Background: an optimization exercise with open tools, aiming at small area, a short achievable clock period and few clock cycles. Do not read the settings as production practice. Where RTL was checked, it was by simulation tests only, not by an equivalence proof against the original. Some runs may be left out. An edit can pass the tests and still lose a function that they never use. Function not checked in runs 3, 4, 9 and 10: the RTL went through the layout flow alone.

`flow/config.mk`:
```
export PLATFORM = sky130hd
export DESIGN_NAME = betterNeighborsInMyCluster
export DESIGN_NICKNAME = betterNeighborsInMyCluster
export VERILOG_FILES = /design/flow/design.v
export SDC_FILE = /design/flow/constraint.sdc
export NUM_CORES = 4
export LEC_CHECK = 0
export CAP_MARGIN = 20
export CORE_MARGIN = 2
export CORE_UTILIZATION = 40
export SLEW_MARGIN = 20
```
`flow/design.v`:
```
`timescale 1ns/1ps
module betterNeighborsInMyCluster(clock, nrst, start, address, wr_en, data_in, MY_CLUSTER_ID, mybest, besthop, bestvalue, bestneighborID, nextsinks, data_out, done);
	input clock, nrst, start;
	input [16-1:0] data_in, MY_CLUSTER_ID;
	input [16-1:0] mybest;  
	output done, wr_en;
	output [16-1:0] address, data_out;
	output [16-1:0] besthop, bestneighborID, nextsinks;
	output [16-1:0] bestvalue;  
	reg done_buf, wr_en_buf;
	reg [16-1:0] address_count, data_out_buf, i, j, k;
	reg [16-1:0] knownSinkCount, neighborCount, clusterID, neighborID, knownSinks, betterneighbors, betterneighborCount, besthop_buf, bestneighborID_buf, nextsinks_buf;
	reg [16-1:0] BATTERY_THRESHOLD, batteryStat, qValue, bestvalue_buf, HCM;  
	reg [31:0] fpTemp;
	reg [31:0] kTemp;  
	reg [3:0] state;
	always @ (posedge clock) begin
		if (!nrst) begin
			done_buf <= 0;
			wr_en_buf <= 0;
			address_count <= 16'h688;  
			betterneighbors <= 0;
			betterneighborCount <= 0;
			besthop_buf <= 16'd65;
			bestvalue_buf  <= 16'hFFFE;  
			BATTERY_THRESHOLD <= 0;  
			nextsinks_buf <= 16'd65;
			state <= 0;
			i <= 0;
			j <= 0;
			k <= 0;
		end
		else begin
			case (state)
				0: begin
					if (start) begin
						state = 1;
						address_count <= 16'h688;  
					end
					else state = 0;
				end
				1: begin
					knownSinkCount = data_in;
					state = 2;
					address_count = 16'h68A;  
				end
				2: begin
					neighborCount = data_in;
					state = 3;
					address_count = 16'hC8;  
				end
				3: begin
					clusterID = data_in;
					if (MY_CLUSTER_ID != clusterID) begin
						i = i + 1;
						address_count = 16'hC8 + 2*i;  
						if (i == neighborCount) begin
							state = 10;
							address_count = 16'h48 + 2*besthop_buf;  
						end
					end
					else begin
						state = 4;
						address_count = 16'h148 + 2*i;  
					end
				end
				4: begin
					batteryStat = data_in; 
					if (BATTERY_THRESHOLD > batteryStat) begin
						i = i + 1;
						state = 3;
						address_count = 16'hC8 + 2*i;  
						if (i == neighborCount) begin
							state = 10;
							address_count = 16'h48 + 2*besthop_buf;  
						end
					end
					else begin
						state = 5;
						address_count = 16'h1C8 + 2*i;  
					end
				end
				5: begin
					qValue = data_in;
					if (qValue <= mybest) begin  
						betterneighborCount = betterneighborCount + 1;
						state = 6;
						data_out_buf = i;  
						address_count = 16'h668 + 2*(betterneighborCount-1);
						wr_en_buf = 1;
					end
					else begin
						state = 8;
						address_count = 16'h48 + 2*i;  
					end
				end
				6: begin
					wr_en_buf = 0;
					state = 7;
					kTemp = (11-1) * batteryStat;  
					if (kTemp[14:0] != 15'd0)  
						k = kTemp[30:15] + 1;
					else
						k = kTemp[30:15];
					if (k >= 11)
						k = 11 - 1;
					address_count = 16'h648 + 2*k;  
				end
				7: begin
					HCM = data_in;
					fpTemp = qValue * HCM;  
					qValue = fpTemp[28:13];  
					if (qValue < bestvalue_buf) begin  
						besthop_buf = i;
						bestvalue_buf = qValue;
					end
					state = 8;
					address_count = 16'h48 + 2*i;  
				end
				8: begin
					neighborID = data_in;
					state = 9;
					address_count = 16'h8 + 2*j;  
				end
				9: begin
					knownSinks = data_in;
					if (neighborID == knownSinks) begin
						nextsinks_buf = i;
					end
					j = j + 1;
					address_count = 16'h8 + 2*j;  
					if (j == knownSinkCount) begin
						j = 0;
						i = i + 1;
						state = 3;
						address_count = 16'hC8 + 2*i;  
					end
					if (i == neighborCount) begin
						state = 10;
						address_count = 16'h48 + 2*besthop_buf;  
					end
				end
				10: begin
					bestneighborID_buf = data_in;
					state = 11;
					data_out_buf = betterneighborCount;
					address_count = 16'h68C;
					wr_en_buf = 1;
				end
				11: begin
					wr_en_buf = 0;
					state = 12;
				end
				12: begin
					done_buf = 1;
				end
				default: state = 12;
			endcase
		end
	end
	assign done = done_buf;
	assign address = address_count;
	assign wr_en = wr_en_buf;
	assign besthop = besthop_buf;
	assign bestvalue = bestvalue_buf;
	assign bestneighborID = bestneighborID_buf;
	assign nextsinks = nextsinks_buf;
	assign data_out = data_out_buf;
endmodule
```
`flow/run.sh`:
```
#!/bin/bash
# synth_recipe.tcl (not shown) runs the flow's synth.tcl, then flattens the netlist and writes it again
# the make line also repeats each setting of config.mk as NAME=value (left out here)
make -C /OpenROAD-flow-scripts/flow DESIGN_CONFIG=/design/flow/config.mk WORK_HOME=/design/flow/orfs CLKGATE_MAP_FILE= SYNTH_SCRIPT=/design/flow/synth_recipe.tcl finish
```
`flow/constraint.sdc`:
```
create_clock -name core_clock -period 11.0 [get_ports {clock}]
set_input_delay 2.2000 -clock core_clock [delete_from_list [all_inputs] [get_ports {clock}]]
set_output_delay 2.2000 -clock core_clock [all_outputs]
set_load 0.01 [all_outputs]
```
==> run_1/final_ir_drop.png <==
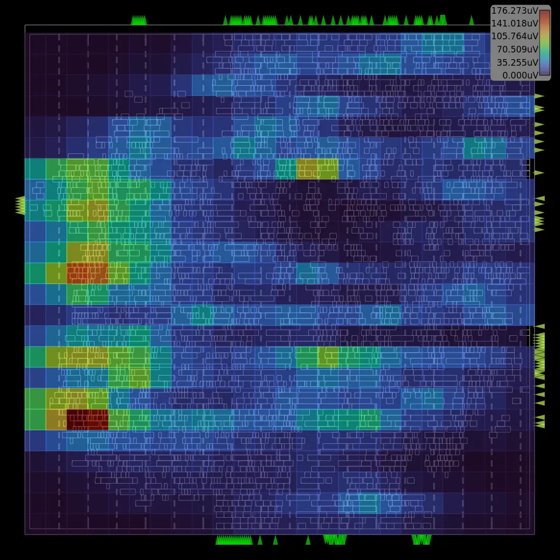

==> run_1/met2.png <==
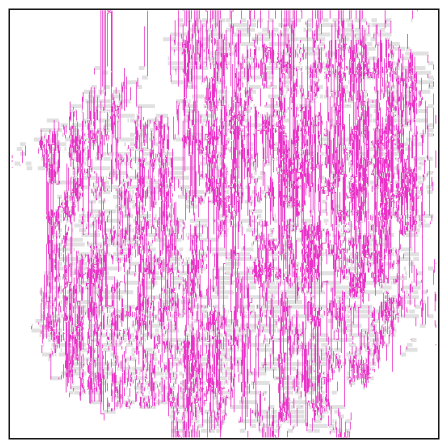
- main direction: vertical
- wire length on this layer: 34.8 mm
- share of all routed wire: 47%
- nets with wire on the layer: 2,659
- longest straight run: 80.2 um
via count: 19,500
GR Layer Usage met2: 0.414
total wire length: 73.9 mm

==> run_1/drive_strength.png <==
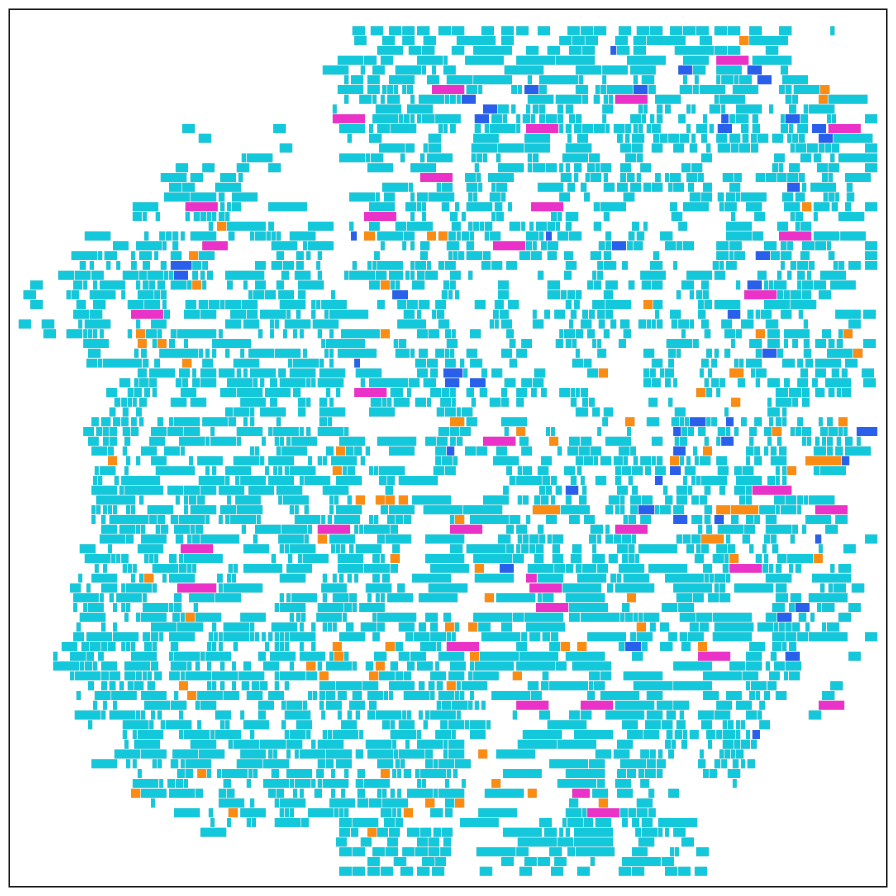
- drive 3 to 4: orange (cells 85)
- drive 1 or less: cyan (cells 2,575)
- drive 2: blue (cells 50)
- drive 6 and up: magenta (cells 35)

==> run_1/gate_families.png <==
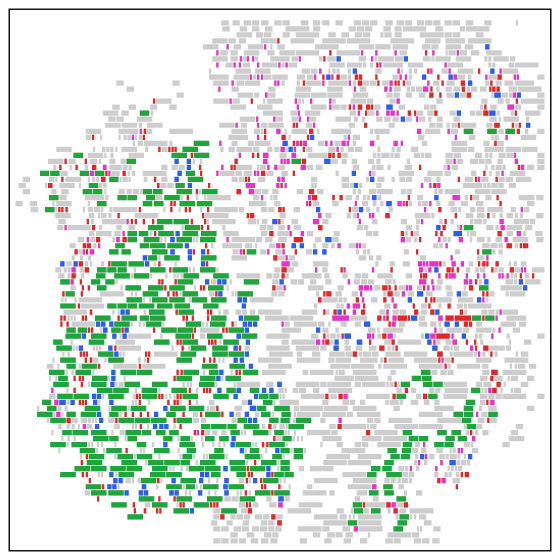
- NOR gates: magenta (cells 272)
- NAND gates: red (cells 436; where widely spread)
- adder and majority cells: green (cells 346)
- AND and OR gates: blue (cells 176; where widely spread)
multi-input combinational area share: 0.591
Non-Filler Instances: 3,504
commonest non-fill, non-tap cell in the layout: nand2_1

==> flow_metrics.py, run 1 <==
metrics = {
    "yosys": {
        "syn_area_um2": 23000,
        "yosysSeqAreaShare": 0.248,
        "syn_inst": 2622,
        "synth_largest_area_cell": "fa_1",
        "yosysTopAreaCellShare": 0.167,
        "synthArstFlopShare": 0,
        "postSynthAreaPerCell_um2": 8.77,
        "ys_warn_count": 1,
        "synthFlopType": "dfxtp_1",
        "synth_cell_type_count": 87,
        "synth_edf_count": 112,
        "synthTopCellsByArea": "fa_1 17%, edfxtp_1 15%, dfxtp_1 10%",
        "synth_seq_cells": 229,
    },
    "worst_setup_path": {
        "crit_type": "primary input to flip-flop",
        "regToRegStartpoint": "qValue[6]",
        "rrSetupSlack_ps": 2150,
        "cp-end-kind": "flip-flop",
        "slowest_stage": "clkdlybuf4s50_1",
        "cpLargestDelayFamily": "adder cells",
        "cp.required_ps": 11450,
        "cp-endpoint": "bestvalue_buf[3]",
        "worst_r2r_path_depth": 34,
        "crit_top_cell": "fa_1",
        "cpPeakStageDelay_ps": 720,
        "critical_path.max_fanout": 21,
        "crit_start": "data_in[5]",
        "timing.rr.end": "bestvalue_buf[3]",
        "critPathLaunchType": "primary input",
        "cp.depth": 35,
        "critical_path_arrival_ps": 10880,
        "crit_buf_inv": 10,
    },
    "global_route": {
        "grt_pass1_wl_mm": 116,
        "grt_start_max_net_pins": 38,
        "grt-ovfl-total": 0,
        "grt_usage": 0.250,
        "antenna_found_initial": 6,
        "grt_pass1_vias": 20000,
    },
    "clock_network": {
        "cts_buffers": 29,
        "htree_num_levels": 1,
        "clk_pin_slew_ps": 70,
        "clockBufferDepth": 3,
        "post-cts-setup-buffer-count": 0,
        "clock_latency_ps": 590,
        "cts_tree": "yes",
        "cts_num_sinks": 229,
        "cts_resized": 0,
        "postCtsHoldBufs": 0,
        "root_buffer": "clkbuf_16",
    },
    "timing": {
        "hold_ws_ps": 489,
        "slew_violations": 0,
        "finalSetupTns_ps": 0,
        "finalCritPeriodShare": 0.948,
        "finClkSkew_ps": 37.4,
        "period_minus_slack_ps": 10430,
        "max_slew.worst_pin.slew_ps": 1160,
        "clock.fmax_ghz": 0.0959,
        "rsz0062_at_grt": "no",
        "final_hold_viol_count": 0,
        "slew-limit-headroom": 0.227,
        "setup_violations": 0,
        "setup_ws_ps": 568,
    },
    "cells_and_area": {
        "seqCellArea_um2": 5710,
        "final_util": 0.465,
        "fin_area_um2": 26300,
        "syn2layout_area_growth_pct": 14.5,
        "multi_input_area_um2": 15600,
        "fin_nets": 3119,
        "final_cell_mix": "320 x nand2_1, 298 x inv_1, 192 x fa_1",
        "nFillCells": 5482,
        "drive_gt1_frac": 0.0619,
    },
    "detailed_routing": {
        "ant_nets": 0,
        "viasPerCell": 5.57,
        "avgRoutedWirePerCell_um": 21.1,
        "drt-initial-drc-count": 1546,
        "drc": 0,
        "first_pass_iters": 6,
    },
    "placed_design": {
        "io_buffer_count": 147,
        "post_dp_cell_area_um2": 25400,
        "place_congestion": 0.931,
        "pre_cts_ws_ps": 23.8,
        "hpwl_mm": 56.4,
        "dp.cells": 3447,
    },
    "die": {
        "fp.coreArea_um2": 56600,
        "pin_count": 149,
        "die_x_um": 244,
        "dieArea_um2": 59400,
        "initial_utilization": 0.406,
        "row_count": 87,
        "die_h_um": 244,
    },
    "min_path": {
        "min_from": "nextsinks_buf[6]",
        "min_path_type": "flip-flop to flip-flop",
    },
    "run_status": {
        "outcome": "timing/DRC/antenna clean",
    },
    "run": {
        "max-cap-violations": 0,
    },
}
Testbench counts for the RTL of run 1, summed over its fixed seeds: cycles 108,365.
-- run 1: worst min path at each step --
stage / cells past startpoint / slack, ps / end
after floorplan: 2 / 470 / j[15]
after global placement: 2 / 470 / nextsinks_buf[6]
after detailed placement: 2 / 480 / nextsinks_buf[6]
after CTS: 2 / 490 / nextsinks_buf[6]
after global routing: 2 / 520 / nextsinks_buf[6]
final: 2 / 490 / nextsinks_buf[6]
-- run 1: area by class of cell --
type / instances / share of cell area
timing repair buffer: 222 / 0.0782
tap: 756 / 0.0359
inverter: 302 / 0.0431
antenna: 3 / 0.000285
clock buffer: 40 / 0.0295
clock inverter: 14 / 0.00513
sequential: 229 / 0.217
multi-input combinational: 1938 / 0.591
-- run 1: cell usage after synthesis (13+ instances only) --
cell / instances
nor2_1: 181
xor2_1: 77
nor3_1: 38
mux2_2: 21
and2_1: 110
fa_1: 192
o21ai_0: 104
edfxtp_1: 112
dfxtp_1: 117
nor4_1: 20
o22ai_1: 19
nand3b_1: 13
nand4_1: 32
nand2_1: 320
a21o_1: 17
nand3_1: 43
a31oi_1: 20
inv_1: 298
nor2b_1: 19
clkbuf_1: 127
mux2i_1: 59
buf_1: 14
ha_1: 154
or3_1: 25
and3_1: 14
xnor2_1: 156
a21oi_1: 111
nand2b_1: 22
-- run 1: kinds of logic (layout without fill, tap and decap cells) --
family,count (synthesis),count (layout),synth area share
muxes,82,82,0.0369
other,1,4,0.000163
AOI/OAI and AO/OA,389,389,0.108
xor gates and xnor gates,236,236,0.0917
buffers and inverters,455,578,0.0764
adders and majority gates,346,346,0.251
and+or+nand+nor,884,884,0.188
DFF,229,229,0.248
-- run 1: metal layers --
layer	up-vias	wire [um]	global-route usage
met1	9569	31200	0.328
met5	-	32	0
met2	788	34800	0.414
met4	6	3080	0.102
met3	192	4870	0.0333
li1	8968	-	-
-- run 1: worst reg2reg max path: cells and delay by family (launching register included) --
family / cells / cell delay, ps
buf+inv: 9 / 1040
compound gates: 11 / 2430
flops: 1 / 740
fa+ha+maj: 8 / 3640
simple gates: 5 / 680
xor+xnor: 1 / 180
==> run 2: a larger rewrite; changed files in full <==
==> flow/design.v <==
`timescale 1ns/1ps
module betterNeighborsInMyCluster(clock, nrst, start, address, wr_en, data_in, MY_CLUSTER_ID, mybest, besthop, bestvalue, bestneighborID, nextsinks, data_out, done);
	input clock, nrst, start;
	input [15:0] data_in, MY_CLUSTER_ID;
	input [15:0] mybest;
	output done, wr_en;
	output [15:0] address, data_out;
	output [15:0] besthop, bestneighborID, nextsinks;
	output [15:0] bestvalue;
	localparam HB = 6;            
	localparam NB = 1 << HB;
	localparam R  = 2;            
	localparam NSTEP = 16 / R;
	localparam [10:0] A_KS = 11'h004, A_NID = 11'h024, A_CID = 11'h064, A_BAT = 11'h0A4,
	                  A_QV = 11'h0E4, A_HCM = 11'h324, A_LIST = 11'h334, A_KSC = 11'h344,
	                  A_NC = 11'h345, A_CNT = 11'h346;
	localparam [4:0] S_IDLE = 0, S_NC = 1, S_SNK = 2, S_CID = 3, S_QV = 4, S_NID = 5,
	                 S_BAT = 6, S_CIDF = 7, S_WR = 8, S_HCMA = 9, S_HCMB = 10, S_WR2 = 11,
	                 S_E0 = 12, S_E1 = 13, S_VN = 14, S_VS = 15, S_VW = 16, S_BW = 17,
	                 S_BN = 18, S_DONE = 19;
	reg [4:0] st, pst;
	reg [10:0] waddr;
	reg wr_en_r, done_r;
	reg [6:0] dout;
	reg [15:0] dq;
	reg [5:0] ksc;
	reg [6:0] nc;
	reg [6:0] c, m, cnt;
	reg [4:0] j;
	reg [5:0] ci, vci;
	reg nxt, flag;
	reg [NB-1:0] bitmap;
	reg [63:0] cand;
	reg [15:0] qreg;
	reg [6:0] hop, sinks;
	reg [15:0] bval;
	reg [15:0] acc, sr, hm;
	reg [2:0] mcnt;
	reg mbusy, mcmp;
	reg [5:0] mh;
	wire eq = (dq == MY_CLUSTER_ID);
	wire better = (dq <= mybest);
	wire bmhit = bitmap[dq[HB-1:0]];
	wire vmatch = (dq == qreg);
	wire [19:0] kt = {1'b0, dq, 3'b000} + {3'b000, dq, 1'b0};
	wire [4:0] kc = kt[19:15] + {4'd0, (kt[14:0] != 15'd0)};
	wire [3:0] k = (kc >= 5'd11) ? 4'd10 : kc[3:0];
	reg [5:0] top;
	integer ii;
	always @* begin
		top = 6'd0;
		for (ii = 0; ii < 64; ii = ii + 1)
			if (cand[ii]) top = ii[5:0];
	end
	wire cand_any = |cand;
	wire [6:0] m1 = m + 7'd1;
	wire [6:0] m2 = m + 7'd2;
	wire hcm_pst = (pst == S_HCMA) || (pst == S_HCMB);
	wire mstart = hcm_pst && !mbusy;
	wire mfree = !mbusy && !mcmp && !hcm_pst;
	wire mbusy_n = mstart || (mbusy && mcnt != NSTEP - 1);
	wire [15:0] mb = mstart ? dq : hm;
	wire [15:0] ms = mstart ? qreg : sr;
	wire [15:0] ma = mstart ? 16'd0 : acc;
	reg [16+R-1:0] pp;
	integer b;
	always @* begin
		pp = {(16+R){1'b0}};
		for (b = 0; b < R; b = b + 1)
			if (ms[b]) pp = pp + ({{R{1'b0}}, mb} << b);
	end
	wire [16+R-1:0] msum = {{R{1'b0}}, ma} + pp;
	wire [15:0] mval = {acc[12:0], sr[15:13]};
	reg [4:0] ns;
	reg [10:0] na;
	reg [6:0] nc_c, nc_m;
	reg [4:0] nj;
	reg n_nxt, clr_top, found, n_wr, n_done;
	reg [4:0] nn_st;
	reg [10:0] nn_a;
	reg [6:0] nn_c, nn_m;
	reg nn_nxt;
	always @* begin
		nn_st = S_E0; nn_a = A_CNT; nn_c = c; nn_m = m; nn_nxt = nxt;
		if (!nxt) begin
			if (m1 < nc) begin
				nn_st = S_CID; nn_c = m1; nn_a = A_CID + {4'd0, m1};
			end
		end else if (m1 < nc) begin
			if (flag) begin
				nn_st = S_QV; nn_m = m1; nn_nxt = 1'b0; nn_a = A_QV + {4'd0, m1};
			end else if (m2 < nc) begin
				nn_st = S_CID; nn_c = m2; nn_a = A_CID + {4'd0, m2};
			end
		end
	end
	wire [4:0] bn_st = mfree ? S_BN : S_BW;
	wire [10:0] bn_a = mfree ? (A_NID + {4'd0, hop}) : waddr;
	wire [4:0] vn_st = cand_any ? S_VN : bn_st;
	wire [10:0] vn_a = cand_any ? (A_NID + {5'd0, top}) : bn_a;
	always @* begin
		ns = st; na = waddr; nc_c = c; nc_m = m; nj = j; n_nxt = nxt;
		clr_top = 1'b0; found = 1'b0;
		case (st)
			S_IDLE: if (start) begin
				ns = S_NC; na = A_NC;
			end
			S_NC: begin
				ns = S_SNK; na = A_KS; nj = 5'd0;
			end
			S_SNK: begin
				if ({1'b0, j} + 6'd1 == ksc) begin
					ns = S_CID; nc_c = 7'd0; na = A_CID;
				end else begin
					nj = j + 5'd1; na = A_KS + {6'd0, j} + 11'd1;
				end
			end
			S_CID: begin
				if (pst == S_CID && eq && (c - 7'd1) < nc) begin
					ns = S_QV; nc_m = c - 7'd1; n_nxt = 1'b1; na = A_QV + {4'd0, c} - 11'd1;
				end else if (pst == S_CID && c >= nc) begin
					ns = S_E0; na = A_CNT;
				end else begin
					nc_c = c + 7'd1; na = A_CID + {4'd0, c} + 11'd1;
				end
			end
			S_QV: begin
				ns = S_NID; na = A_NID + {4'd0, m};
			end
			S_NID: begin
				if (better) begin
					ns = S_BAT; na = A_BAT + {4'd0, m};
				end else begin
					ns = nn_st; na = nn_a; nc_c = nn_c; nc_m = nn_m; n_nxt = nn_nxt;
				end
			end
			S_BAT: begin
				if (!nxt && m1 < nc) begin
					ns = S_CIDF; na = A_CID + {4'd0, m1};
				end else begin
					ns = S_WR; na = A_LIST + {4'd0, cnt};
				end
			end
			S_CIDF: begin
				n_nxt = 1'b1;
				ns = S_HCMB; na = A_HCM + {7'd0, k};
			end
			S_WR: begin
				ns = S_HCMA; na = A_HCM + {7'd0, k};
			end
			S_HCMA: if (!mbusy_n) begin
				ns = nn_st; na = nn_a; nc_c = nn_c; nc_m = nn_m; n_nxt = nn_nxt;
			end
			S_HCMB: if (!mbusy_n) begin
				ns = S_WR2; na = A_LIST + {4'd0, cnt};
			end
			S_WR2: begin
				ns = nn_st; na = nn_a; nc_c = nn_c; nc_m = nn_m; n_nxt = nn_nxt;
			end
			S_E0: begin
				if (pst == S_NID) ns = S_E1;
				else begin
					ns = vn_st; na = vn_a; clr_top = cand_any;
				end
			end
			S_E1: begin
				ns = vn_st; na = vn_a; clr_top = cand_any;
			end
			S_VN: begin
				ns = S_VS; na = A_KS; nj = 5'd0;
			end
			S_VS: begin
				if (pst == S_VS && vmatch) begin
					found = 1'b1; ns = bn_st; na = bn_a;
				end else if ({1'b0, j} + 6'd1 == ksc) begin
					ns = S_VW;
				end else begin
					nj = j + 5'd1; na = A_KS + {6'd0, j} + 11'd1;
				end
			end
			S_VW: begin
				if (vmatch) begin
					found = 1'b1; ns = bn_st; na = bn_a;
				end else begin
					ns = vn_st; na = vn_a; clr_top = cand_any;
				end
			end
			S_BW: begin
				ns = bn_st; na = bn_a;
			end
			S_BN: ns = S_DONE;
			default: ns = S_DONE;
		endcase
		n_wr = (ns == S_WR) || (ns == S_WR2) || (ns == S_E0 && st != S_E0);
	end
	always @(posedge clock) begin
		dq <= data_in;
		pst <= st;
		if (!nrst) begin
			st <= S_IDLE;
			pst <= S_IDLE;
			waddr <= A_KSC;
			wr_en_r <= 1'b0;
			done_r <= 1'b0;
			mbusy <= 1'b0;
			mcmp <= 1'b0;
		end else begin
			st <= ns;
			waddr <= na;
			c <= nc_c;
			m <= nc_m;
			j <= nj;
			nxt <= n_nxt;
			wr_en_r <= n_wr;
			if (ns == S_WR || ns == S_WR2) begin
				dout <= m;
				cnt <= cnt + 7'd1;
			end else if (n_wr)
				dout <= cnt;
			if (st == S_NC) ksc <= dq[5:0];
			if (pst == S_NC) nc <= dq[6:0];
			if (pst == S_SNK) bitmap[dq[HB-1:0]] <= 1'b1;
			if (pst == S_CID || pst == S_CIDF) flag <= eq;
			if (pst == S_QV || pst == S_VN) qreg <= dq;
			if (st == S_NID) ci <= m[5:0];
			if (pst == S_NID && bmhit) cand[ci] <= 1'b1;
			if (clr_top) begin
				cand[top] <= 1'b0;
				vci <= top;
			end
			if (found) sinks <= {1'b0, vci};
			if (mstart || mbusy) begin
				acc <= msum[16+R-1:R];
				sr <= {msum[R-1:0], ms[15:R]};
			end
			if (mstart) begin
				hm <= dq;
				mh <= ci;
				mcnt <= 3'd1;
				mbusy <= 1'b1;
			end else if (mbusy) begin
				mcnt <= mcnt + 3'd1;
				if (mcnt == NSTEP - 1) mbusy <= 1'b0;
			end
			mcmp <= mbusy && (mcnt == NSTEP - 1);
			if (mcmp && (mval < bval)) begin
				bval <= mval;
				hop <= {1'b0, mh};
			end
			if (st == S_BN) begin
				qreg <= data_in;
				done_r <= 1'b1;
			end
			if (st == S_IDLE && start) begin
				bval <= 16'hFFFE; hop <= 7'd65; sinks <= 7'd65; cnt <= 7'd0;
				bitmap <= {NB{1'b0}}; cand <= 64'd0;
			end
		end
	end
	assign address = {4'd0, waddr, 1'b0};
	assign wr_en = wr_en_r;
	assign data_out = {9'd0, dout};
	assign done = done_r;
	assign besthop = {9'd0, hop};
	assign nextsinks = {9'd0, sinks};
	assign bestvalue = bval;
	assign bestneighborID = qreg;
endmodule
==> run_2/final_ir_drop.png <==
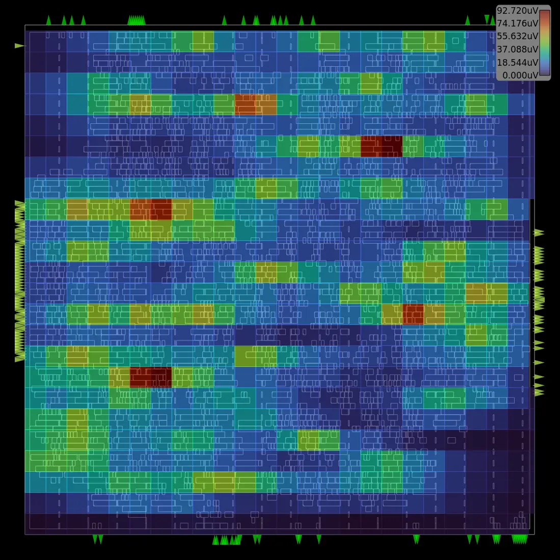

==> flow_metrics.py, run 2 <==
metrics = {
    "die": {
        "pin_count": 149,
        "initial_utilization": 0.405,
    },
    "worst_setup_path": {
        "cp.required_ps": 11320,
        "critical_path.max_fanout": 55,
        "rrSetupSlack_ps": 5080,
        "worst_r2r_path_depth": 23,
        "crit_type": "flip-flop to flip-flop",
        "timing.rr.end": "acc[15]",
    },
    "yosys": {
        "syn_area_um2": 22800,
        "syn_inst": 2361,
        "synthFlopType": "edfxtp_1",
        "ys_warn_count": 1,
        "yosysSeqAreaShare": 0.419,
        "synthArstFlopShare": 0,
        "synth_compound_area_frac": 0.180,
        "synthAdderAreaFrac": 0.0760,
        "synth_common_cells": "291 x edfxtp_1, 247 x nor2_1, 172 x a21oi_1, 142 x o21ai_0, 137 x nand2_1",
        "yosys.area_share.xor_xnor": 0.0503,
        "synth_top_family_by_area": "compound AO/OA/AOI/OAI gates",
    },
    "clock_network": {
        "postCtsHoldBufs": 0,
        "clock_latency_ps": 590,
        "cts_resized": 0,
        "cts_buffers": 41,
    },
    "run_status": {
        "outcome": "timing/DRC/antenna clean",
    },
    "timing": {
        "slew_violations": 0,
        "final_hold_viol_count": 0,
        "max_slew.worst_pin.slew_ps": 1220,
    },
    "placed_design": {
        "post_dp_cell_area_um2": 24700,
        "hpwl_mm": 51.2,
        "io_buffer_count": 116,
    },
    "cells_and_area": {
        "multi_input_area_share": 0.473,
        "sh_seq_area": 0.366,
        "nFillCells": 5425,
        "buffers": 149,
        "num-nonclk-inverters": 102,
        "stdcell_count": 3236,
        "syn2layout_area_growth_pct": 14.6,
        "layout_commonest_cell": "edfxtp_1",
        "final_cell_mix": "291 x edfxtp_1, 246 x nor2_1, 171 x a21oi_1",
        "final-clk-cell-share": 0.0563,
    },
    "detailed_routing": {
        "viasPerCell": 5.94,
        "routed_wl_mm": 70.7,
        "drc": 0,
        "vias": 19200,
    },
    "min_path": {
        "hold_path_end": "waddr[10]",
    },
    "global_route": {
        "grt_usage": 0.235,
        "grt_pass1_vias": 18700,
    },
}
Testbench counts for the RTL of run 2, summed over its fixed seeds: cycles 53,979.
==> run_2/pdn.png <==
Pins as bars on the die edge. Tap cells in gray.
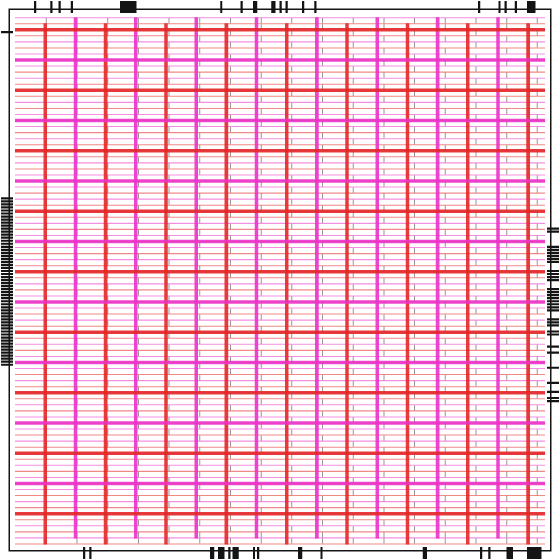
- VDD: magenta
- VSS: red
- signal pins: 149
- met1 rails: 88
- met5 straps: 17
- rows: 87
die height: 243 um
Die X: 243 um
Core Area: 56,400 um^2

[run 2: changes by cell type after synthesis, sizes merged, moves of 45 or more]
| cell | change |
|---|---|
| a21oi | +61 |
| a31oi | +45 |
| and2 | -56 |
| dfxtp | -76 |
| edfxtp | +179 |
| fa | -189 |
| inv | -200 |
| nand2 | -184 |
| nor2 | +66 |
| xnor2 | -80 |
[run 2: layer usage]
metal	wire [um]	up-vias	track usage
met2	32400	727	0.375
met5	0	-	0
met1	31700	9418	0.330
li1	-	8978	-
met4	1710	0	0.0668
met3	4900	113	0.0344
[run 2: logic make-up (layout without fill, tap and decap cells)]
logic type      count (synthesis)  in the layout
other cells                     1             32
xor+xnor                      131            131
buf+inv                       239            327
simple gates                  791            791
flops                         332            332
fa+ha+maj                     137            137
compound gates                637            637
mux                            93             93
[run 2: per-stage QoR]
stage | setup slack (ps) | util | hold WS (ps)
finish | 5080 | 0.464 | 437
global route | 4490 | 0.464 | 454
CTS | 5060 | 0.464 | 442
detailed placement | 5050 | 0.437 | 434
global placement | 5040 | 0.437 | 423
floorplan | 4610 | - | 424
[run 2: critical path, cell delays in order, from the launching register on]
cell and delay (ps):
dfxtp_1 420, xor2_1 280, nand4b_1 210, buf_4 370, nand2_1 150, o21ai_0 210
nor2b_1 230, ha_1 220, fa_1 430, a21o_1 200, a21oi_1 210, o21ai_0 150
o41ai_1 580, o21ai_0 230, o41a_1 370, a21oi_1 180, xor2_1 140, o21ai_0 100
ha_1 350, o21a_1 130, o31a_1 150, o211ai_1 100, xnor2_1 170, nor2_1 50
[run 2: worst max path at each step]
stage               start         to  slack, ps  cells after the start
2_1_floorplan        nrst  bitmap[0]       4610                      4
3_3_place_gp   mybest[10]     cnt[1]       5040                     12
3_5_place_dp   mybest[10]     cnt[6]       5050                     12
4_1_cts            pst[1]    acc[15]       5060                     23
5_1_grt            pst[1]    acc[15]       4490                     24
6_report           pst[1]    acc[15]       5080                     23
## Run 3: files that changed since run 2, shown whole
==> flow/design.v <==
`timescale 1ns/1ps
module betterNeighborsInMyCluster(clock, nrst, start, address, wr_en, data_in, MY_CLUSTER_ID, mybest, besthop, bestvalue, bestneighborID, nextsinks, data_out, done);
	input clock, nrst, start;
	input [15:0] data_in, MY_CLUSTER_ID;
	input [15:0] mybest;
	output done, wr_en;
	output [15:0] address, data_out;
	output [15:0] besthop, bestneighborID, nextsinks;
	output [15:0] bestvalue;
	localparam HB = 5;            
	localparam NB = 1 << HB;
	localparam R  = 4;            
	localparam NSTEP = 16 / R;
	localparam [10:0] A_KS = 11'h004, A_NID = 11'h024, A_CID = 11'h064, A_BAT = 11'h0A4,
	                  A_QV = 11'h0E4, A_HCM = 11'h324, A_LIST = 11'h334, A_KSC = 11'h344,
	                  A_NC = 11'h345, A_CNT = 11'h346;
	localparam [3:0] S_IDLE = 0, S_NC = 1, S_SNK = 2, S_CID = 3, S_QV = 4, S_BAT = 5,
	                 S_WR = 6, S_HCM = 7, S_CNT = 8, S_RCID = 9, S_RNID = 10, S_RSPEC = 11,
	                 S_VS = 12, S_BW = 13, S_BN = 14, S_DONE = 15;
	reg [3:0] st;
	reg [10:0] waddr;
	reg wr_en_r, done_r;
	reg [6:0] dout;
	reg [5:0] ksc;
	reg [6:0] nc;
	reg [6:0] m, cnt;
	reg [4:0] j;
	reg [3:0] kreg;
	reg hit;
	reg [NB-1:0] bitmap;
	reg [15:0] qreg;
	reg [6:0] hop, sinks;
	reg [15:0] bval;
	reg [15:0] acc, sr, hm;
	reg [1:0] mcnt;
	reg mbusy, mcmp, mpend;
	reg [5:0] mh;
	wire eq = (data_in == MY_CLUSTER_ID);
	wire better = (data_in <= mybest);
	wire match = (data_in == qreg);
	wire bhit = bitmap[data_in[HB-1:0]];
	wire [9:0] th;
	assign th[0] = data_in >= 16'd1;
	assign th[1] = data_in >= 16'd3277;
	assign th[2] = data_in >= 16'd6554;
	assign th[3] = data_in >= 16'd9831;
	assign th[4] = data_in >= 16'd13108;
	assign th[5] = data_in >= 16'd16385;
	assign th[6] = data_in >= 16'd19661;
	assign th[7] = data_in >= 16'd22938;
	assign th[8] = data_in >= 16'd26215;
	assign th[9] = data_in >= 16'd29492;
	wire [3:0] k = th[0] + th[1] + th[2] + th[3] + th[4] + th[5] + th[6] + th[7] + th[8] + th[9];
	wire mstart = mpend;
	wire [15:0] ms = mstart ? qreg : sr;
	wire [15:0] ma = mstart ? 16'd0 : acc;
	reg [16+R-1:0] pp;
	integer b;
	always @* begin
		pp = {{R{1'b0}}, ma};
		for (b = 0; b < R; b = b + 1)
			if (ms[b]) pp = pp + ({{R{1'b0}}, hm} << b);
	end
	wire [15:0] mval = {acc[12:0], sr[15:13]};
	wire mfree = !mpend && !mbusy && !mcmp;
	wire [6:0] m1 = m + 7'd1;
	wire [6:0] mm1 = m - 7'd1;
	wire [6:0] mm2 = m - 7'd2;
	wire lastf = (m1 == nc);           
	wire first = (m == 7'd0);
	wire jlast = ({1'b0, j} + 6'd1 == ksc);
	wire [10:0] a_bn = A_NID + {4'd0, hop};
	reg [3:0] ts, fs;
	reg [10:0] ta, fa;
	reg [6:0] tm, fm;
	always @* begin
		ts = st; fs = st; ta = waddr; fa = waddr; tm = m; fm = m;
		case (st)
			S_IDLE: begin
				ts = S_NC; ta = A_NC;
			end
			S_NC: begin
				ts = S_SNK; ta = A_KS; fs = ts; fa = ta;
			end
			S_SNK: begin
				if (jlast) begin
					ts = S_CID; ta = A_CID; tm = 7'd0;
				end else begin
					ts = S_SNK; ta = A_KS + {6'd0, j} + 11'd1;
				end
				fs = ts; fa = ta; fm = tm;
			end
			S_CID: begin  
				ts = S_QV; ta = A_QV + {4'd0, m};
				if (lastf) begin
					fs = S_CNT; fa = A_CNT;
				end else begin
					fs = S_CID; fa = A_CID + {4'd0, m1}; fm = m1;
				end
			end
			S_QV: begin  
				ts = S_BAT; ta = A_BAT + {4'd0, m};
				if (lastf) begin
					fs = S_CNT; fa = A_CNT;
				end else begin
					fs = S_CID; fa = A_CID + {4'd0, m1}; fm = m1;
				end
			end
			S_BAT: begin
				ts = S_WR; ta = A_LIST + {4'd0, cnt}; fs = ts; fa = ta;
			end
			S_WR: begin
				ts = S_HCM; ta = A_HCM + {7'd0, kreg}; fs = ts; fa = ta;
			end
			S_HCM: begin
				if (lastf) begin
					ts = S_CNT; ta = A_CNT;
				end else begin
					ts = S_CID; ta = A_CID + {4'd0, m1}; tm = m1;
				end
				fs = ts; fa = ta; fm = tm;
			end
			S_CNT: begin
				ts = S_RCID; ta = A_CID + {4'd0, m}; fs = ts; fa = ta;
			end
			S_RCID: begin  
				ts = S_RNID; ta = A_NID + {4'd0, m};
				if (first) begin
					fs = S_BW; fa = a_bn;
				end else begin
					fs = S_RCID; fa = A_CID + {4'd0, mm1}; fm = mm1;
				end
			end
			S_RNID: begin
				ts = S_RSPEC; ta = A_CID + {4'd0, mm1}; fs = ts; fa = ta;
			end
			S_RSPEC: begin  
				if (hit) begin
					ts = S_VS; ta = A_KS; fs = ts; fa = ta;
				end else if (first) begin
					ts = S_BW; ta = a_bn; fs = ts; fa = ta;
				end else begin
					ts = S_RNID; ta = A_NID + {4'd0, mm1}; tm = mm1;
					if (mm1 == 7'd0) begin
						fs = S_BW; fa = a_bn;
					end else begin
						fs = S_RCID; fa = A_CID + {4'd0, mm2}; fm = mm2;
					end
				end
			end
			S_VS: begin  
				ts = S_BW; ta = a_bn;
				if (!jlast) begin
					fs = S_VS; fa = A_KS + {6'd0, j} + 11'd1;
				end else if (first) begin
					fs = S_BW; fa = a_bn;
				end else begin
					fs = S_RCID; fa = A_CID + {4'd0, mm1}; fm = mm1;
				end
			end
			S_BW: begin
				ts = S_BW; ta = a_bn; fs = ts; fa = ta;
			end
			default: ;
		endcase
	end
	wire cond = (st == S_IDLE) ? start :
	            (st == S_CID || st == S_RCID || st == S_RSPEC) ? eq :
	            (st == S_QV) ? better :
	            (st == S_VS) ? match : 1'b1;
	wire [3:0] ns0 = cond ? ts : fs;
	wire [3:0] ns = (ns0 == S_BW && mfree) ? S_BN : ns0;
	always @(posedge clock) begin
		if (!nrst) begin
			st <= S_IDLE;
			waddr <= A_KSC;
			wr_en_r <= 1'b0;
			done_r <= 1'b0;
			mbusy <= 1'b0;
			mpend <= 1'b0;
			mcmp <= 1'b0;
		end else begin
			if (st != S_DONE && st != S_BN) begin
				st <= ns;
				waddr <= cond ? ta : fa;
				m <= cond ? tm : fm;
			end else
				st <= S_DONE;
			wr_en_r <= (ns == S_WR) || (ns == S_CNT);
			if (st == S_BN) done_r <= 1'b1;
			mpend <= (st == S_HCM);
			if (mstart || mbusy) begin
				acc <= pp[16+R-1:R];
				sr <= {pp[R-1:0], ms[15:R]};
			end
			if (mstart) begin
				mcnt <= 2'd1;
				mbusy <= 1'b1;
			end else if (mbusy) begin
				mcnt <= mcnt + 2'd1;
				if (mcnt == NSTEP - 1) mbusy <= 1'b0;
			end
			mcmp <= mbusy && (mcnt == NSTEP - 1);
		end
		if (st == S_IDLE) begin
			ksc <= data_in[5:0];
			bval <= 16'hFFFE; hop <= 7'd65; sinks <= 7'd65; cnt <= 7'd0;
			bitmap <= {NB{1'b0}};
		end
		if (st == S_NC) nc <= data_in[6:0];
		if (st == S_NC || st == S_SNK) j <= (st == S_NC) ? 5'd0 : j + 5'd1;
		if (st == S_RNID) j <= 5'd0;
		if (st == S_VS) j <= j + 5'd1;
		if (st == S_SNK) bitmap[data_in[HB-1:0]] <= 1'b1;
		if (st == S_QV || st == S_RNID || st == S_BN) qreg <= data_in;
		if (st == S_RNID) hit <= bhit;
		if (st == S_BAT) kreg <= k;
		if (st == S_HCM) begin
			hm <= data_in;
			mh <= m[5:0];
		end
		if (ns == S_WR) begin
			dout <= m;
			cnt <= cnt + 7'd1;
		end
		if (ns == S_CNT) dout <= cnt;
		if (st == S_VS && match) sinks <= m;
		if (mcmp && (mval < bval)) begin
			bval <= mval;
			hop <= {1'b0, mh};
		end
	end
	assign address = {4'd0, waddr, 1'b0};
	assign wr_en = wr_en_r;
	assign data_out = {9'd0, dout};
	assign done = done_r;
	assign besthop = {9'd0, hop};
	assign nextsinks = {9'd0, sinks};
	assign bestvalue = bval;
	assign bestneighborID = qreg;
endmodule
==> flow/config.mk <==
export PLATFORM = sky130hd
export DESIGN_NAME = betterNeighborsInMyCluster
export DESIGN_NICKNAME = betterNeighborsInMyCluster
export VERILOG_FILES = /design/flow/design.v
export SDC_FILE = /design/flow/constraint.sdc
export NUM_CORES = 4
export LEC_CHECK = 0
export CAP_MARGIN = 20
export CORE_MARGIN = 2
export CORE_UTILIZATION = 40
export SETUP_SLACK_MARGIN = 5
export SLEW_MARGIN = 20
==> run_3/gate_families.png <==
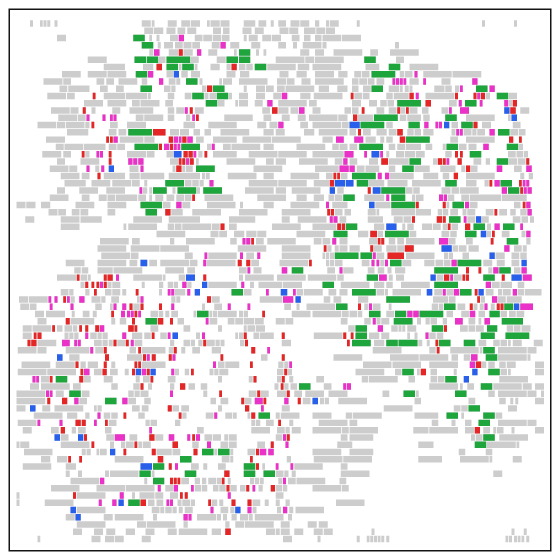
- NOR gates: magenta (cells 224; where widely spread)
- NAND gates: red (cells 232)
- adder and majority cells: green (cells 135; where widely spread)
- AND and OR gates: blue (cells 46)

==> flow_metrics.py, run 3 <==
metrics = {
    "timing": {
        "slew_violations": 0,
        "finClkSkew_ps": 18.3,
        "finalSetupTns_ps": 0,
        "clock.fmax_ghz": 0.146,
        "max_slew.worst_pin.slew_ps": 1070,
        "rsz0062_at_grt": "yes",
        "period_minus_slack_ps": 6860,
        "finalCritPeriodShare": 0.623,
        "final_hold_viol_count": 0,
        "setup_violations": 0,
        "setup_ws_ps": 4140,
        "slew-limit-headroom": 0.285,
    },
    "worst_setup_path": {
        "crit_buf_inv": 3,
        "slowest_stage": "edfxtp_1",
        "cpPeakStageDelay_ps": 460,
        "crit_type": "flip-flop to flip-flop",
        "critical_path.max_fanout": 4,
        "cpLargestDelayFamily": "compound AO/OA/AOI/OAI gates",
        "cp-end-kind": "flip-flop",
        "cp.required_ps": 11210,
        "critical_path_arrival_ps": 7060,
        "critPathLaunchType": "flip-flop",
        "crit_top_cell": "ha_4",
    },
    "min_path": {
        "min_path_type": "flip-flop to flip-flop",
    },
    "detailed_routing": {
        "drc": 0,
        "routed_wl_mm": 52.1,
        "viasPerCell": 5.83,
        "avgRoutedWirePerCell_um": 21.8,
        "first_pass_iters": 6,
        "drt-initial-drc-count": 1206,
        "vias": 14000,
        "ant_nets": 0,
    },
    "cells_and_area": {
        "final_util": 0.497,
        "fin_nets": 2048,
        "top_register": "bitmap",
        "largest_reg_flops": 32,
        "syn2layout_area_growth_pct": 22.6,
        "antenna_cells": 0,
        "drive_gt1_frac": 0.163,
        "final_cell_mix": "158 x nand2_1, 145 x edfxtp_1, 127 x nor2_1",
        "layout_commonest_cell": "nand2_1",
    },
    "clock_network": {
        "htree_num_levels": 4,
        "clockBufferDepth": 2,
        "clk_pin_slew_ps": 90,
        "postCtsHoldBufs": 0,
        "clock_latency_ps": 460,
        "cts_tree": "yes",
        "cts_num_sinks": 197,
        "root_buffer": "clkbuf_16",
        "cts_buffers": 17,
    },
    "die": {
        "die_x_um": 202,
        "row_count": 72,
        "initial_utilization": 0.406,
        "dieArea_um2": 40900,
        "die_h_um": 202,
        "pin_count": 149,
        "fp.coreArea_um2": 38700,
    },
    "yosys": {
        "synthArstFlopShare": 0,
        "synth.area.mux_share": 0.0565,
        "synth_compound_area_frac": 0.203,
        "synth_edf_count": 145,
        "yosys.area_share.xor_xnor": 0.0779,
        "synth_common_cells": "159 x nand2_1, 145 x edfxtp_1, 131 x nor2_1, 122 x ha_1, 116 x a21oi_1",
        "synth_cell_type_count": 79,
        "ys_warn_count": 1,
        "synth_largest_area_cell": "edfxtp_1",
        "yosysSeqAreaShare": 0.343,
        "synth_seq_cells": 197,
        "syn_area_um2": 15700,
        "postSynthAreaPerCell_um2": 9.12,
        "synth_simple_gate_area_frac": 0.149,
        "syn_inst": 1723,
        "synthAdderAreaFrac": 0.112,
        "synthFlopType": "edfxtp_1",
        "synthTopCellsByArea": "edfxtp_1 28%, ha_1 9.7%, dfxtp_1 6.6%",
        "yosysTopAreaCellShare": 0.277,
        "synth_top_family_by_area": "compound AO/OA/AOI/OAI gates",
        "synth_most_common_cell": "nand2_1",
    },
    "placed_design": {
        "pre_cts_ws_ps": 3490,
        "io_buffer_count": 115,
        "hpwl_mm": 37.3,
        "place_congestion": 0.958,
    },
    "global_route": {
        "grt_start_max_net_pins": 37,
        "grt_pass1_wl_mm": 78.5,
        "grt_pass1_vias": 13400,
        "grt-ovfl-total": 0,
        "grt_usage": 0.248,
        "antenna_found_initial": 0,
    },
    "run_status": {
        "outcome": "timing/DRC/antenna clean",
    },
    "run": {
        "max-cap-violations": 0,
    },
}
==> run_3/drive_strength.png <==
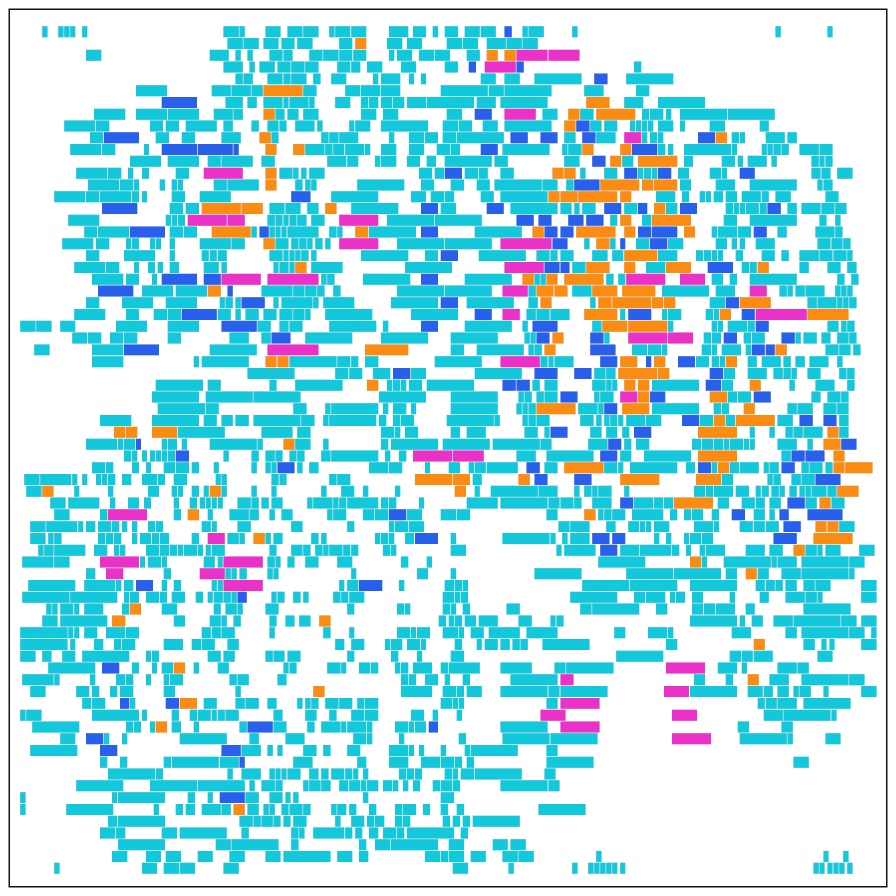
- drive 1 or less: cyan (cells 1,571)
- drive 2: blue (cells 133)
- drive 3 to 4: orange (cells 132)
- drive 6 and up: magenta (cells 42)

-- run 3: final timing paths --
path	startpoint	cells after the start	end	slack, ps
min	bitmap[12]	2	bitmap[12]	470
max	acc[1]	33	acc[14]	4140
min reg2reg	bitmap[12]	2	bitmap[12]	470
max reg2reg	acc[1]	33	acc[14]	4140
-- run 3: layout make-up --
cell class / instances / area, um^2
clock inverter: 14 / 183
tap: 518 / 648
clock buffer: 18 / 450
fill: 3608 / 19500
timing repair buffer: 206 / 2000
sequential: 197 / 5400
multi-input combinational: 1355 / 10300
inverter: 88 / 338
-- run 3: logic make-up after synthesis --
group	Yosys count
other	1
buffers and inverters	203
XOR/XNOR	138
adder cells (fa/ha/maj)	135
AND/OR/NAND/NOR	502
flip-flops	197
AO/OA/AOI/OAI	476
multiplexers	71
-- run 3: worst min-delay path: stages (launching register included) --
cell	delay, ps
dfxtp_1	340
nand2_1	50
o21ai_0	60
-- run 3: timing repair --
item,CTS,global route
setup buffers,31,31
gates resized for setup,65,86
endpoints found under the setup margin,22,22
pin swaps,31,57
cloned,4,0
hold endpoints to repair,0,0
-- run 3: metrics by stage --
stage | cell area, um^2 | cells | hold WS (ps)
final | 19300 | 2396 | 474
after global routing | 19300 | 2396 | 501
after CTS | 18600 | 2365 | 473
after detailed placement | 17400 | 2298 | 448
after global placement | 17400 | 2298 | 439
after floorplan | 16100 | 1755 | 420
-- run 3: layer usage --
metal | vias up | global-route usage | routed length, um
li1 | 6574 | - | -
met1 | 6752 | 0.329 | 22400
met2 | 533 | 0.408 | 24700
met3 | 102 | 0.0389 | 3210
met4 | 0 | 0.0965 | 1800
met5 | - | 0 | 0
## Run 4: what changed since run 3
--- a/flow/config.mk
+++ b/flow/config.mk
@@ -10,3 +10,2 @@
 export CORE_UTILIZATION = 40
-export SETUP_SLACK_MARGIN = 5
 export SLEW_MARGIN = 20
==> run_4/final_ir_drop.png <==
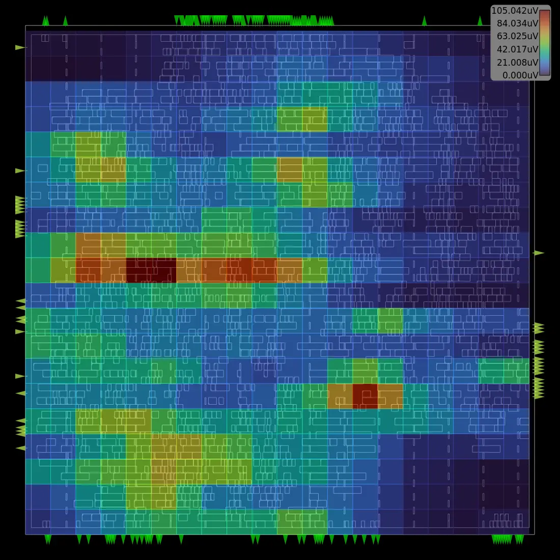

==> flow_metrics.py, run 4 <==
metrics = {
    "run_status": {
        "outcome": "timing/DRC/antenna clean",
    },
    "yosys": {
        "yosysSeqAreaShare": 0.343,
        "yosys.area_share.xor_xnor": 0.0779,
        "synth_largest_area_cell": "edfxtp_1",
        "synth_seq_cells": 197,
        "yosysTopAreaCellShare": 0.277,
        "synth_common_cells": "159 x nand2_1, 145 x edfxtp_1, 131 x nor2_1, 122 x ha_1, 116 x a21oi_1",
        "synthFlopType": "edfxtp_1",
        "synth_compound_area_frac": 0.203,
        "syn_inst": 1723,
        "synthArstFlopShare": 0,
    },
    "worst_setup_path": {
        "cp-end-kind": "flip-flop",
        "crit_type": "flip-flop to flip-flop",
        "critPathLaunchType": "flip-flop",
        "cpLargestDelayFamily": "compound AO/OA/AOI/OAI gates",
        "rrSetupSlack_ps": 2960,
        "cpPeakStageDelay_ps": 760,
        "worst_r2r_path_depth": 32,
        "crit_buf_inv": 1,
        "crit_top_cell": "a21oi_1",
        "critical_path.max_fanout": 18,
    },
    "global_route": {
        "grt_pass1_wl_mm": 77.4,
        "grt-ovfl-total": 0,
        "grt_usage": 0.246,
        "grt_pass1_vias": 13300,
        "antenna_found_initial": 1,
    },
    "detailed_routing": {
        "avgRoutedWirePerCell_um": 21.5,
        "routed_wl_mm": 50.2,
        "viasPerCell": 5.81,
        "first_pass_iters": 6,
        "drc": 0,
        "drt-initial-drc-count": 1290,
        "ant_nets": 0,
        "wl_met3_mm": 2.89,
    },
    "die": {
        "initial_utilization": 0.406,
        "pin_count": 149,
    },
    "clock_network": {
        "htree_num_levels": 4,
        "cts_buffers": 17,
        "cts_tree": "yes",
        "postCtsHoldBufs": 0,
        "cts_resized": 0,
        "cts_num_sinks": 197,
        "clock_latency_ps": 470,
        "clockBufferDepth": 2,
    },
    "cells_and_area": {
        "fin_nets": 1985,
        "largest_reg_flops": 32,
        "layout_commonest_cell": "nand2_1",
        "syn2layout_area_growth_pct": 13.8,
        "final_cell_mix": "159 x nand2_1, 145 x edfxtp_1, 130 x nor2_1",
        "antenna_cells": 0,
    },
    "placed_design": {
        "post_dp_cell_area_um2": 17300,
    },
    "min_path": {
        "hold_path_end": "bitmap[12]",
        "min_path_type": "flip-flop to flip-flop",
    },
    "timing": {
        "slew_violations": 0,
        "period_minus_slack_ps": 8040,
        "hold_ws_ps": 475,
        "rsz0062_at_grt": "no",
        "clock.fmax_ghz": 0.124,
        "final_hold_viol_count": 0,
    },
    "run": {
        "max-cap-violations": 0,
    },
}
==> run_4/pdn.png <==
Pins as bars on the die edge. Tap cells in gray.
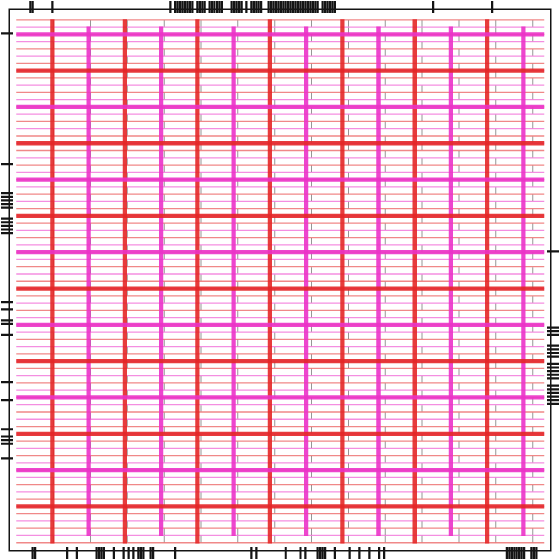
- VSS: red
- VDD: magenta
- met1 rails: 73
- met5 straps: 14
- met4 straps: 14
Die X: 202 um
Core Area: 38,700 um^2
die height: 202 um

## run 4: per-stage QoR
stage | util | std cells | setup slack (ps)
6_report | 0.462 | 2333 | 2960
5_1_grt | 0.462 | 2333 | 2390
4_1_cts | 0.462 | 2333 | 2990
3_5_place_dp | 0.446 | 2301 | 3030
3_3_place_gp | 0.446 | 2301 | 3310
2_1_floorplan | - | 1755 | 3120
## run 4: area by class of cell
type	instances	area, um^2
fill	3716	20900
clock inverter	15	183
clock buffer	17	425
sequential	197	5400
timing repair buffer	143	1360
multi-input combinational	1355	9540
inverter	88	330
tap	518	648
## run 4: worst max-delay path by stage
stage | from | end | slack [ps]
3_5_place_dp | mpend | acc[14] | 3030
5_1_grt | mpend | acc[14] | 2390
3_3_place_gp | mpend | acc[14] | 3310
4_1_cts | mpend | acc[14] | 2990
6_report | mpend | acc[14] | 2960
2_1_floorplan | mpend | acc[14] | 3120
## run 4: per-layer routing
layer	GRT usage	vias up
met2	0.392	497
met3	0.0369	108
met1	0.330	6518
met5	0	-
li1	-	6434
met4	0.110	0
## run 4: cells by family (layout without fill, tap and decap cells)
| group | Yosys count | in the layout |
|---|---|---|
| AND/OR/NAND/NOR | 502 | 502 |
| AO/OA/AOI/OAI | 476 | 476 |
| buffers and inverters | 203 | 263 |
| flip-flops | 197 | 197 |
| XOR/XNOR | 138 | 138 |
| adder cells (fa/ha/maj) | 135 | 135 |
| multiplexers | 71 | 71 |
| other | 1 | 33 |
## run 4: tightest hold or removal path: cells and delay by family (launching register included)
family / cells / cell delay [ps]
AOI/OAI and AO/OA: 1 / 60
DFF: 1 / 340
and+or+nand+nor: 1 / 50
--- run 5 (changed files replaced; the others as in run 4) ---
==> flow/design.v <==
`timescale 1ns/1ps
module betterNeighborsInMyCluster(clock, nrst, start, address, wr_en, data_in, MY_CLUSTER_ID, mybest, besthop, bestvalue, bestneighborID, nextsinks, data_out, done);
	input clock, nrst, start;
	input [15:0] data_in, MY_CLUSTER_ID;
	input [15:0] mybest;
	output done, wr_en;
	output [15:0] address, data_out;
	output [15:0] besthop, bestneighborID, nextsinks;
	output [15:0] bestvalue;
	localparam HB = 5;            
	localparam NB = 1 << HB;
	localparam [10:0] A_KS = 11'h004, A_NID = 11'h024, A_CID = 11'h064, A_BAT = 11'h0A4,
	                  A_QV = 11'h0E4, A_HCM = 11'h324, A_LIST = 11'h334, A_KSC = 11'h344,
	                  A_NC = 11'h345, A_CNT = 11'h346;
	localparam [3:0] S_IDLE = 0, S_NC = 1, S_SNK = 2, S_CID = 3, S_QV = 4, S_BAT = 5,
	                 S_WR = 6, S_HCM = 7, S_RCID = 8, S_RNID = 9, S_RSPEC = 10, S_VS = 11,
	                 S_CNT = 12, S_BW = 13, S_BN = 14, S_DONE = 15;
	reg [3:0] st;
	reg [10:0] waddr;
	reg wr_en_r, done_r;
	reg [4:0] kscm;               
	reg [5:0] ncm;                
	reg [6:0] m;                  
	reg [6:0] cnt;
	reg [4:0] j;
	reg [3:0] kreg;
	reg hit;
	reg [NB-1:0] bitmap;
	reg [15:0] qreg;
	reg [6:0] hop, sinks;
	reg [15:0] bval;
	reg [15:0] acc, sr, hm;
	reg [2:0] mph;                
	reg [5:0] mh;
	wire eq = (data_in == MY_CLUSTER_ID);
	wire better = (data_in <= mybest);
	wire match = (data_in == qreg);
	wire bhit = bitmap[data_in[HB-1:0]];
	wire [9:0] th;
	assign th[0] = data_in >= 16'd1;
	assign th[1] = data_in >= 16'd3277;
	assign th[2] = data_in >= 16'd6554;
	assign th[3] = data_in >= 16'd9831;
	assign th[4] = data_in >= 16'd13108;
	assign th[5] = data_in >= 16'd16385;
	assign th[6] = data_in >= 16'd19661;
	assign th[7] = data_in >= 16'd22938;
	assign th[8] = data_in >= 16'd26215;
	assign th[9] = data_in >= 16'd29492;
	wire [3:0] k;
	assign k[3] = th[7];
	assign k[2] = th[3] & ~th[7];
	assign k[1] = (th[1] & ~th[3]) | (th[5] & ~th[7]) | th[9];
	assign k[0] = (th[0] & ~th[1]) | (th[2] & ~th[3]) | (th[4] & ~th[5]) | (th[6] & ~th[7]) | (th[8] & ~th[9]);
	wire [15:0] r0 = sr[0] ? hm : 16'd0;
	wire [15:0] r1 = sr[1] ? hm : 16'd0;
	wire [15:0] r2 = sr[2] ? hm : 16'd0;
	wire [15:0] r3 = sr[3] ? hm : 16'd0;
	wire [19:0] msum = {4'd0, acc} + {4'd0, r0} + {3'd0, r1, 1'b0} + {2'd0, r2, 2'b0} + {1'd0, r3, 3'b0};
	wire [15:0] mval = {acc[12:0], sr[15:13]};
	wire mfree = (mph == 3'd0);
	wire lastf = (m[5:0] == ncm);      
	wire first = (m[5:0] == 6'd0);
	wire second = (m[5:0] == 6'd1);
	wire jlast = (j == kscm);
	wire is_idle = (st == S_IDLE);
	reg [3:0] ts, fs;
	reg [10:0] tb, fb;
	reg [2:0] tis, fis;                
	reg [2:0] tms, fms;                
	always @* begin
		ts = st; fs = st; tb = 11'd0; fb = 11'd0; tis = 3'd0; fis = 3'd0; tms = 3'd0; fms = 3'd0;
		case (st)
			S_IDLE: begin
				ts = S_NC; tb = A_NC; fb = A_KSC;
			end
			S_NC: begin
				ts = S_SNK; tb = A_KS;
				fs = ts; fb = tb;
			end
			S_SNK: begin
				if (jlast) begin
					ts = S_CID; tb = A_CID; tms = 3'd4;
				end else begin
					ts = S_SNK; tb = A_KS + 11'd1; tis = 3'd2;
				end
				fs = ts; fb = tb; fis = tis; fms = tms;
			end
			S_CID, S_QV: begin  
				ts = (st == S_CID) ? S_QV : S_BAT; tb = (st == S_CID) ? A_QV : A_BAT; tis = 3'd1;
				if (lastf) begin
					fs = S_RNID; fb = A_NID; fis = 3'd1;
					if (st == S_CID) begin
						if (first) begin
							fs = S_CNT; fb = A_CNT; fms = 3'd5;
						end else begin
							fs = S_RCID; fb = A_CID - 11'd1; fms = 3'd2;
						end
					end
				end else begin
					fs = S_CID; fb = A_CID + 11'd1; fis = 3'd1; fms = 3'd1;
				end
			end
			S_BAT: begin
				ts = S_WR; tb = A_LIST; tis = 3'd3;
				fs = ts; fb = tb; fis = tis;
			end
			S_WR: begin
				ts = S_HCM; tb = A_HCM; tis = 3'd4;
				fs = ts; fb = tb; fis = tis;
			end
			S_HCM: begin
				if (lastf) begin
					ts = S_RNID; tb = A_NID; tis = 3'd1;
				end else begin
					ts = S_CID; tb = A_CID + 11'd1; tis = 3'd1; tms = 3'd1;
				end
				fs = ts; fb = tb; fis = tis; fms = tms;
			end
			S_RCID: begin  
				ts = S_RNID; tb = A_NID; tis = 3'd1;
				if (first) begin
					fs = S_CNT; fb = A_CNT; fms = 3'd5;
				end else begin
					fs = S_RCID; fb = A_CID - 11'd1; fis = 3'd1; fms = 3'd2;
				end
			end
			S_RNID: begin
				ts = S_RSPEC; tb = A_CID - 11'd1; tis = 3'd1;
				fs = ts; fb = tb; fis = tis;
			end
			S_RSPEC: begin  
				if (hit) begin
					ts = S_VS; tb = A_KS; fs = ts; fb = tb;
				end else if (first) begin
					ts = S_CNT; tb = A_CNT; tms = 3'd5;
					fs = ts; fb = tb; fms = tms;
				end else begin
					ts = S_RNID; tb = A_NID - 11'd1; tis = 3'd1; tms = 3'd2;
					if (second) begin
						fs = S_CNT; fb = A_CNT; fms = 3'd5;
					end else begin
						fs = S_RCID; fb = A_CID - 11'd2; fis = 3'd1; fms = 3'd3;
					end
				end
			end
			S_VS: begin  
				ts = S_CNT; tb = A_CNT; tms = 3'd5;
				if (!jlast) begin
					fs = S_VS; fb = A_KS + 11'd1; fis = 3'd2;
				end else if (first) begin
					fs = S_CNT; fb = A_CNT; fms = 3'd5;
				end else begin
					fs = S_RCID; fb = A_CID - 11'd1; fis = 3'd1; fms = 3'd2;
				end
			end
			S_CNT, S_BW: begin
				ts = S_BW; tb = A_NID; tis = 3'd5;
				fs = ts; fb = tb; fis = tis;
			end
			default: begin
				ts = S_DONE; fs = S_DONE; tb = waddr; fb = waddr;
			end
		endcase
	end
	reg [10:0] ti, fi;
	reg [6:0] tm, fm;
	always @* begin
		case (tis)
			3'd1: ti = {4'd0, m};
			3'd2: ti = {6'd0, j};
			3'd3: ti = {4'd0, cnt};
			3'd4: ti = {7'd0, kreg};
			3'd5: ti = {4'd0, hop};
			default: ti = 11'd0;
		endcase
		case (fis)
			3'd1: fi = {4'd0, m};
			3'd2: fi = {6'd0, j};
			3'd3: fi = {4'd0, cnt};
			3'd4: fi = {7'd0, kreg};
			3'd5: fi = {4'd0, hop};
			default: fi = 11'd0;
		endcase
		case (tms)
			3'd1: tm = m + 7'd1;
			3'd2: tm = m - 7'd1;
			3'd3: tm = m - 7'd2;
			3'd4: tm = 7'd0;
			3'd5: tm = cnt;
			default: tm = m;
		endcase
		case (fms)
			3'd1: fm = m + 7'd1;
			3'd2: fm = m - 7'd1;
			3'd3: fm = m - 7'd2;
			3'd4: fm = 7'd0;
			3'd5: fm = cnt;
			default: fm = m;
		endcase
	end
	wire [10:0] ta = tb + ti;
	wire [10:0] fa = fb + fi;
	wire cond = (is_idle & start) |
	            ((st == S_CID || st == S_RCID || st == S_RSPEC) & eq) |
	            ((st == S_QV) & better) |
	            ((st == S_VS) & match);
	wire [3:0] ns0 = cond ? ts : fs;
	wire [3:0] ns = (ns0 == S_BW && mfree) ? S_BN : ns0;
	always @(posedge clock) begin
		if (!nrst) begin
			st <= S_IDLE;
			waddr <= A_KSC;
			wr_en_r <= 1'b0;
			done_r <= 1'b0;
			mph <= 3'd0;
		end else begin
			st <= ns;
			waddr <= cond ? ta : fa;
			wr_en_r <= (ns == S_WR) || (ns == S_CNT);
			if (st == S_BN) done_r <= 1'b1;
			if (st == S_HCM) mph <= 3'd1;
			else if (mph == 3'd5) mph <= 3'd0;
			else if (mph != 3'd0) mph <= mph + 3'd1;
		end
		m <= cond ? tm : fm;
		if (is_idle) begin
			bval <= 16'hFFFE; hop <= 7'd65; sinks <= 7'd65; cnt <= 7'd0;
			kscm <= data_in[4:0] - 5'd1;
		end
		bitmap <= is_idle ? {NB{1'b0}} : (bitmap | ((st == S_SNK) ? ({{(NB-1){1'b0}}, 1'b1} << data_in[HB-1:0]) : {NB{1'b0}}));
		if (st == S_NC) ncm <= data_in[5:0] - 6'd1;
		if (st == S_NC || st == S_RNID) j <= 5'd0;
		if (st == S_SNK || st == S_VS) j <= j + 5'd1;
		if (st == S_QV || st == S_RNID || st == S_BN) qreg <= data_in;
		if (st == S_RNID) hit <= bhit;
		if (st == S_BAT) kreg <= k;
		if (st == S_WR) cnt <= cnt + 7'd1;
		if (st == S_VS && match) sinks <= m;
		if (st == S_HCM) begin
			hm <= data_in;
			mh <= m[5:0];
			acc <= 16'd0;
			sr <= qreg;
		end else begin
			acc <= msum[19:4];
			sr <= {msum[3:0], sr[15:4]};
		end
		if (mph == 3'd5 && (mval < bval)) begin
			bval <= mval;
			hop <= {1'b0, mh};
		end
	end
	assign address = {4'd0, waddr, 1'b0};
	assign wr_en = wr_en_r;
	assign data_out = {9'd0, m};
	assign done = done_r;
	assign besthop = {9'd0, hop};
	assign nextsinks = {9'd0, sinks};
	assign bestvalue = bval;
	assign bestneighborID = qreg;
endmodule
==> run_5/gate_families.png <==
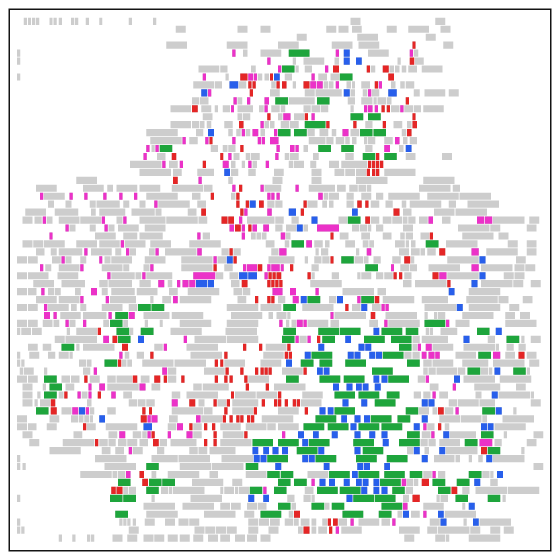
- AND and OR gates: blue (cells 121)
- adder and majority cells: green (cells 132)
- NAND gates: red (cells 175)
- NOR gates: magenta (cells 194)
Non-Filler Instances: 1,898
commonest non-fill, non-tap cell in the layout: nor2_1
multi-input combinational area share: 0.506

==> flow_metrics.py, run 5 <==
metrics = {
    "run": {
        "max-cap-violations": 0,
    },
    "yosys": {
        "synthArstFlopShare": 0,
        "synth_cell_type_count": 80,
        "yosysSeqAreaShare": 0.365,
        "syn_inst": 1367,
        "synth_common_cells": "129 x nor2_1, 124 x nand2_1, 102 x edfxtp_1, 85 x dfxtp_1, 85 x ha_1",
        "synth_largest_area_cell": "edfxtp_1",
        "synthFlopType": "edfxtp_1",
        "yosysTopAreaCellShare": 0.234,
    },
    "die": {
        "fp.coreArea_um2": 32400,
        "die_h_um": 185,
        "die_x_um": 185,
        "pin_count": 149,
        "initial_utilization": 0.404,
    },
    "placed_design": {
        "pre_cts_ws_ps": 4780,
        "dp.cells": 1865,
        "io_buffer_count": 116,
    },
    "clock_network": {
        "cts_resized": 0,
        "cts_tree": "yes",
        "cts_num_sinks": 187,
        "htree_num_levels": 4,
        "clockBufferDepth": 2,
        "postCtsHoldBufs": 0,
        "clock_latency_ps": 450,
        "cts_buffers": 17,
    },
    "cells_and_area": {
        "largest_reg_flops": 32,
        "nFillCells": 3123,
        "final_cell_mix": "129 x nor2_1, 124 x nand2_1, 116 x clkdlybuf4s50_1",
        "fin_nets": 1626,
        "antenna_cells": 0,
        "syn2layout_area_growth_pct": 15.5,
    },
    "detailed_routing": {
        "ant_nets": 0,
        "viasPerCell": 5.52,
        "drt-initial-drc-count": 894,
        "vias": 10500,
        "first_pass_iters": 5,
        "avgRoutedWirePerCell_um": 19.6,
        "routed_wl_mm": 37.2,
        "drc": 0,
    },
    "timing": {
        "setup_ws_ps": 5240,
        "final_hold_viol_count": 0,
        "period_minus_slack_ps": 5760,
        "finalSetupTns_ps": 0,
        "clock.fmax_ghz": 0.174,
        "slew_violations": 0,
    },
    "worst_setup_path": {
        "critical_path.max_fanout": 27,
        "critPathLaunchType": "primary input",
        "cp-end-kind": "flip-flop",
        "crit_type": "primary input to flip-flop",
    },
    "global_route": {
        "grt_pass1_wl_mm": 58.1,
        "grt_usage": 0.223,
        "grt-ovfl-total": 0,
        "antenna_found_initial": 0,
        "grt_pass1_vias": 10100,
    },
    "run_status": {
        "outcome": "timing/DRC/antenna clean",
    },
    "min_path": {
        "min_path_type": "flip-flop to flip-flop",
    },
}
Testbench counts for the RTL of run 5, summed over its fixed seeds: cycles 50,154.
==> run_5/drive_strength.png <==
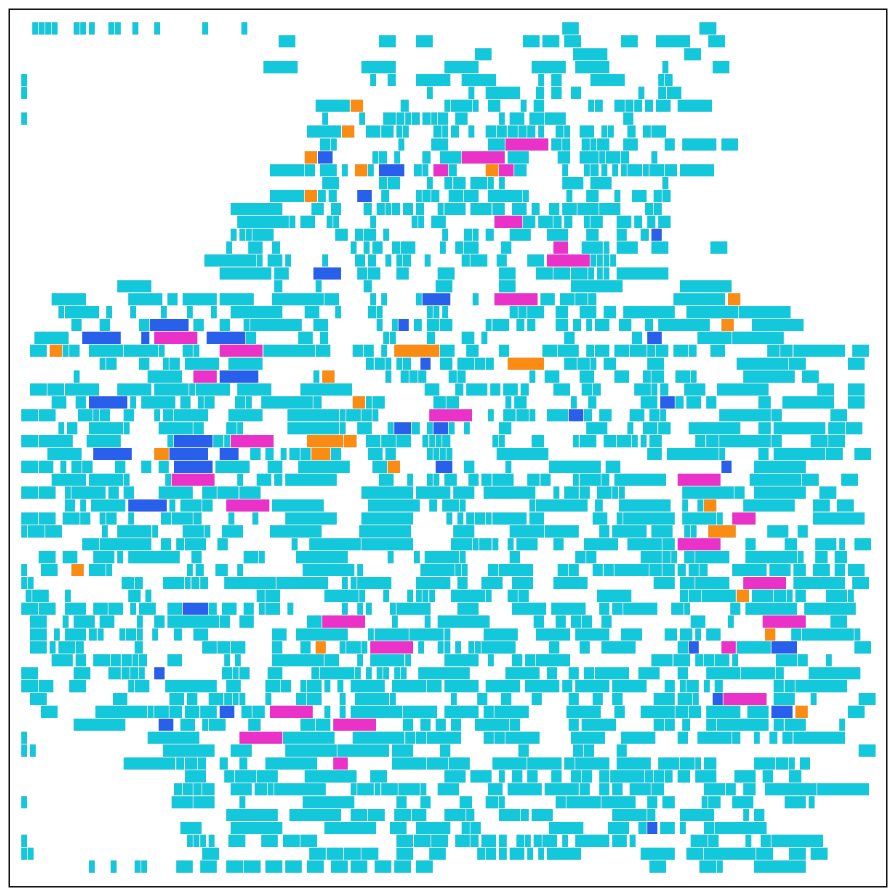
- drive 3 to 4: orange (cells 25)
- drive 2: blue (cells 36)
- drive 6 and up: magenta (cells 28)
- drive 1 or less: cyan (cells 1,367)

run 5: final cells by class:
type                       count  area [um^2]  share of cell area
timing repair buffer         133         1290              0.0854
inverter                      62          233              0.0154
clock inverter                10         86.3             0.00572
tap                          442          553              0.0366
sequential                   187         4760               0.316
clock buffer                  22          528              0.0350
multi-input combinational   1042         7640               0.506
run 5: path summary, 6_finish.rpt:
kind	startpoint	end	slack [ps]	cells past startpoint
setup / recovery	data_in[4]	m[0]	5240	11
hold / removal	sr[5]	sr[1]	420	2
hold reg to reg	sr[5]	sr[1]	420	2
setup reg to reg	m[1]	waddr[8]	5870	17
run 5: critical path, stage by stage:
cell and delay, ps:
clkdlybuf4s50_1 790, ha_1 500, nand4_1 90, nor3_1 360, a21oi_1 190, nor4_1 480
nor4_4 90, buf_4 260, nand2_1 100, a2bb2oi_1 560, a21boi_0 270
run 5: layer usage:
layer	GRT usage	vias to the layer above	share of wire
met5	0	-	0
met4	0.0610	0	0.017
met3	0.0346	45	0.054
met2	0.348	344	0.46
met1	0.322	5157	0.47
li1	-	4930	-
run 5: cell families (layout without fill, tap and decap cells):
group,count (synthesis),after routing,share of synthesized area
fa+ha+maj,132,132,0.153
compound gates,279,279,0.148
xor+xnor,92,92,0.0617
other cells,1,32,0.000287
flops,187,187,0.365
simple gates,490,490,0.188
buf+inv,169,227,0.0618
mux,17,17,0.0227
run 5: through the flow:
stage / hold WS (ps) / cell area, um^2 / utilization
6_report: 424 / 15100 / 0.466
4_1_cts: 426 / 15100 / 0.466
3_3_place_gp: 402 / 14500 / 0.447
5_1_grt: 440 / 15100 / 0.466
2_1_floorplan: 399 / 13200 / -
3_5_place_dp: 409 / 14500 / 0.447
## Run 6: what changed since run 5
--- a/flow/config.mk
+++ b/flow/config.mk
@@ -10,2 +10,3 @@
 export CORE_UTILIZATION = 40
+export SETUP_SLACK_MARGIN = 5
 export SLEW_MARGIN = 20
==> run_6/gate_families.png <==
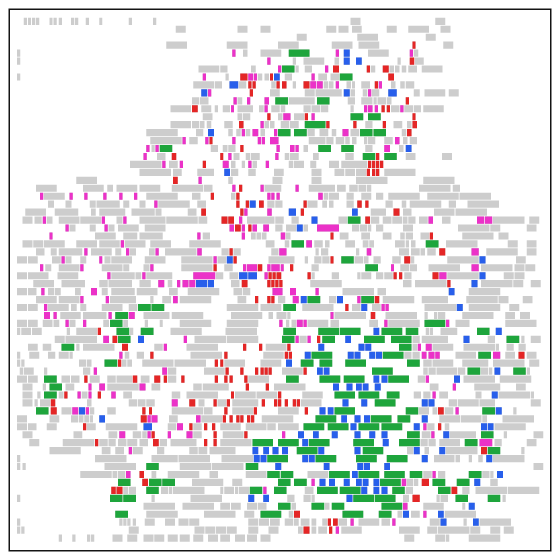
- adder and majority cells: green (cells 132)
- NOR gates: magenta (cells 194)
- NAND gates: red (cells 175)
- AND and OR gates: blue (cells 121)

==> flow_metrics.py, run 6 <==
metrics = {
    "detailed_routing": {
        "avgRoutedWirePerCell_um": 19.6,
        "drt-initial-drc-count": 874,
        "viasPerCell": 5.52,
        "first_pass_iters": 5,
        "vias": 10500,
        "routed_wl_mm": 37.2,
        "ant_nets": 0,
    },
    "worst_setup_path": {
        "crit_type": "primary input to flip-flop",
        "crit_start": "data_in[4]",
        "timing.rr.end": "waddr[8]",
        "cp-end-kind": "flip-flop",
        "cp.depth": 11,
        "critical_path.max_fanout": 27,
        "cpPeakStageDelay_ps": 800,
        "regToRegStartpoint": "m[1]",
        "cp-endpoint": "m[0]",
        "critPathLaunchType": "primary input",
        "slowest_stage": "clkdlybuf4s50_1",
        "worst_r2r_path_depth": 17,
        "crit_buf_inv": 2,
    },
    "min_path": {
        "min_path_type": "flip-flop to flip-flop",
        "min_from": "sr[5]",
    },
    "yosys": {
        "synthArstFlopShare": 0,
        "yosysTopAreaCellShare": 0.234,
        "synth_cell_type_count": 80,
        "yosysSeqAreaShare": 0.365,
        "syn_inst": 1367,
        "synth_largest_area_cell": "edfxtp_1",
        "synthFlopType": "edfxtp_1",
    },
    "clock_network": {
        "htree_num_levels": 4,
        "cts_resized": 0,
        "cts_tree": "yes",
        "post-cts-setup-buffer-count": 0,
        "postCtsHoldBufs": 0,
        "cts_buffers": 17,
        "cts_num_sinks": 187,
        "clock_latency_ps": 450,
        "clockBufferDepth": 2,
    },
    "timing": {
        "clock.fmax_ghz": 0.180,
        "finalSetupTns_ps": 0,
        "hold_ws_ps": 425,
        "final_hold_viol_count": 0,
    },
    "cells_and_area": {
        "largest_reg_flops": 32,
        "final_cell_mix": "129 x nor2_1, 124 x nand2_1, 116 x clkdlybuf4s50_1",
        "nFillCells": 3123,
        "antenna_cells": 0,
        "top_register": "bitmap",
        "stdcell_count": 1898,
    },
    "die": {
        "die_x_um": 185,
        "initial_utilization": 0.404,
        "fp.coreArea_um2": 32400,
        "pin_count": 149,
        "die_h_um": 185,
    },
    "run": {
        "max-cap-violations": 0,
    },
    "global_route": {
        "grt_pass1_vias": 10100,
        "grt_pass1_wl_mm": 58.1,
        "grt-ovfl-total": 0,
        "antenna_found_initial": 0,
    },
    "placed_design": {
        "io_buffer_count": 116,
        "dp.cells": 1865,
        "hpwl_mm": 28.0,
    },
    "run_status": {
        "outcome": "timing/DRC/antenna clean",
    },
}
==> run_6/drive_strength.png <==
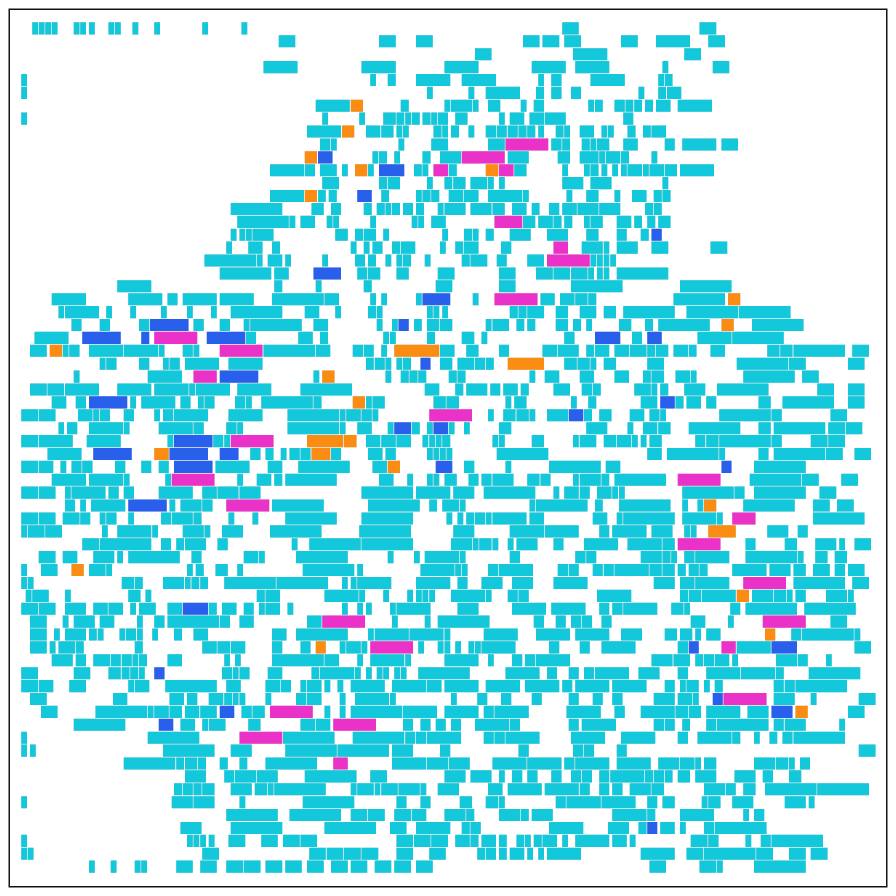
- drive 6 and up: magenta (cells 28)
- drive 3 to 4: orange (cells 25)
- drive 2: blue (cells 37)
- drive 1 or less: cyan (cells 1,366)
Final Worst Setup Slack: 5450 ps
Buffers, non-clock: 133
Final Instance Area: 15,100 um^2
Area growth, synth to finish: 15.5%

## run 6: kinds of logic (layout without fill, tap and decap cells)
| group | after synthesis | count (layout) | share of synthesized area |
|---|---|---|---|
| adder cells (fa/ha/maj) | 132 | 132 | 0.153 |
| other | 1 | 32 | 0.000287 |
| AND/OR/NAND/NOR | 490 | 490 | 0.188 |
| XOR/XNOR | 92 | 92 | 0.0617 |
| multiplexers | 17 | 17 | 0.0227 |
| flip-flops | 187 | 187 | 0.365 |
| AO/OA/AOI/OAI | 279 | 279 | 0.148 |
| buffers and inverters | 169 | 227 | 0.0618 |
## run 6: how the worst min path moves through the flow
stage | end | slack [ps] | depth (start not counted)
CTS | sr[1] | 430 | 2
global placement | sr[1] | 400 | 2
floorplan | sr[0] | 400 | 2
detailed placement | sr[5] | 410 | 2
global route | sr[7] | 440 | 2
finish | sr[1] | 430 | 2
## run 6: metrics by stage
stage	util	instance area (um^2)
2_1_floorplan	-	13200
3_3_place_gp	0.447	14500
3_5_place_dp	0.447	14500
4_1_cts	0.466	15100
5_1_grt	0.466	15100
6_report	0.466	15100
## run 6: final cells by class
| class | count | area [um^2] | share of cell area |
|---|---|---|---|
| clock buffer | 22 | 528 | 0.0350 |
| clock inverter | 10 | 86.3 | 0.00572 |
| inverter | 62 | 233 | 0.0154 |
| multi-input combinational | 1042 | 7640 | 0.506 |
| sequential | 187 | 4760 | 0.316 |
| tap | 442 | 553 | 0.0366 |
| timing repair buffer | 133 | 1290 | 0.0854 |
## run 6: worst reg2reg max path: stages (launching register included)
cell      delay, ps
edfxtp_1        620
inv_1           330
ha_1            410
and2_1          370
nor3_1          140
a221oi_4        390
a211o_1         200
o311ai_2        200
a221o_1         420
ha_1            220
fa_1            410
a21o_1          200
a21oi_1         230
o21bai_1        110
a21oi_1         220
o21ai_0         220
xor2_1          210
a31oi_1         160
## run 6: per-layer routing
layer	vias to the layer above	share of wire	wire, um	global-route usage
li1	4931	-	-	-
met1	5120	0.47	17300	0.322
met2	378	0.45	16800	0.348
met3	50	0.062	2300	0.0346
met4	0	0.019	697	0.0610
met5	-	0	0	0
## Run 7: what changed since run 6
==> flow/flow/run.sh (new file) <==
#!/bin/bash
set -o pipefail
bash standard.sh SETUP_SLACK_MARGIN=8 finish 2>&1 | tee flow_make.log
==> flow/standard.sh (new file) <==
#!/bin/bash
# synth_recipe.tcl (not shown) runs the flow's synth.tcl, then flattens the netlist and writes it again
# the make line also repeats each setting of config.mk as NAME=value (left out here)
make -C /OpenROAD-flow-scripts/flow DESIGN_CONFIG=/design/flow/config.mk WORK_HOME=/design/flow/orfs CLKGATE_MAP_FILE= SYNTH_SCRIPT=/design/flow/synth_recipe.tcl "${@:-finish}"
--- a/flow/config.mk
+++ b/flow/config.mk
@@ -10,3 +10,2 @@
 export CORE_UTILIZATION = 40
-export SETUP_SLACK_MARGIN = 5
 export SLEW_MARGIN = 20
removed: flow/run.sh
==> run_7/final_ir_drop.png <==
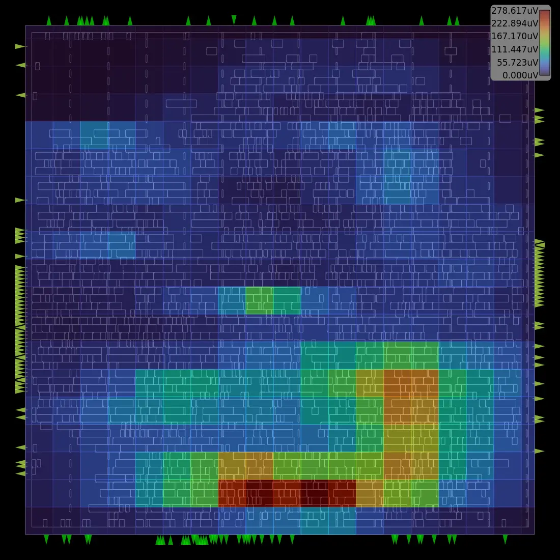

==> flow_metrics.py, run 7 <==
metrics = {
    "global_route": {
        "grt-ovfl-total": 0,
        "grt_usage": 0.243,
        "grt_pass1_vias": 11000,
        "grt_start_max_net_pins": 55,
        "grt_pass1_wl_mm": 62.9,
        "antenna_found_initial": 1,
    },
    "die": {
        "pin_count": 149,
        "die_x_um": 185,
        "die_h_um": 185,
        "fp.coreArea_um2": 32400,
        "dieArea_um2": 34100,
        "row_count": 66,
        "initial_utilization": 0.404,
    },
    "clock_network": {
        "clockBufferDepth": 2,
        "htree_num_levels": 4,
        "clk_pin_slew_ps": 80,
        "postCtsHoldBufs": 0,
        "root_buffer": "clkbuf_16",
        "cts_buffers": 17,
        "cts_num_sinks": 187,
        "clock_latency_ps": 460,
        "cts_tree": "yes",
    },
    "timing": {
        "slew-limit-headroom": 0.339,
        "max_slew.worst_pin.slew_ps": 987,
        "hold_ws_ps": 417,
        "rsz0062_at_grt": "yes",
        "clock.fmax_ghz": 0.237,
        "finClkSkew_ps": 10.6,
        "finalCritPeriodShare": 0.384,
        "slew_violations": 0,
        "setup_violations": 0,
        "final_hold_viol_count": 0,
        "finalSetupTns_ps": 0,
        "period_minus_slack_ps": 4220,
    },
    "placed_design": {
        "dp.cells": 1865,
        "post_dp_cell_area_um2": 14800,
        "place_congestion": 0.935,
        "hpwl_mm": 27.9,
        "io_buffer_count": 116,
    },
    "cells_and_area": {
        "final_cell_mix": "135 x buf_4, 113 x nand2_1, 112 x nor2_1",
        "syn2layout_area_growth_pct": 36.2,
        "drive_gt1_frac": 0.336,
        "layout_commonest_cell": "buf_4",
        "top_register": "bitmap",
        "fin_nets": 1799,
        "largest_reg_flops": 32,
        "stdcell_count": 2072,
        "fin_area_um2": 17800,
    },
    "detailed_routing": {
        "drc": 0,
        "first_pass_iters": 5,
        "avgRoutedWirePerCell_um": 20.0,
        "ant_nets": 0,
        "drt-initial-drc-count": 1020,
        "routed_wl_mm": 41.5,
        "viasPerCell": 5.44,
        "vias": 11300,
    },
    "yosys": {
        "synthArstFlopShare": 0,
        "synth_common_cells": "129 x nor2_1, 124 x nand2_1, 102 x edfxtp_1, 85 x dfxtp_1, 85 x ha_1",
        "yosysSeqAreaShare": 0.365,
        "synthTopCellsByArea": "edfxtp_1 23%, dfxtp_1 13%, ha_1 8.1%",
        "synth_cell_type_count": 80,
        "synthFlopType": "edfxtp_1",
        "postSynthAreaPerCell_um2": 9.56,
        "syn_area_um2": 13100,
        "yosysTopAreaCellShare": 0.234,
        "synth_most_common_cell": "nor2_1",
        "syn_inst": 1367,
        "synth_seq_cells": 187,
        "ys_warn_count": 1,
        "synth_largest_area_cell": "edfxtp_1",
        "synth_edf_count": 102,
    },
    "run_status": {
        "outcome": "timing/DRC/antenna clean",
    },
    "worst_setup_path": {
        "cp.required_ps": 11170,
        "critPathLaunchType": "primary input",
        "crit_start": "data_in[13]",
        "critical_path_arrival_ps": 4390,
        "critical_path.max_fanout": 6,
        "regToRegStartpoint": "hm[2]",
        "crit_type": "primary input to flip-flop",
        "cp-end-kind": "flip-flop",
    },
    "min_path": {
        "min_path_type": "flip-flop to flip-flop",
        "min_from": "sr[5]",
    },
    "run": {
        "max-cap-violations": 0,
    },
}
==> run_7/pdn.png <==
Pins as bars on the die edge. Tap cells in gray.
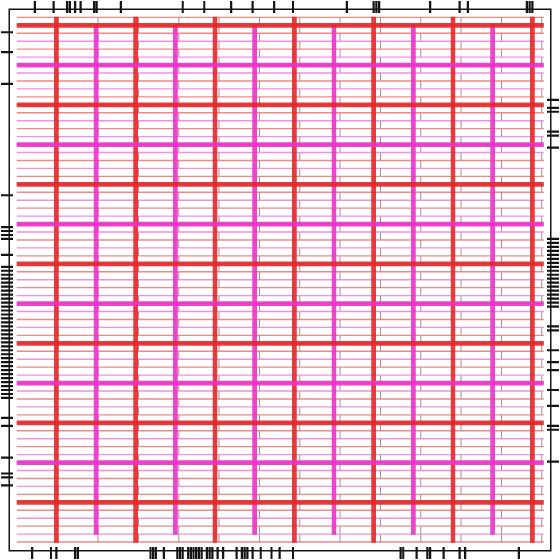
- VDD: magenta
- VSS: red
- tap cells: 442
- met4 straps: 13
- met5 straps: 13
- rows: 66
- met1 rails: 67

run 7: cell counts after synthesis:
No cell type changed its count.
run 7: through the flow:
step,utilization,setup WS (ps)
2_1_floorplan,-,6620
3_3_place_gp,0.456,5250
3_5_place_dp,0.456,5200
4_1_cts,0.522,6840
5_1_grt,0.550,6670
6_report,0.550,6780
run 7: kinds of logic after synthesis:
family | count (synthesis) | share of synthesized area
adders and majority gates | 132 | 0.153
and+or+nand+nor | 490 | 0.188
xor gates and xnor gates | 92 | 0.0617
buffers and inverters | 169 | 0.0618
other | 1 | 0.000287
DFF | 187 | 0.365
muxes | 17 | 0.0227
AOI/OAI and AO/OA | 279 | 0.148
run 7: worst paths after layout:
kind | to | slack, ps | depth (start not counted)
worst max-delay path | m[0] | 6780 | 15
worst min-delay path | sr[1] | 420 | 2
worst max register to register | acc[13] | 6910 | 16
worst min register to register | sr[1] | 420 | 2
run 7: cell type report:
| cell class | instances | area [um^2] |
|---|---|---|
| fillers | 2904 | 14600 |
| multi-input cells | 1043 | 8750 |
| flip-flops and latches | 187 | 4800 |
| repair buffers | 305 | 2860 |
| well taps | 442 | 553 |
| clock buffers | 19 | 464 |
| inverters | 62 | 258 |
| clock inverters | 13 | 123 |
| diodes | 1 | 2.50 |
run 7: timing repair:
action / in CTS / in global routing
buffers inserted: 118 / 50
resized for setup: 594 / 124
gates cloned: 4 / 2
pin swaps: 67 / 49
endpoints found under the setup margin: 198 / 174
run 7: worst max-delay path, stage by stage:
cell and delay (ps):
buf_12 110, ha_4 260, nand4_1 120, buf_6 160
nor3_4 260, buf_4 160, buf_6 90, a21oi_4 60
nor4_4 220, nor4_4 60, buf_6 140, buf_12 140
nand2_2 80, a2bb2oi_4 150, a21boi_2 170
run 7: layer usage:
layer / wire length, um / up-vias / share of wire / global-route usage
li1: - / 5286 / - / -
met1: 19000 / 5544 / 0.46 / 0.334
met2: 19100 / 378 / 0.46 / 0.380
met3: 2570 / 64 / 0.062 / 0.0524
met4: 877 / 0 / 0.021 / 0.0810
met5: 0 / - / 0 / 0
## Run 8: what changed since run 7
==> flow/flow/run.sh (replaced) <==
#!/bin/bash
set -o pipefail
bash standard.sh SETUP_SLACK_MARGIN=7 finish 2>&1 | tee flow_make.log
==> run_8/drive_strength.png <==
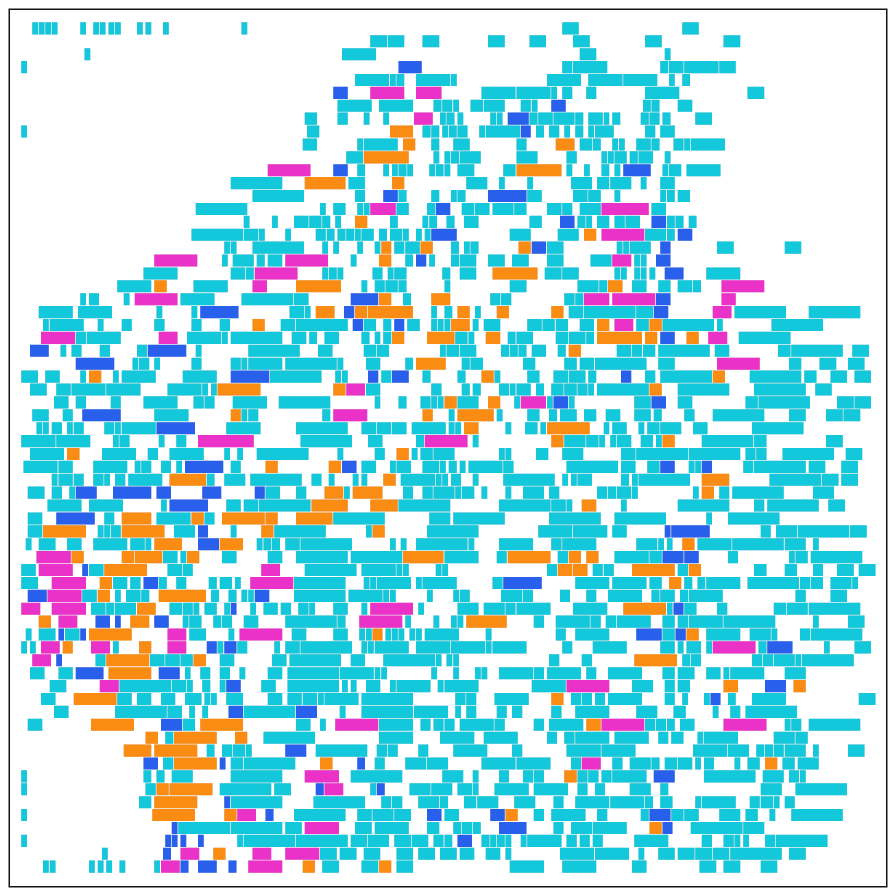
- drive 1 or less: cyan (cells 1,224)
- drive 2: blue (cells 105)
- drive 6 and up: magenta (cells 61)
- drive 3 to 4: orange (cells 134)
Final Worst Setup Slack: 6800 ps
Final Instance Area: 16,500 um^2

==> flow_metrics.py, run 8 <==
metrics = {
    "clock_network": {
        "cts_tree": "yes",
        "clockBufferDepth": 2,
        "htree_num_levels": 4,
        "cts_buffers": 17,
        "postCtsHoldBufs": 0,
        "root_buffer": "clkbuf_16",
        "clk_pin_slew_ps": 70,
        "cts_num_sinks": 187,
        "clock_latency_ps": 450,
    },
    "yosys": {
        "synthArstFlopShare": 0,
        "synth_common_cells": "129 x nor2_1, 124 x nand2_1, 102 x edfxtp_1, 85 x dfxtp_1, 85 x ha_1",
        "synth_edf_count": 102,
        "synth_most_common_cell": "nor2_1",
        "synthTopCellsByArea": "edfxtp_1 23%, dfxtp_1 13%, ha_1 8.1%",
        "syn_area_um2": 13100,
        "synth_seq_cells": 187,
        "syn_inst": 1367,
        "yosysSeqAreaShare": 0.365,
        "postSynthAreaPerCell_um2": 9.56,
        "ys_warn_count": 1,
        "synthFlopType": "edfxtp_1",
        "synth_largest_area_cell": "edfxtp_1",
        "yosysTopAreaCellShare": 0.234,
        "synth_cell_type_count": 80,
    },
    "cells_and_area": {
        "layout_commonest_cell": "nand2_1",
        "fin_nets": 1694,
        "antenna_cells": 0,
        "largest_reg_flops": 32,
        "syn2layout_area_growth_pct": 26.6,
        "final_cell_mix": "121 x nand2_1, 118 x nor2_1, 102 x edfxtp_1",
        "drive_gt1_frac": 0.197,
        "top_register": "bitmap",
        "final_util": 0.511,
    },
    "timing": {
        "final_hold_viol_count": 0,
        "slew_violations": 0,
        "rsz0062_at_grt": "yes",
        "slew-limit-headroom": 0.356,
        "finClkSkew_ps": 10.1,
        "setup_violations": 0,
        "finalSetupTns_ps": 0,
        "period_minus_slack_ps": 4200,
        "max_slew.worst_pin.slew_ps": 962,
        "hold_ws_ps": 416,
        "clock.fmax_ghz": 0.238,
        "finalCritPeriodShare": 0.382,
    },
    "worst_setup_path": {
        "cp-endpoint": "m[0]",
        "critical_path_arrival_ps": 4350,
        "critPathLaunchType": "primary input",
        "crit_start": "data_in[14]",
        "cp_cell_sequence": "buf_12, ha_4, nand4_1, buf_6, nor3_4, buf_6, a2111oi_4, buf_4, or4_4, a2bb2oi_4, a21boi_2",
        "crit_type": "primary input to flip-flop",
        "worst_r2r_path_depth": 15,
        "crit_top_cell": "buf_6",
        "crit_buf_inv": 4,
        "cpLargestDelayFamily": "simple AND/OR/NAND/NOR gates",
        "cp.required_ps": 11150,
        "cp.depth": 11,
        "rrSetupSlack_ps": 6990,
        "cp-end-kind": "flip-flop",
        "cpPeakStageDelay_ps": 540,
        "regToRegStartpoint": "hm[2]",
        "timing.rr.end": "acc[15]",
        "slowest_stage": "or4_4",
        "critical_path.max_fanout": 6,
    },
    "die": {
        "initial_utilization": 0.404,
        "pin_count": 149,
        "die_h_um": 185,
        "row_count": 66,
        "die_x_um": 185,
        "dieArea_um2": 34100,
        "fp.coreArea_um2": 32400,
    },
    "detailed_routing": {
        "viasPerCell": 5.56,
        "first_pass_iters": 7,
        "drc": 0,
        "avgRoutedWirePerCell_um": 20.3,
        "routed_wl_mm": 39.9,
        "drt-initial-drc-count": 960,
        "ant_nets": 0,
        "vias": 10900,
    },
    "run": {
        "max-cap-violations": 0,
    },
    "min_path": {
        "min_path_type": "flip-flop to flip-flop",
        "hold_path_depth": 2,
    },
    "global_route": {
        "grt_pass1_vias": 10800,
        "grt_start_max_net_pins": 56,
        "grt_usage": 0.239,
        "grt_pass1_wl_mm": 62.0,
        "antenna_found_initial": 0,
        "grt-ovfl-total": 0,
    },
    "placed_design": {
        "hpwl_mm": 27.9,
        "place_congestion": 0.938,
        "io_buffer_count": 116,
    },
    "run_status": {
        "outcome": "timing/DRC/antenna clean",
    },
}
==> run_8/gate_families.png <==
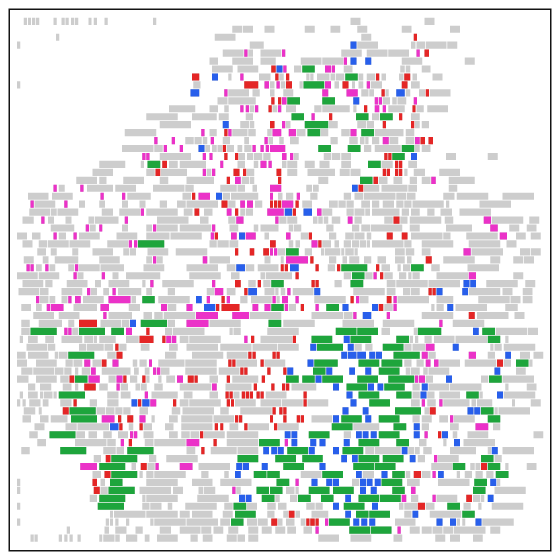
- AND and OR gates: blue (cells 121)
- adder and majority cells: green (cells 132; where widely spread)
- NAND gates: red (cells 175)
- NOR gates: magenta (cells 194)

[run 8: layout make-up]
cell class / instances / area, um^2
fill: 3015 / 15800
multi-input combinational: 1042 / 8390
sequential: 187 / 4780
timing repair buffer: 201 / 2010
tap: 442 / 553
clock buffer: 23 / 490
inverter: 62 / 250
clock inverter: 9 / 80.1
[run 8: worst min-delay path: stages (launching register included)]
cell	delay, ps
dfxtp_1	310
nand2_1	40
nand2_1	50
[run 8: kinds of logic after synthesis]
kind of cell               Yosys count  share of synthesized area
and+or+nand+nor                    490                      0.188
AOI/OAI and AO/OA                  279                      0.148
DFF                                187                      0.365
buffers and inverters              169                     0.0618
adders and majority gates          132                      0.153
xor gates and xnor gates            92                     0.0617
muxes                               17                     0.0227
other                                1                   0.000287
[run 8: how the worst min path moves through the flow]
stage | from | to | slack (ps)
floorplan | sr[4] | sr[0] | 400
global placement | sr[6] | sr[2] | 400
detailed placement | sr[6] | sr[2] | 410
CTS | sr[11] | sr[7] | 410
global route | sr[9] | sr[5] | 440
finish | sr[11] | sr[7] | 420
[run 8: metal layers]
metal | GRT usage | part of all wire | vias to the layer above
li1 | - | - | 5081
met1 | 0.332 | 0.44 | 5360
met2 | 0.376 | 0.46 | 431
met3 | 0.0443 | 0.070 | 59
met4 | 0.0743 | 0.022 | 0
met5 | 0 | 0 | -
[run 8: timing repair]
| action | in CTS | in global routing |
|---|---|---|
| resized for setup | 294 | 63 |
| pin swaps | 65 | 32 |
| setup endpoints to repair | 65 | 36 |
| setup buffers | 52 | 16 |
| cloned | 2 | 0 |
[run 8: per-stage QoR]
step | std cells | setup WS, ps | cell area, um^2
6_report | 1966 | 6800 | 16500
5_1_grt | 1966 | 6780 | 16500
4_1_cts | 1950 | 6890 | 16200
3_5_place_dp | 1864 | 5170 | 14500
3_3_place_gp | 1864 | 5240 | 14500
2_1_floorplan | 1398 | 6620 | 13300
## Run 9: files that changed since run 8, shown whole
removed: flow/flow/run.sh
removed: flow/standard.sh
==> flow/design.v <==
`timescale 1ns/1ps
module betterNeighborsInMyCluster(clock, nrst, start, address, wr_en, data_in, MY_CLUSTER_ID, mybest, besthop, bestvalue, bestneighborID, nextsinks, data_out, done);
	input clock, nrst, start;
	input [15:0] data_in, MY_CLUSTER_ID;
	input [15:0] mybest;
	output done, wr_en;
	output [15:0] address, data_out;
	output [15:0] besthop, bestneighborID, nextsinks;
	output [15:0] bestvalue;
	localparam HB = 5;            
	localparam NB = 1 << HB;
	localparam [10:0] A_KS = 11'h004, A_NID = 11'h024, A_HCM = 11'h324, A_LIST = 11'h334,
	                  A_KSC = 11'h344, A_NC = 11'h345, A_CNT = 11'h346;
	localparam [6:0] P0 = 7'h24;  
	localparam [5:0] J0 = 6'h04;  
	localparam [6:0] C0 = 7'h34;  
	localparam [3:0] S_IDLE = 0, S_NC = 1, S_SNK = 2, S_CID = 3, S_QV = 4, S_BAT = 5,
	                 S_WR = 6, S_HCM = 7, S_RCID = 8, S_RNID = 9, S_RSPEC = 10, S_VS = 11,
	                 S_CNT = 12, S_BW = 13, S_BN = 14, S_DONE = 15;
	localparam [1:0] T_NID = 2'd0, T_CID = 2'd1, T_BAT = 2'd2, T_QV = 2'd3;
	reg [3:0] st;
	reg [10:0] waddr;
	reg wr_en_r, done_r;
	reg [6:0] dout;
	reg [5:0] jlast;              
	reg [6:0] plast;              
	reg [6:0] p;                  
	reg [5:0] jp;                 
	reg [6:0] cp;                 
	reg [3:0] kp;                 
	reg hit;
	reg [NB-1:0] bitmap;
	reg [15:0] qreg;
	reg [6:0] hop, sinks;
	reg [15:0] bval;
	reg [15:0] acc, sr, hm;
	reg [2:0] mph;                
	reg [5:0] mh;
	function lt16;
		input [15:0] a, b;
		reg [15:0] g, e;
		reg [7:0] g1, e1;
		reg [3:0] g2, e2;
		reg [1:0] g3, e3;
		integer i;
		begin
			g = ~a & b;
			e = ~(a ^ b);
			for (i = 0; i < 8; i = i + 1) begin
				g1[i] = g[2*i+1] | (e[2*i+1] & g[2*i]);
				e1[i] = e[2*i+1] & e[2*i];
			end
			for (i = 0; i < 4; i = i + 1) begin
				g2[i] = g1[2*i+1] | (e1[2*i+1] & g1[2*i]);
				e2[i] = e1[2*i+1] & e1[2*i];
			end
			for (i = 0; i < 2; i = i + 1) begin
				g3[i] = g2[2*i+1] | (e2[2*i+1] & g2[2*i]);
				e3[i] = e2[2*i+1] & e2[2*i];
			end
			lt16 = g3[1] | (e3[1] & g3[0]);
		end
	endfunction
	function [19:0] add20;
		input [19:0] a, b;
		reg [19:0] p, g, G, P, G2, P2;
		integer i, l, q;
		begin
			p = a ^ b;
			g = a & b;
			G = g; P = p;
			for (l = 0; l < 5; l = l + 1) begin
				G2 = G; P2 = P;
				for (i = 0; i < 20; i = i + 1)
					if ((i >> l) & 1) begin
						q = ((i >> l) << l) - 1;
						G2[i] = G[i] | (P[i] & G[q]);
						P2[i] = P[i] & P[q];
					end
				G = G2; P = P2;
			end
			add20 = p ^ {G[18:0], 1'b0};
		end
	endfunction
	wire eq = (data_in == MY_CLUSTER_ID);
	wire better = ~lt16(mybest, data_in);
	wire match = (data_in == qreg);
	wire bhit = bitmap[data_in[HB-1:0]];
	wire [9:0] th;
	assign th[0] = data_in >= 16'd1;
	assign th[1] = data_in >= 16'd3277;
	assign th[2] = data_in >= 16'd6554;
	assign th[3] = data_in >= 16'd9831;
	assign th[4] = data_in >= 16'd13108;
	assign th[5] = data_in >= 16'd16385;
	assign th[6] = data_in >= 16'd19661;
	assign th[7] = data_in >= 16'd22938;
	assign th[8] = data_in >= 16'd26215;
	assign th[9] = data_in >= 16'd29492;
	wire [3:0] k4;
	assign k4[3] = th[3];
	assign k4[2] = ~th[3] | th[7];
	assign k4[1] = (th[1] & ~th[3]) | (th[5] & ~th[7]) | th[9];
	assign k4[0] = (th[0] & ~th[1]) | (th[2] & ~th[3]) | (th[4] & ~th[5]) | (th[6] & ~th[7]) | (th[8] & ~th[9]);
	wire [15:0] r0 = sr[0] ? hm : 16'd0;
	wire [15:0] r1 = sr[1] ? hm : 16'd0;
	wire [15:0] r2 = sr[2] ? hm : 16'd0;
	wire [15:0] r3 = sr[3] ? hm : 16'd0;
	wire [19:0] o0 = {4'd0, acc}, o1 = {4'd0, r0}, o2 = {3'd0, r1, 1'b0}, o3 = {2'd0, r2, 2'b0}, o4 = {1'd0, r3, 3'b0};
	wire [19:0] s1 = o0 ^ o1 ^ o2;
	wire [19:0] c1 = {((o0 & o1) | (o0 & o2) | (o1 & o2)), 1'b0};
	wire [19:0] s2 = s1 ^ c1 ^ o3;
	wire [19:0] c2 = {((s1 & c1) | (s1 & o3) | (c1 & o3)), 1'b0};
	wire [19:0] s3 = s2 ^ c2 ^ o4;
	wire [19:0] c3 = {((s2 & c2) | (s2 & o4) | (c2 & o4)), 1'b0};
	wire [19:0] msum = add20(s3, c3);
	wire [15:0] mval = {acc[12:0], sr[15:13]};
	wire mfree = (mph == 3'd0);
	wire plastf = (p == plast);
	wire first = (p == P0);
	wire second = (p == P0 + 7'd1);
	wire jend = (jp == jlast);
	wire [6:0] pinc = p + 7'd1;
	wire [6:0] pdec = p - 7'd1;
	wire [6:0] pdec2 = p - 7'd2;
	wire [6:0] mcur = p - P0;
	function [10:0] tab;
		input [1:0] t;
		input [6:0] q;
		tab = {2'b00, {2'b00, q[6]} + {1'b0, t}, q[5:0]};
	endfunction
	reg [3:0] ts, fs;
	reg [10:0] ta, fa;
	reg [6:0] tp, fp;
	always @* begin
		ts = st; fs = st; ta = waddr; fa = waddr; tp = p; fp = p;
		case (st)
			S_IDLE: begin
				ts = S_NC; ta = A_NC; fa = A_KSC;
			end
			S_NC: begin
				ts = S_SNK; ta = {5'd0, J0};
				fs = ts; fa = ta;
			end
			S_SNK: begin
				if (jend) begin
					ts = S_CID; ta = tab(T_CID, P0); tp = P0;
				end else begin
					ta = {5'd0, jp + 6'd1};
				end
				fs = ts; fa = ta; fp = tp;
			end
			S_CID, S_QV: begin  
				ts = (st == S_CID) ? S_QV : S_BAT; ta = tab((st == S_CID) ? T_QV : T_BAT, p);
				if (plastf) begin
					fs = S_RNID; fa = tab(T_NID, p);
					if (st == S_CID) begin
						if (first) begin
							fs = S_CNT; fa = A_CNT;
						end else begin
							fs = S_RCID; fa = tab(T_CID, pdec); fp = pdec;
						end
					end
				end else begin
					fs = S_CID; fa = tab(T_CID, pinc); fp = pinc;
				end
			end
			S_BAT: begin
				ts = S_WR; ta = {4'h6, cp};
				fs = ts; fa = ta;
			end
			S_WR: begin
				ts = S_HCM; ta = {7'h32, kp};
				fs = ts; fa = ta;
			end
			S_HCM: begin
				if (plastf) begin
					ts = S_RNID; ta = tab(T_NID, p);
				end else begin
					ts = S_CID; ta = tab(T_CID, pinc); tp = pinc;
				end
				fs = ts; fa = ta; fp = tp;
			end
			S_RCID: begin  
				ts = S_RNID; ta = tab(T_NID, p);
				if (first) begin
					fs = S_CNT; fa = A_CNT;
				end else begin
					fs = S_RCID; fa = tab(T_CID, pdec); fp = pdec;
				end
			end
			S_RNID: begin
				ts = S_RSPEC; ta = tab(T_CID, pdec);
				fs = ts; fa = ta;
			end
			S_RSPEC: begin  
				if (hit) begin
					ts = S_VS; ta = {5'd0, J0}; fs = ts; fa = ta;
				end else if (first) begin
					ts = S_CNT; ta = A_CNT; fs = ts; fa = ta;
				end else begin
					ts = S_RNID; ta = tab(T_NID, pdec); tp = pdec;
					if (second) begin
						fs = S_CNT; fa = A_CNT;
					end else begin
						fs = S_RCID; fa = tab(T_CID, pdec2); fp = pdec2;
					end
				end
			end
			S_VS: begin  
				ts = S_CNT; ta = A_CNT;
				if (!jend) begin
					fa = {5'd0, jp + 6'd1};
				end else if (first) begin
					fs = S_CNT; fa = A_CNT;
				end else begin
					fs = S_RCID; fa = tab(T_CID, pdec); fp = pdec;
				end
			end
			S_CNT, S_BW: begin
				ts = S_BW; ta = A_NID + {4'd0, hop};
				fs = ts; fa = ta;
			end
			default: begin
				ts = S_DONE; fs = S_DONE;
			end
		endcase
	end
	wire cond = (st == S_IDLE) ? start :
	            (st == S_CID || st == S_RCID || st == S_RSPEC) ? eq :
	            (st == S_QV) ? better :
	            (st == S_VS) ? match : 1'b1;
	wire [3:0] ns0 = cond ? ts : fs;
	wire [3:0] ns = (ns0 == S_BW && mfree) ? S_BN : ns0;
	always @(posedge clock) begin
		if (!nrst) begin
			st <= S_IDLE;
			waddr <= A_KSC;
			wr_en_r <= 1'b0;
			done_r <= 1'b0;
			mph <= 3'd0;
		end else begin
			st <= ns;
			waddr <= cond ? ta : fa;
			wr_en_r <= (ns == S_WR) || (ns == S_CNT);
			if (st == S_BN) done_r <= 1'b1;
			if (st == S_HCM) mph <= 3'd1;
			else if (mph == 3'd5) mph <= 3'd0;
			else if (mph != 3'd0) mph <= mph + 3'd1;
		end
		p <= cond ? tp : fp;
		if (st == S_IDLE) begin
			bval <= 16'hFFFE; hop <= 7'd65; sinks <= 7'd65; cp <= C0;
			jlast <= data_in[5:0] + (J0 - 6'd1);
		end
		bitmap <= (st == S_IDLE) ? {NB{1'b0}} : (bitmap | ((st == S_SNK) ? ({{(NB-1){1'b0}}, 1'b1} << data_in[HB-1:0]) : {NB{1'b0}}));
		if (st == S_NC) plast <= data_in[6:0] + (P0 - 7'd1);
		if (st == S_NC || st == S_RNID) jp <= J0;
		if (st == S_SNK || st == S_VS) jp <= jp + 6'd1;
		if (st == S_QV || st == S_RNID || st == S_BN) qreg <= data_in;
		if (st == S_RNID) hit <= bhit;
		if (st == S_BAT) begin
			kp <= k4;
			dout <= mcur;
		end
		if (st == S_WR) cp <= cp + 7'd1;
		if (ns == S_CNT) dout <= cp - C0;
		if (st == S_VS && match) sinks <= mcur;
		if (st == S_HCM) begin
			hm <= data_in;
			mh <= mcur[5:0];
			acc <= 16'd0;
			sr <= qreg;
		end else begin
			acc <= msum[19:4];
			sr <= {msum[3:0], sr[15:4]};
		end
		if (mph == 3'd5 && lt16(mval, bval)) begin
			bval <= mval;
			hop <= {1'b0, mh};
		end
	end
	assign address = {4'd0, waddr, 1'b0};
	assign wr_en = wr_en_r;
	assign data_out = {9'd0, dout};
	assign done = done_r;
	assign besthop = {9'd0, hop};
	assign nextsinks = {9'd0, sinks};
	assign bestvalue = bval;
	assign bestneighborID = qreg;
endmodule
==> flow/run.sh <==
#!/bin/bash
# synth_recipe.tcl (not shown) runs the flow's synth.tcl, then flattens the netlist and writes it again
# the make line also repeats each setting of config.mk as NAME=value (left out here)
make -C /OpenROAD-flow-scripts/flow DESIGN_CONFIG=/design/flow/config.mk WORK_HOME=/design/flow/orfs CLKGATE_MAP_FILE= SYNTH_SCRIPT=/design/flow/synth_recipe.tcl finish
==> flow/config.mk <==
export PLATFORM = sky130hd
export DESIGN_NAME = betterNeighborsInMyCluster
export DESIGN_NICKNAME = betterNeighborsInMyCluster
export VERILOG_FILES = /design/flow/design.v
export SDC_FILE = /design/flow/constraint.sdc
export NUM_CORES = 4
export LEC_CHECK = 0
export CAP_MARGIN = 20
export CORE_MARGIN = 2
export CORE_UTILIZATION = 40
export SETUP_SLACK_MARGIN = 5
export SLEW_MARGIN = 20
==> run_9/pdn.png <==
Pins as bars on the die edge. Tap cells in gray.
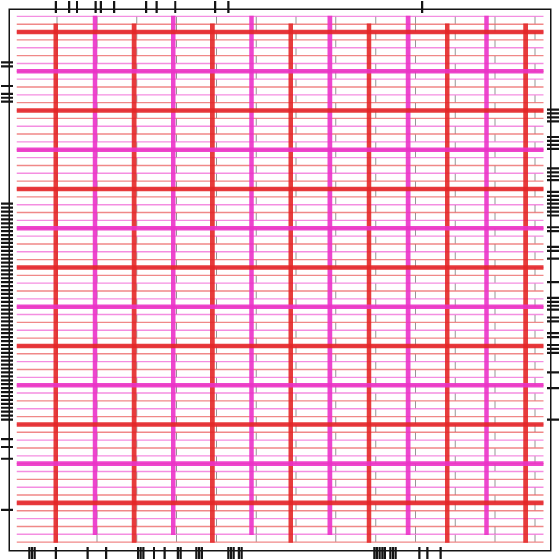
- VSS: red
- VDD: magenta
- met5 straps: 13
- rows: 67
- tap cells: 448
- signal pins: 149

==> flow_metrics.py, run 9 <==
metrics = {
    "run_status": {
        "outcome": "timing/DRC/antenna clean",
    },
    "global_route": {
        "grt_pass1_wl_mm": 61.5,
        "grt-ovfl-total": 0,
        "gr-usage-met3": 0.0499,
        "grt_usage": 0.226,
        "grt_pass1_vias": 10500,
    },
    "yosys": {
        "synthArstFlopShare": 0,
        "syn_area_um2": 13400,
        "synth_seq_cells": 196,
        "yosysTopAreaCellShare": 0.251,
        "synthTopCellsByArea": "edfxtp_1 25%, dfxtp_1 13%, fa_1 7.2%",
        "yosysSeqAreaShare": 0.376,
        "synth_most_common_cell": "nand2_1",
    },
    "timing": {
        "finalSetupTns_ps": 0,
        "period_minus_slack_ps": 5620,
        "finClkSkew_ps": 12.8,
        "clock.fmax_ghz": 0.178,
    },
    "detailed_routing": {
        "drc": 0,
        "avgRoutedWirePerCell_um": 20.1,
        "vias": 10900,
        "ant_nets": 0,
    },
    "clock_network": {
        "postCtsHoldBufs": 0,
        "root_buffer": "clkbuf_16",
        "clock_latency_ps": 450,
        "clk_pin_slew_ps": 80,
    },
    "die": {
        "dieArea_um2": 35000,
        "die_x_um": 187,
        "pin_count": 149,
    },
    "worst_setup_path": {
        "cpPeakStageDelay_ps": 540,
        "cp.required_ps": 11200,
        "slowest_stage": "o41ai_1",
    },
    "cells_and_area": {
        "fin_nets": 1665,
        "final_cell_mix": "154 x nand2_1, 125 x nor2_1, 114 x clkdlybuf4s50_1",
        "top_register": "bitmap",
    },
    "min_path": {
        "hold_path_depth": 2,
        "min_path_type": "flip-flop to flip-flop",
        "hold_path_end": "sr[3]",
    },
    "placed_design": {
        "io_buffer_count": 115,
    },
}
==> run_9/final_ir_drop.png <==
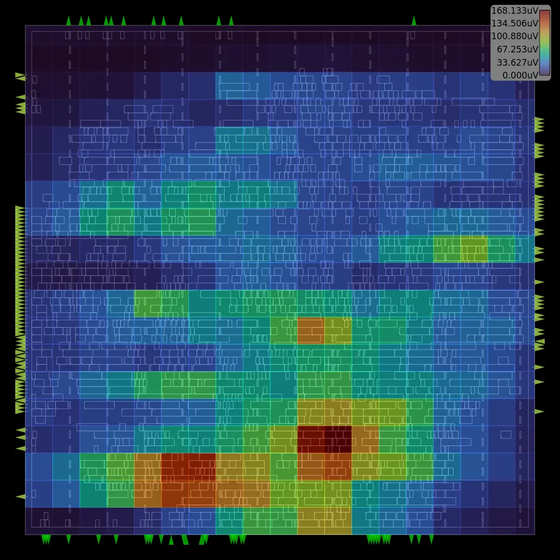

-- run 9: final cells by class --
class,count,area (um^2),area share
Clock inverter,15,145,0.00941
Timing Repair Buffer,139,1350,0.0875
Clock buffer,17,425,0.0276
Sequential cell,196,5040,0.327
Tap cell,448,561,0.0363
Inverter,69,259,0.0168
Multi-Input combinational cell,1069,7640,0.495
-- run 9: cell families (layout without fill, tap and decap cells) --
| family | count (synthesis) | after routing | synth area share |
|---|---|---|---|
| AND/OR/NAND/NOR | 494 | 494 | 0.179 |
| AO/OA/AOI/OAI | 301 | 301 | 0.149 |
| flip-flops | 196 | 196 | 0.376 |
| buffers and inverters | 189 | 240 | 0.0641 |
| adder cells (fa/ha/maj) | 122 | 122 | 0.141 |
| XOR/XNOR | 93 | 93 | 0.0607 |
| multiplexers | 26 | 26 | 0.0297 |
| other | 1 | 33 | 0.000279 |
-- run 9: worst max-delay path by stage --
stage | endpoint | cells after the start | slack [ps] | start
after global placement | dout[2] | 10 | 4700 | data_in[3]
after detailed placement | dout[3] | 10 | 4620 | data_in[3]
after CTS | dout[5] | 10 | 5070 | data_in[3]
final | dout[0] | 15 | 5380 | data_in[2]
after global routing | dout[0] | 15 | 5190 | data_in[2]
after floorplan | dout[0] | 11 | 6010 | mybest[2]
-- run 9: critical path: cells and delay by family --
family                     cells  cell delay, ps
AOI/OAI and AO/OA              6            1540
and+or+nand+nor                2             150
adders and majority gates      1             290
buffers and inverters          5            1320
muxes                          1             280
-- run 9: stage by stage --
stage | instance area (um^2) | setup WS [ps] | cells
2_1_floorplan | 13500 | 6010 | 1454
3_3_place_gp | 14800 | 4700 | 1917
3_5_place_dp | 14800 | 4620 | 1917
4_1_cts | 15400 | 5070 | 1949
5_1_grt | 15400 | 5190 | 1953
6_report | 15400 | 5380 | 1953
-- run 9: per-layer routing --
metal / wire length (um) / up-vias
met5: 19 / -
met4: 838 / 2
met3: 3120 / 60
met2: 17300 / 506
met1: 17900 / 5265
li1: - / 5095
-- run 9: what timing repair did --
| item | CTS | global route |
|---|---|---|
| endpoints found under the setup margin | 0 | 9 |
| resized for setup | 0 | 1 |
| buffers inserted | 0 | 3 |
## Run 10: what changed since run 9
==> flow/flow/run.sh (new file) <==
#!/bin/bash
# The standard layout; timing repair aims at a tighter setup margin and the port buffers
# are plain buffers. The make output goes to flow_make.log, each ORFS step to its own log under orfs/logs.
set -o pipefail
bash standard.sh SETUP_SLACK_MARGIN=7.5 "BUFFER_PORTS_ARGS=-buffer_cell sky130_fd_sc_hd__buf_4" finish 2>&1 | tee flow_make.log
==> flow/standard.sh (new file) <==
#!/bin/bash
# synth_recipe.tcl (not shown) runs the flow's synth.tcl, then flattens the netlist and writes it again
# the make line also repeats each setting of config.mk as NAME=value (left out here)
make -C /OpenROAD-flow-scripts/flow DESIGN_CONFIG=/design/flow/config.mk WORK_HOME=/design/flow/orfs CLKGATE_MAP_FILE= SYNTH_SCRIPT=/design/flow/synth_recipe.tcl "${@:-finish}"
--- a/flow/config.mk
+++ b/flow/config.mk
@@ -10,3 +10,2 @@
 export CORE_UTILIZATION = 40
-export SETUP_SLACK_MARGIN = 5
 export SLEW_MARGIN = 20
removed: flow/run.sh
==> run_10/drive_strength.png <==
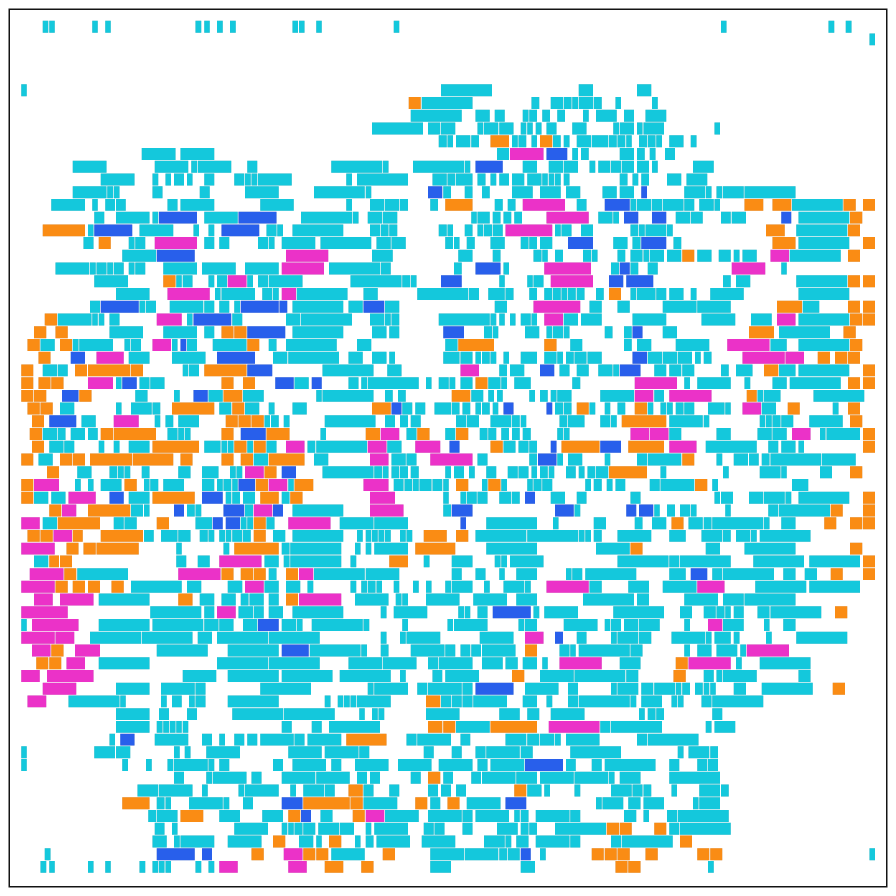
- drive 6 and up: magenta (cells 86)
- drive 3 to 4: orange (cells 209)
- drive 1 or less: cyan (cells 1,203)
- drive 2: blue (cells 78)
Area growth, synth to finish: 25.2%
Final Instance Area: 16,800 um^2
Buffers, non-clock: 210
Final Worst Setup Slack: 6550 ps

==> flow_metrics.py, run 10 <==
metrics = {
    "run_status": {
        "outcome": "timing/DRC/antenna clean",
    },
    "cells_and_area": {
        "final_cell_mix": "155 x buf_4, 148 x nand2_1, 113 x nor2_1",
        "fin_nets": 1736,
        "drive_gt1_frac": 0.237,
        "nFillCells": 3026,
        "top_register": "bitmap",
    },
    "clock_network": {
        "clk_pin_slew_ps": 70,
        "cts_tree": "yes",
        "clock_latency_ps": 450,
        "cts_num_sinks": 196,
        "clockBufferDepth": 2,
        "postCtsHoldBufs": 0,
        "htree_num_levels": 4,
        "root_buffer": "clkbuf_16",
    },
    "placed_design": {
        "post_dp_cell_area_um2": 14700,
        "pre_cts_ws_ps": 5490,
        "place_congestion": 0.949,
        "io_buffer_count": 115,
    },
    "timing": {
        "final_hold_viol_count": 0,
        "rsz0062_at_grt": "yes",
        "finClkSkew_ps": 15.3,
        "slew_violations": 0,
        "period_minus_slack_ps": 4450,
        "finalCritPeriodShare": 0.404,
        "clock.fmax_ghz": 0.225,
        "finalSetupTns_ps": 0,
        "slew-limit-headroom": 0.364,
    },
    "yosys": {
        "synth_seq_cells": 196,
        "syn_area_um2": 13400,
        "synth_edf_count": 112,
        "postSynthAreaPerCell_um2": 9.44,
        "synthFlopType": "edfxtp_1",
        "yosysTopAreaCellShare": 0.251,
        "synth_most_common_cell": "nand2_1",
        "syn_inst": 1422,
        "synthArstFlopShare": 0,
        "synth_common_cells": "154 x nand2_1, 125 x nor2_1, 112 x edfxtp_1, 84 x dfxtp_1, 74 x ha_1",
        "synthTopCellsByArea": "edfxtp_1 25%, dfxtp_1 13%, fa_1 7.2%",
        "yosysSeqAreaShare": 0.376,
        "synth_cell_type_count": 80,
    },
    "worst_setup_path": {
        "crit_buf_inv": 3,
        "crit_start": "data_in[10]",
        "critical_path.max_fanout": 10,
        "critical_path_arrival_ps": 4640,
        "cp.required_ps": 11190,
        "cpLargestDelayFamily": "simple AND/OR/NAND/NOR gates",
        "critPathLaunchType": "primary input",
        "crit_top_cell": "buf_6",
        "cpPeakStageDelay_ps": 380,
        "cp_cell_sequence": "buf_6, xor2_1, nor4_2, nand4_1, a21oi_2, a31oi_4, buf_12, mux2i_4, nor4_4, buf_6, mux2_4",
        "cp-end-kind": "flip-flop",
        "regToRegStartpoint": "hm[3]",
        "slowest_stage": "nor4_2",
    },
    "detailed_routing": {
        "avgRoutedWirePerCell_um": 20.6,
        "drt-initial-drc-count": 1087,
        "routed_wl_mm": 41.8,
        "vias": 11500,
        "ant_nets": 0,
        "first_pass_iters": 6,
        "viasPerCell": 5.66,
        "drc": 0,
    },
    "global_route": {
        "grt_pass1_wl_mm": 63.5,
        "antenna_found_initial": 1,
        "grt_usage": 0.234,
        "grt-ovfl-total": 0,
        "grt_pass1_vias": 10900,
    },
    "die": {
        "die_x_um": 187,
        "dieArea_um2": 35000,
        "die_h_um": 187,
        "pin_count": 149,
    },
    "min_path": {
        "min_path_type": "flip-flop to flip-flop",
        "min_from": "sr[4]",
    },
}
==> run_10/gate_families.png <==
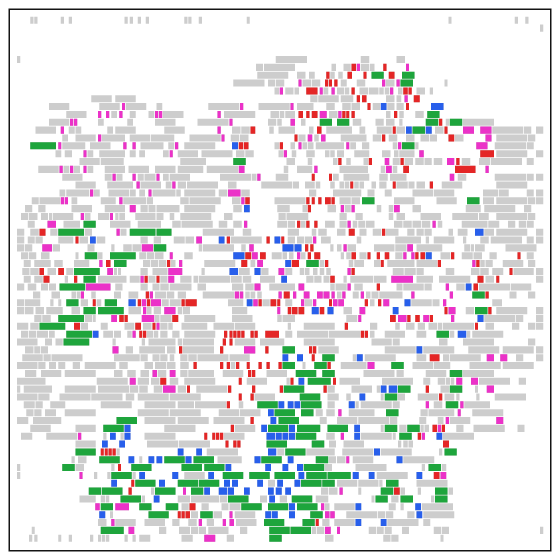
- NAND gates: red (cells 205)
- adder and majority cells: green (cells 122)
- NOR gates: magenta (cells 185; where widely spread)
- AND and OR gates: blue (cells 104)
commonest non-fill, non-tap cell in the layout: buf_4
multi-input combinational area share: 0.493

==> run 10: changes by cell type in the layout (fill, tap and decap cells not counted), sizes merged <==
cell / previous run / this run
clkinvlp: 3 / 2
inv: 75 / 76
buf: 24 / 207
dlymetal6s2s: 1 / 0
clkinv: 6 / 5
clkbuf: 17 / 20
bufinv: 0 / 1
clkdlybuf4s50: 114 / 0
==> run 10: tightest hold or removal path: cells and delay by family, from the launching register on <==
kind	cells	cell delay (ps)
DFF	1	300
and+or+nand+nor	2	90
==> run 10: final cells by class <==
| cell class | count | area (um^2) | area share |
|---|---|---|---|
| clock inverter | 15 | 166 | 0.00990 |
| clock buffer | 17 | 425 | 0.0253 |
| timing repair buffer | 210 | 2020 | 0.120 |
| inverter | 69 | 298 | 0.0177 |
| multi-input combinational | 1069 | 8280 | 0.493 |
| sequential | 196 | 5050 | 0.301 |
| tap | 448 | 561 | 0.0334 |
==> run 10: cell families (layout without fill, tap and decap cells) <==
family                     Yosys count  in the layout  synth area share
muxes                               26             26            0.0297
other                                1             33          0.000279
DFF                                196            196             0.376
buffers and inverters              189            311            0.0641
xor gates and xnor gates            93             93            0.0607
adders and majority gates          122            122             0.141
AOI/OAI and AO/OA                  301            301             0.149
and+or+nand+nor                    494            494             0.179
==> run 10: what timing repair did <==
action	4_1_cts	5_1_grt
gates cloned	3	3
setup buffers	37	37
resized for setup	94	86
endpoints found under the setup margin	90	75
endpoints found under the hold margin	0	0
pin swaps	32	53
==> run 10: per-stage QoR <==
step | cells | utilization
2_1_floorplan | 1454 | -
3_3_place_gp | 1912 | 0.442
3_5_place_dp | 1912 | 0.442
4_1_cts | 1984 | 0.483
5_1_grt | 2024 | 0.505
6_report | 2024 | 0.505
==> run 10: worst paths after layout <==
kind / endpoint / slack, ps / cells after the start
max: dout[0] / 6550 / 11
min: sr[0] / 420 / 2
max reg2reg: acc[12] / 6680 / 14
min reg2reg: sr[0] / 420 / 2
==> run 10: routing by layer <==
layer / vias to the layer above / GRT usage / share of wire
li1: 5236 / - / -
met1: 5533 / 0.334 / 0.44
met2: 591 / 0.359 / 0.45
met3: 95 / 0.0411 / 0.082
met4: 0 / 0.0784 / 0.029
met5: - / 0 / 0

==> static timing again, ports no longer ideal <==
In the flow no input, the clock included, has a driving cell. The finished layouts below were timed again as built, in two steps.
Step 1: set_driving_cell puts a clkbuf_16 on clock and a buf_2 on each other input, an assumption about the parent block.
Step 2 moves the port delays by t, midway between the first and last clock arrival at a register: inputs arrive t later, outputs are due t later. That takes back most of the time a late clock gives input paths.
Slacks: no drivers / after step 1 / after step 2; pairs: no drivers / after step 1.
run | t, ns | setup WS [ns] | worst setup path at the end | clock arrival spread, ns | worst slew at a driven data input, ns
run 1 | 0.628 | 0.568 / 0.605 / -0.023 | input to register | 0.044 / 0.044 | 0.15
run 2 | 0.637 | 5.081 / 5.081 / 4.965 | input to register | 0.025 / 0.025 | 0.04
run 3 | 0.506 | 4.145 / 4.145 / 4.145 | register to register | 0.018 / 0.018 | 0.05
run 4 | 0.516 | 2.957 / 2.957 / 2.957 | register to register | 0.017 / 0.017 | 0.05
run 5 | 0.491 | 5.242 / 5.266 / 4.775 | input to register | 0.008 / 0.008 | 0.06
run 6 | 0.492 | 5.447 / 5.471 / 4.979 | input to register | 0.008 / 0.008 | 0.06
run 7 | 0.504 | 6.779 / 6.775 / 6.271 | input to register | 0.012 / 0.012 | 0.07
run 8 | 0.491 | 6.802 / 6.801 / 6.309 | input to register | 0.011 / 0.011 | 0.07
run 9 | 0.494 | 5.379 / 5.412 / 4.918 | input to register | 0.013 / 0.014 | 0.05
run 10 | 0.490 | 6.553 / 6.548 / 6.058 | input to register | 0.016 / 0.016 | 0.08
Met with ideal ports but missed after step 2: setup timing in run 1. For run 1, which loses most, drivers alone change the setup slack by +0.037 ns; drivers and shift together by -0.591 ns.
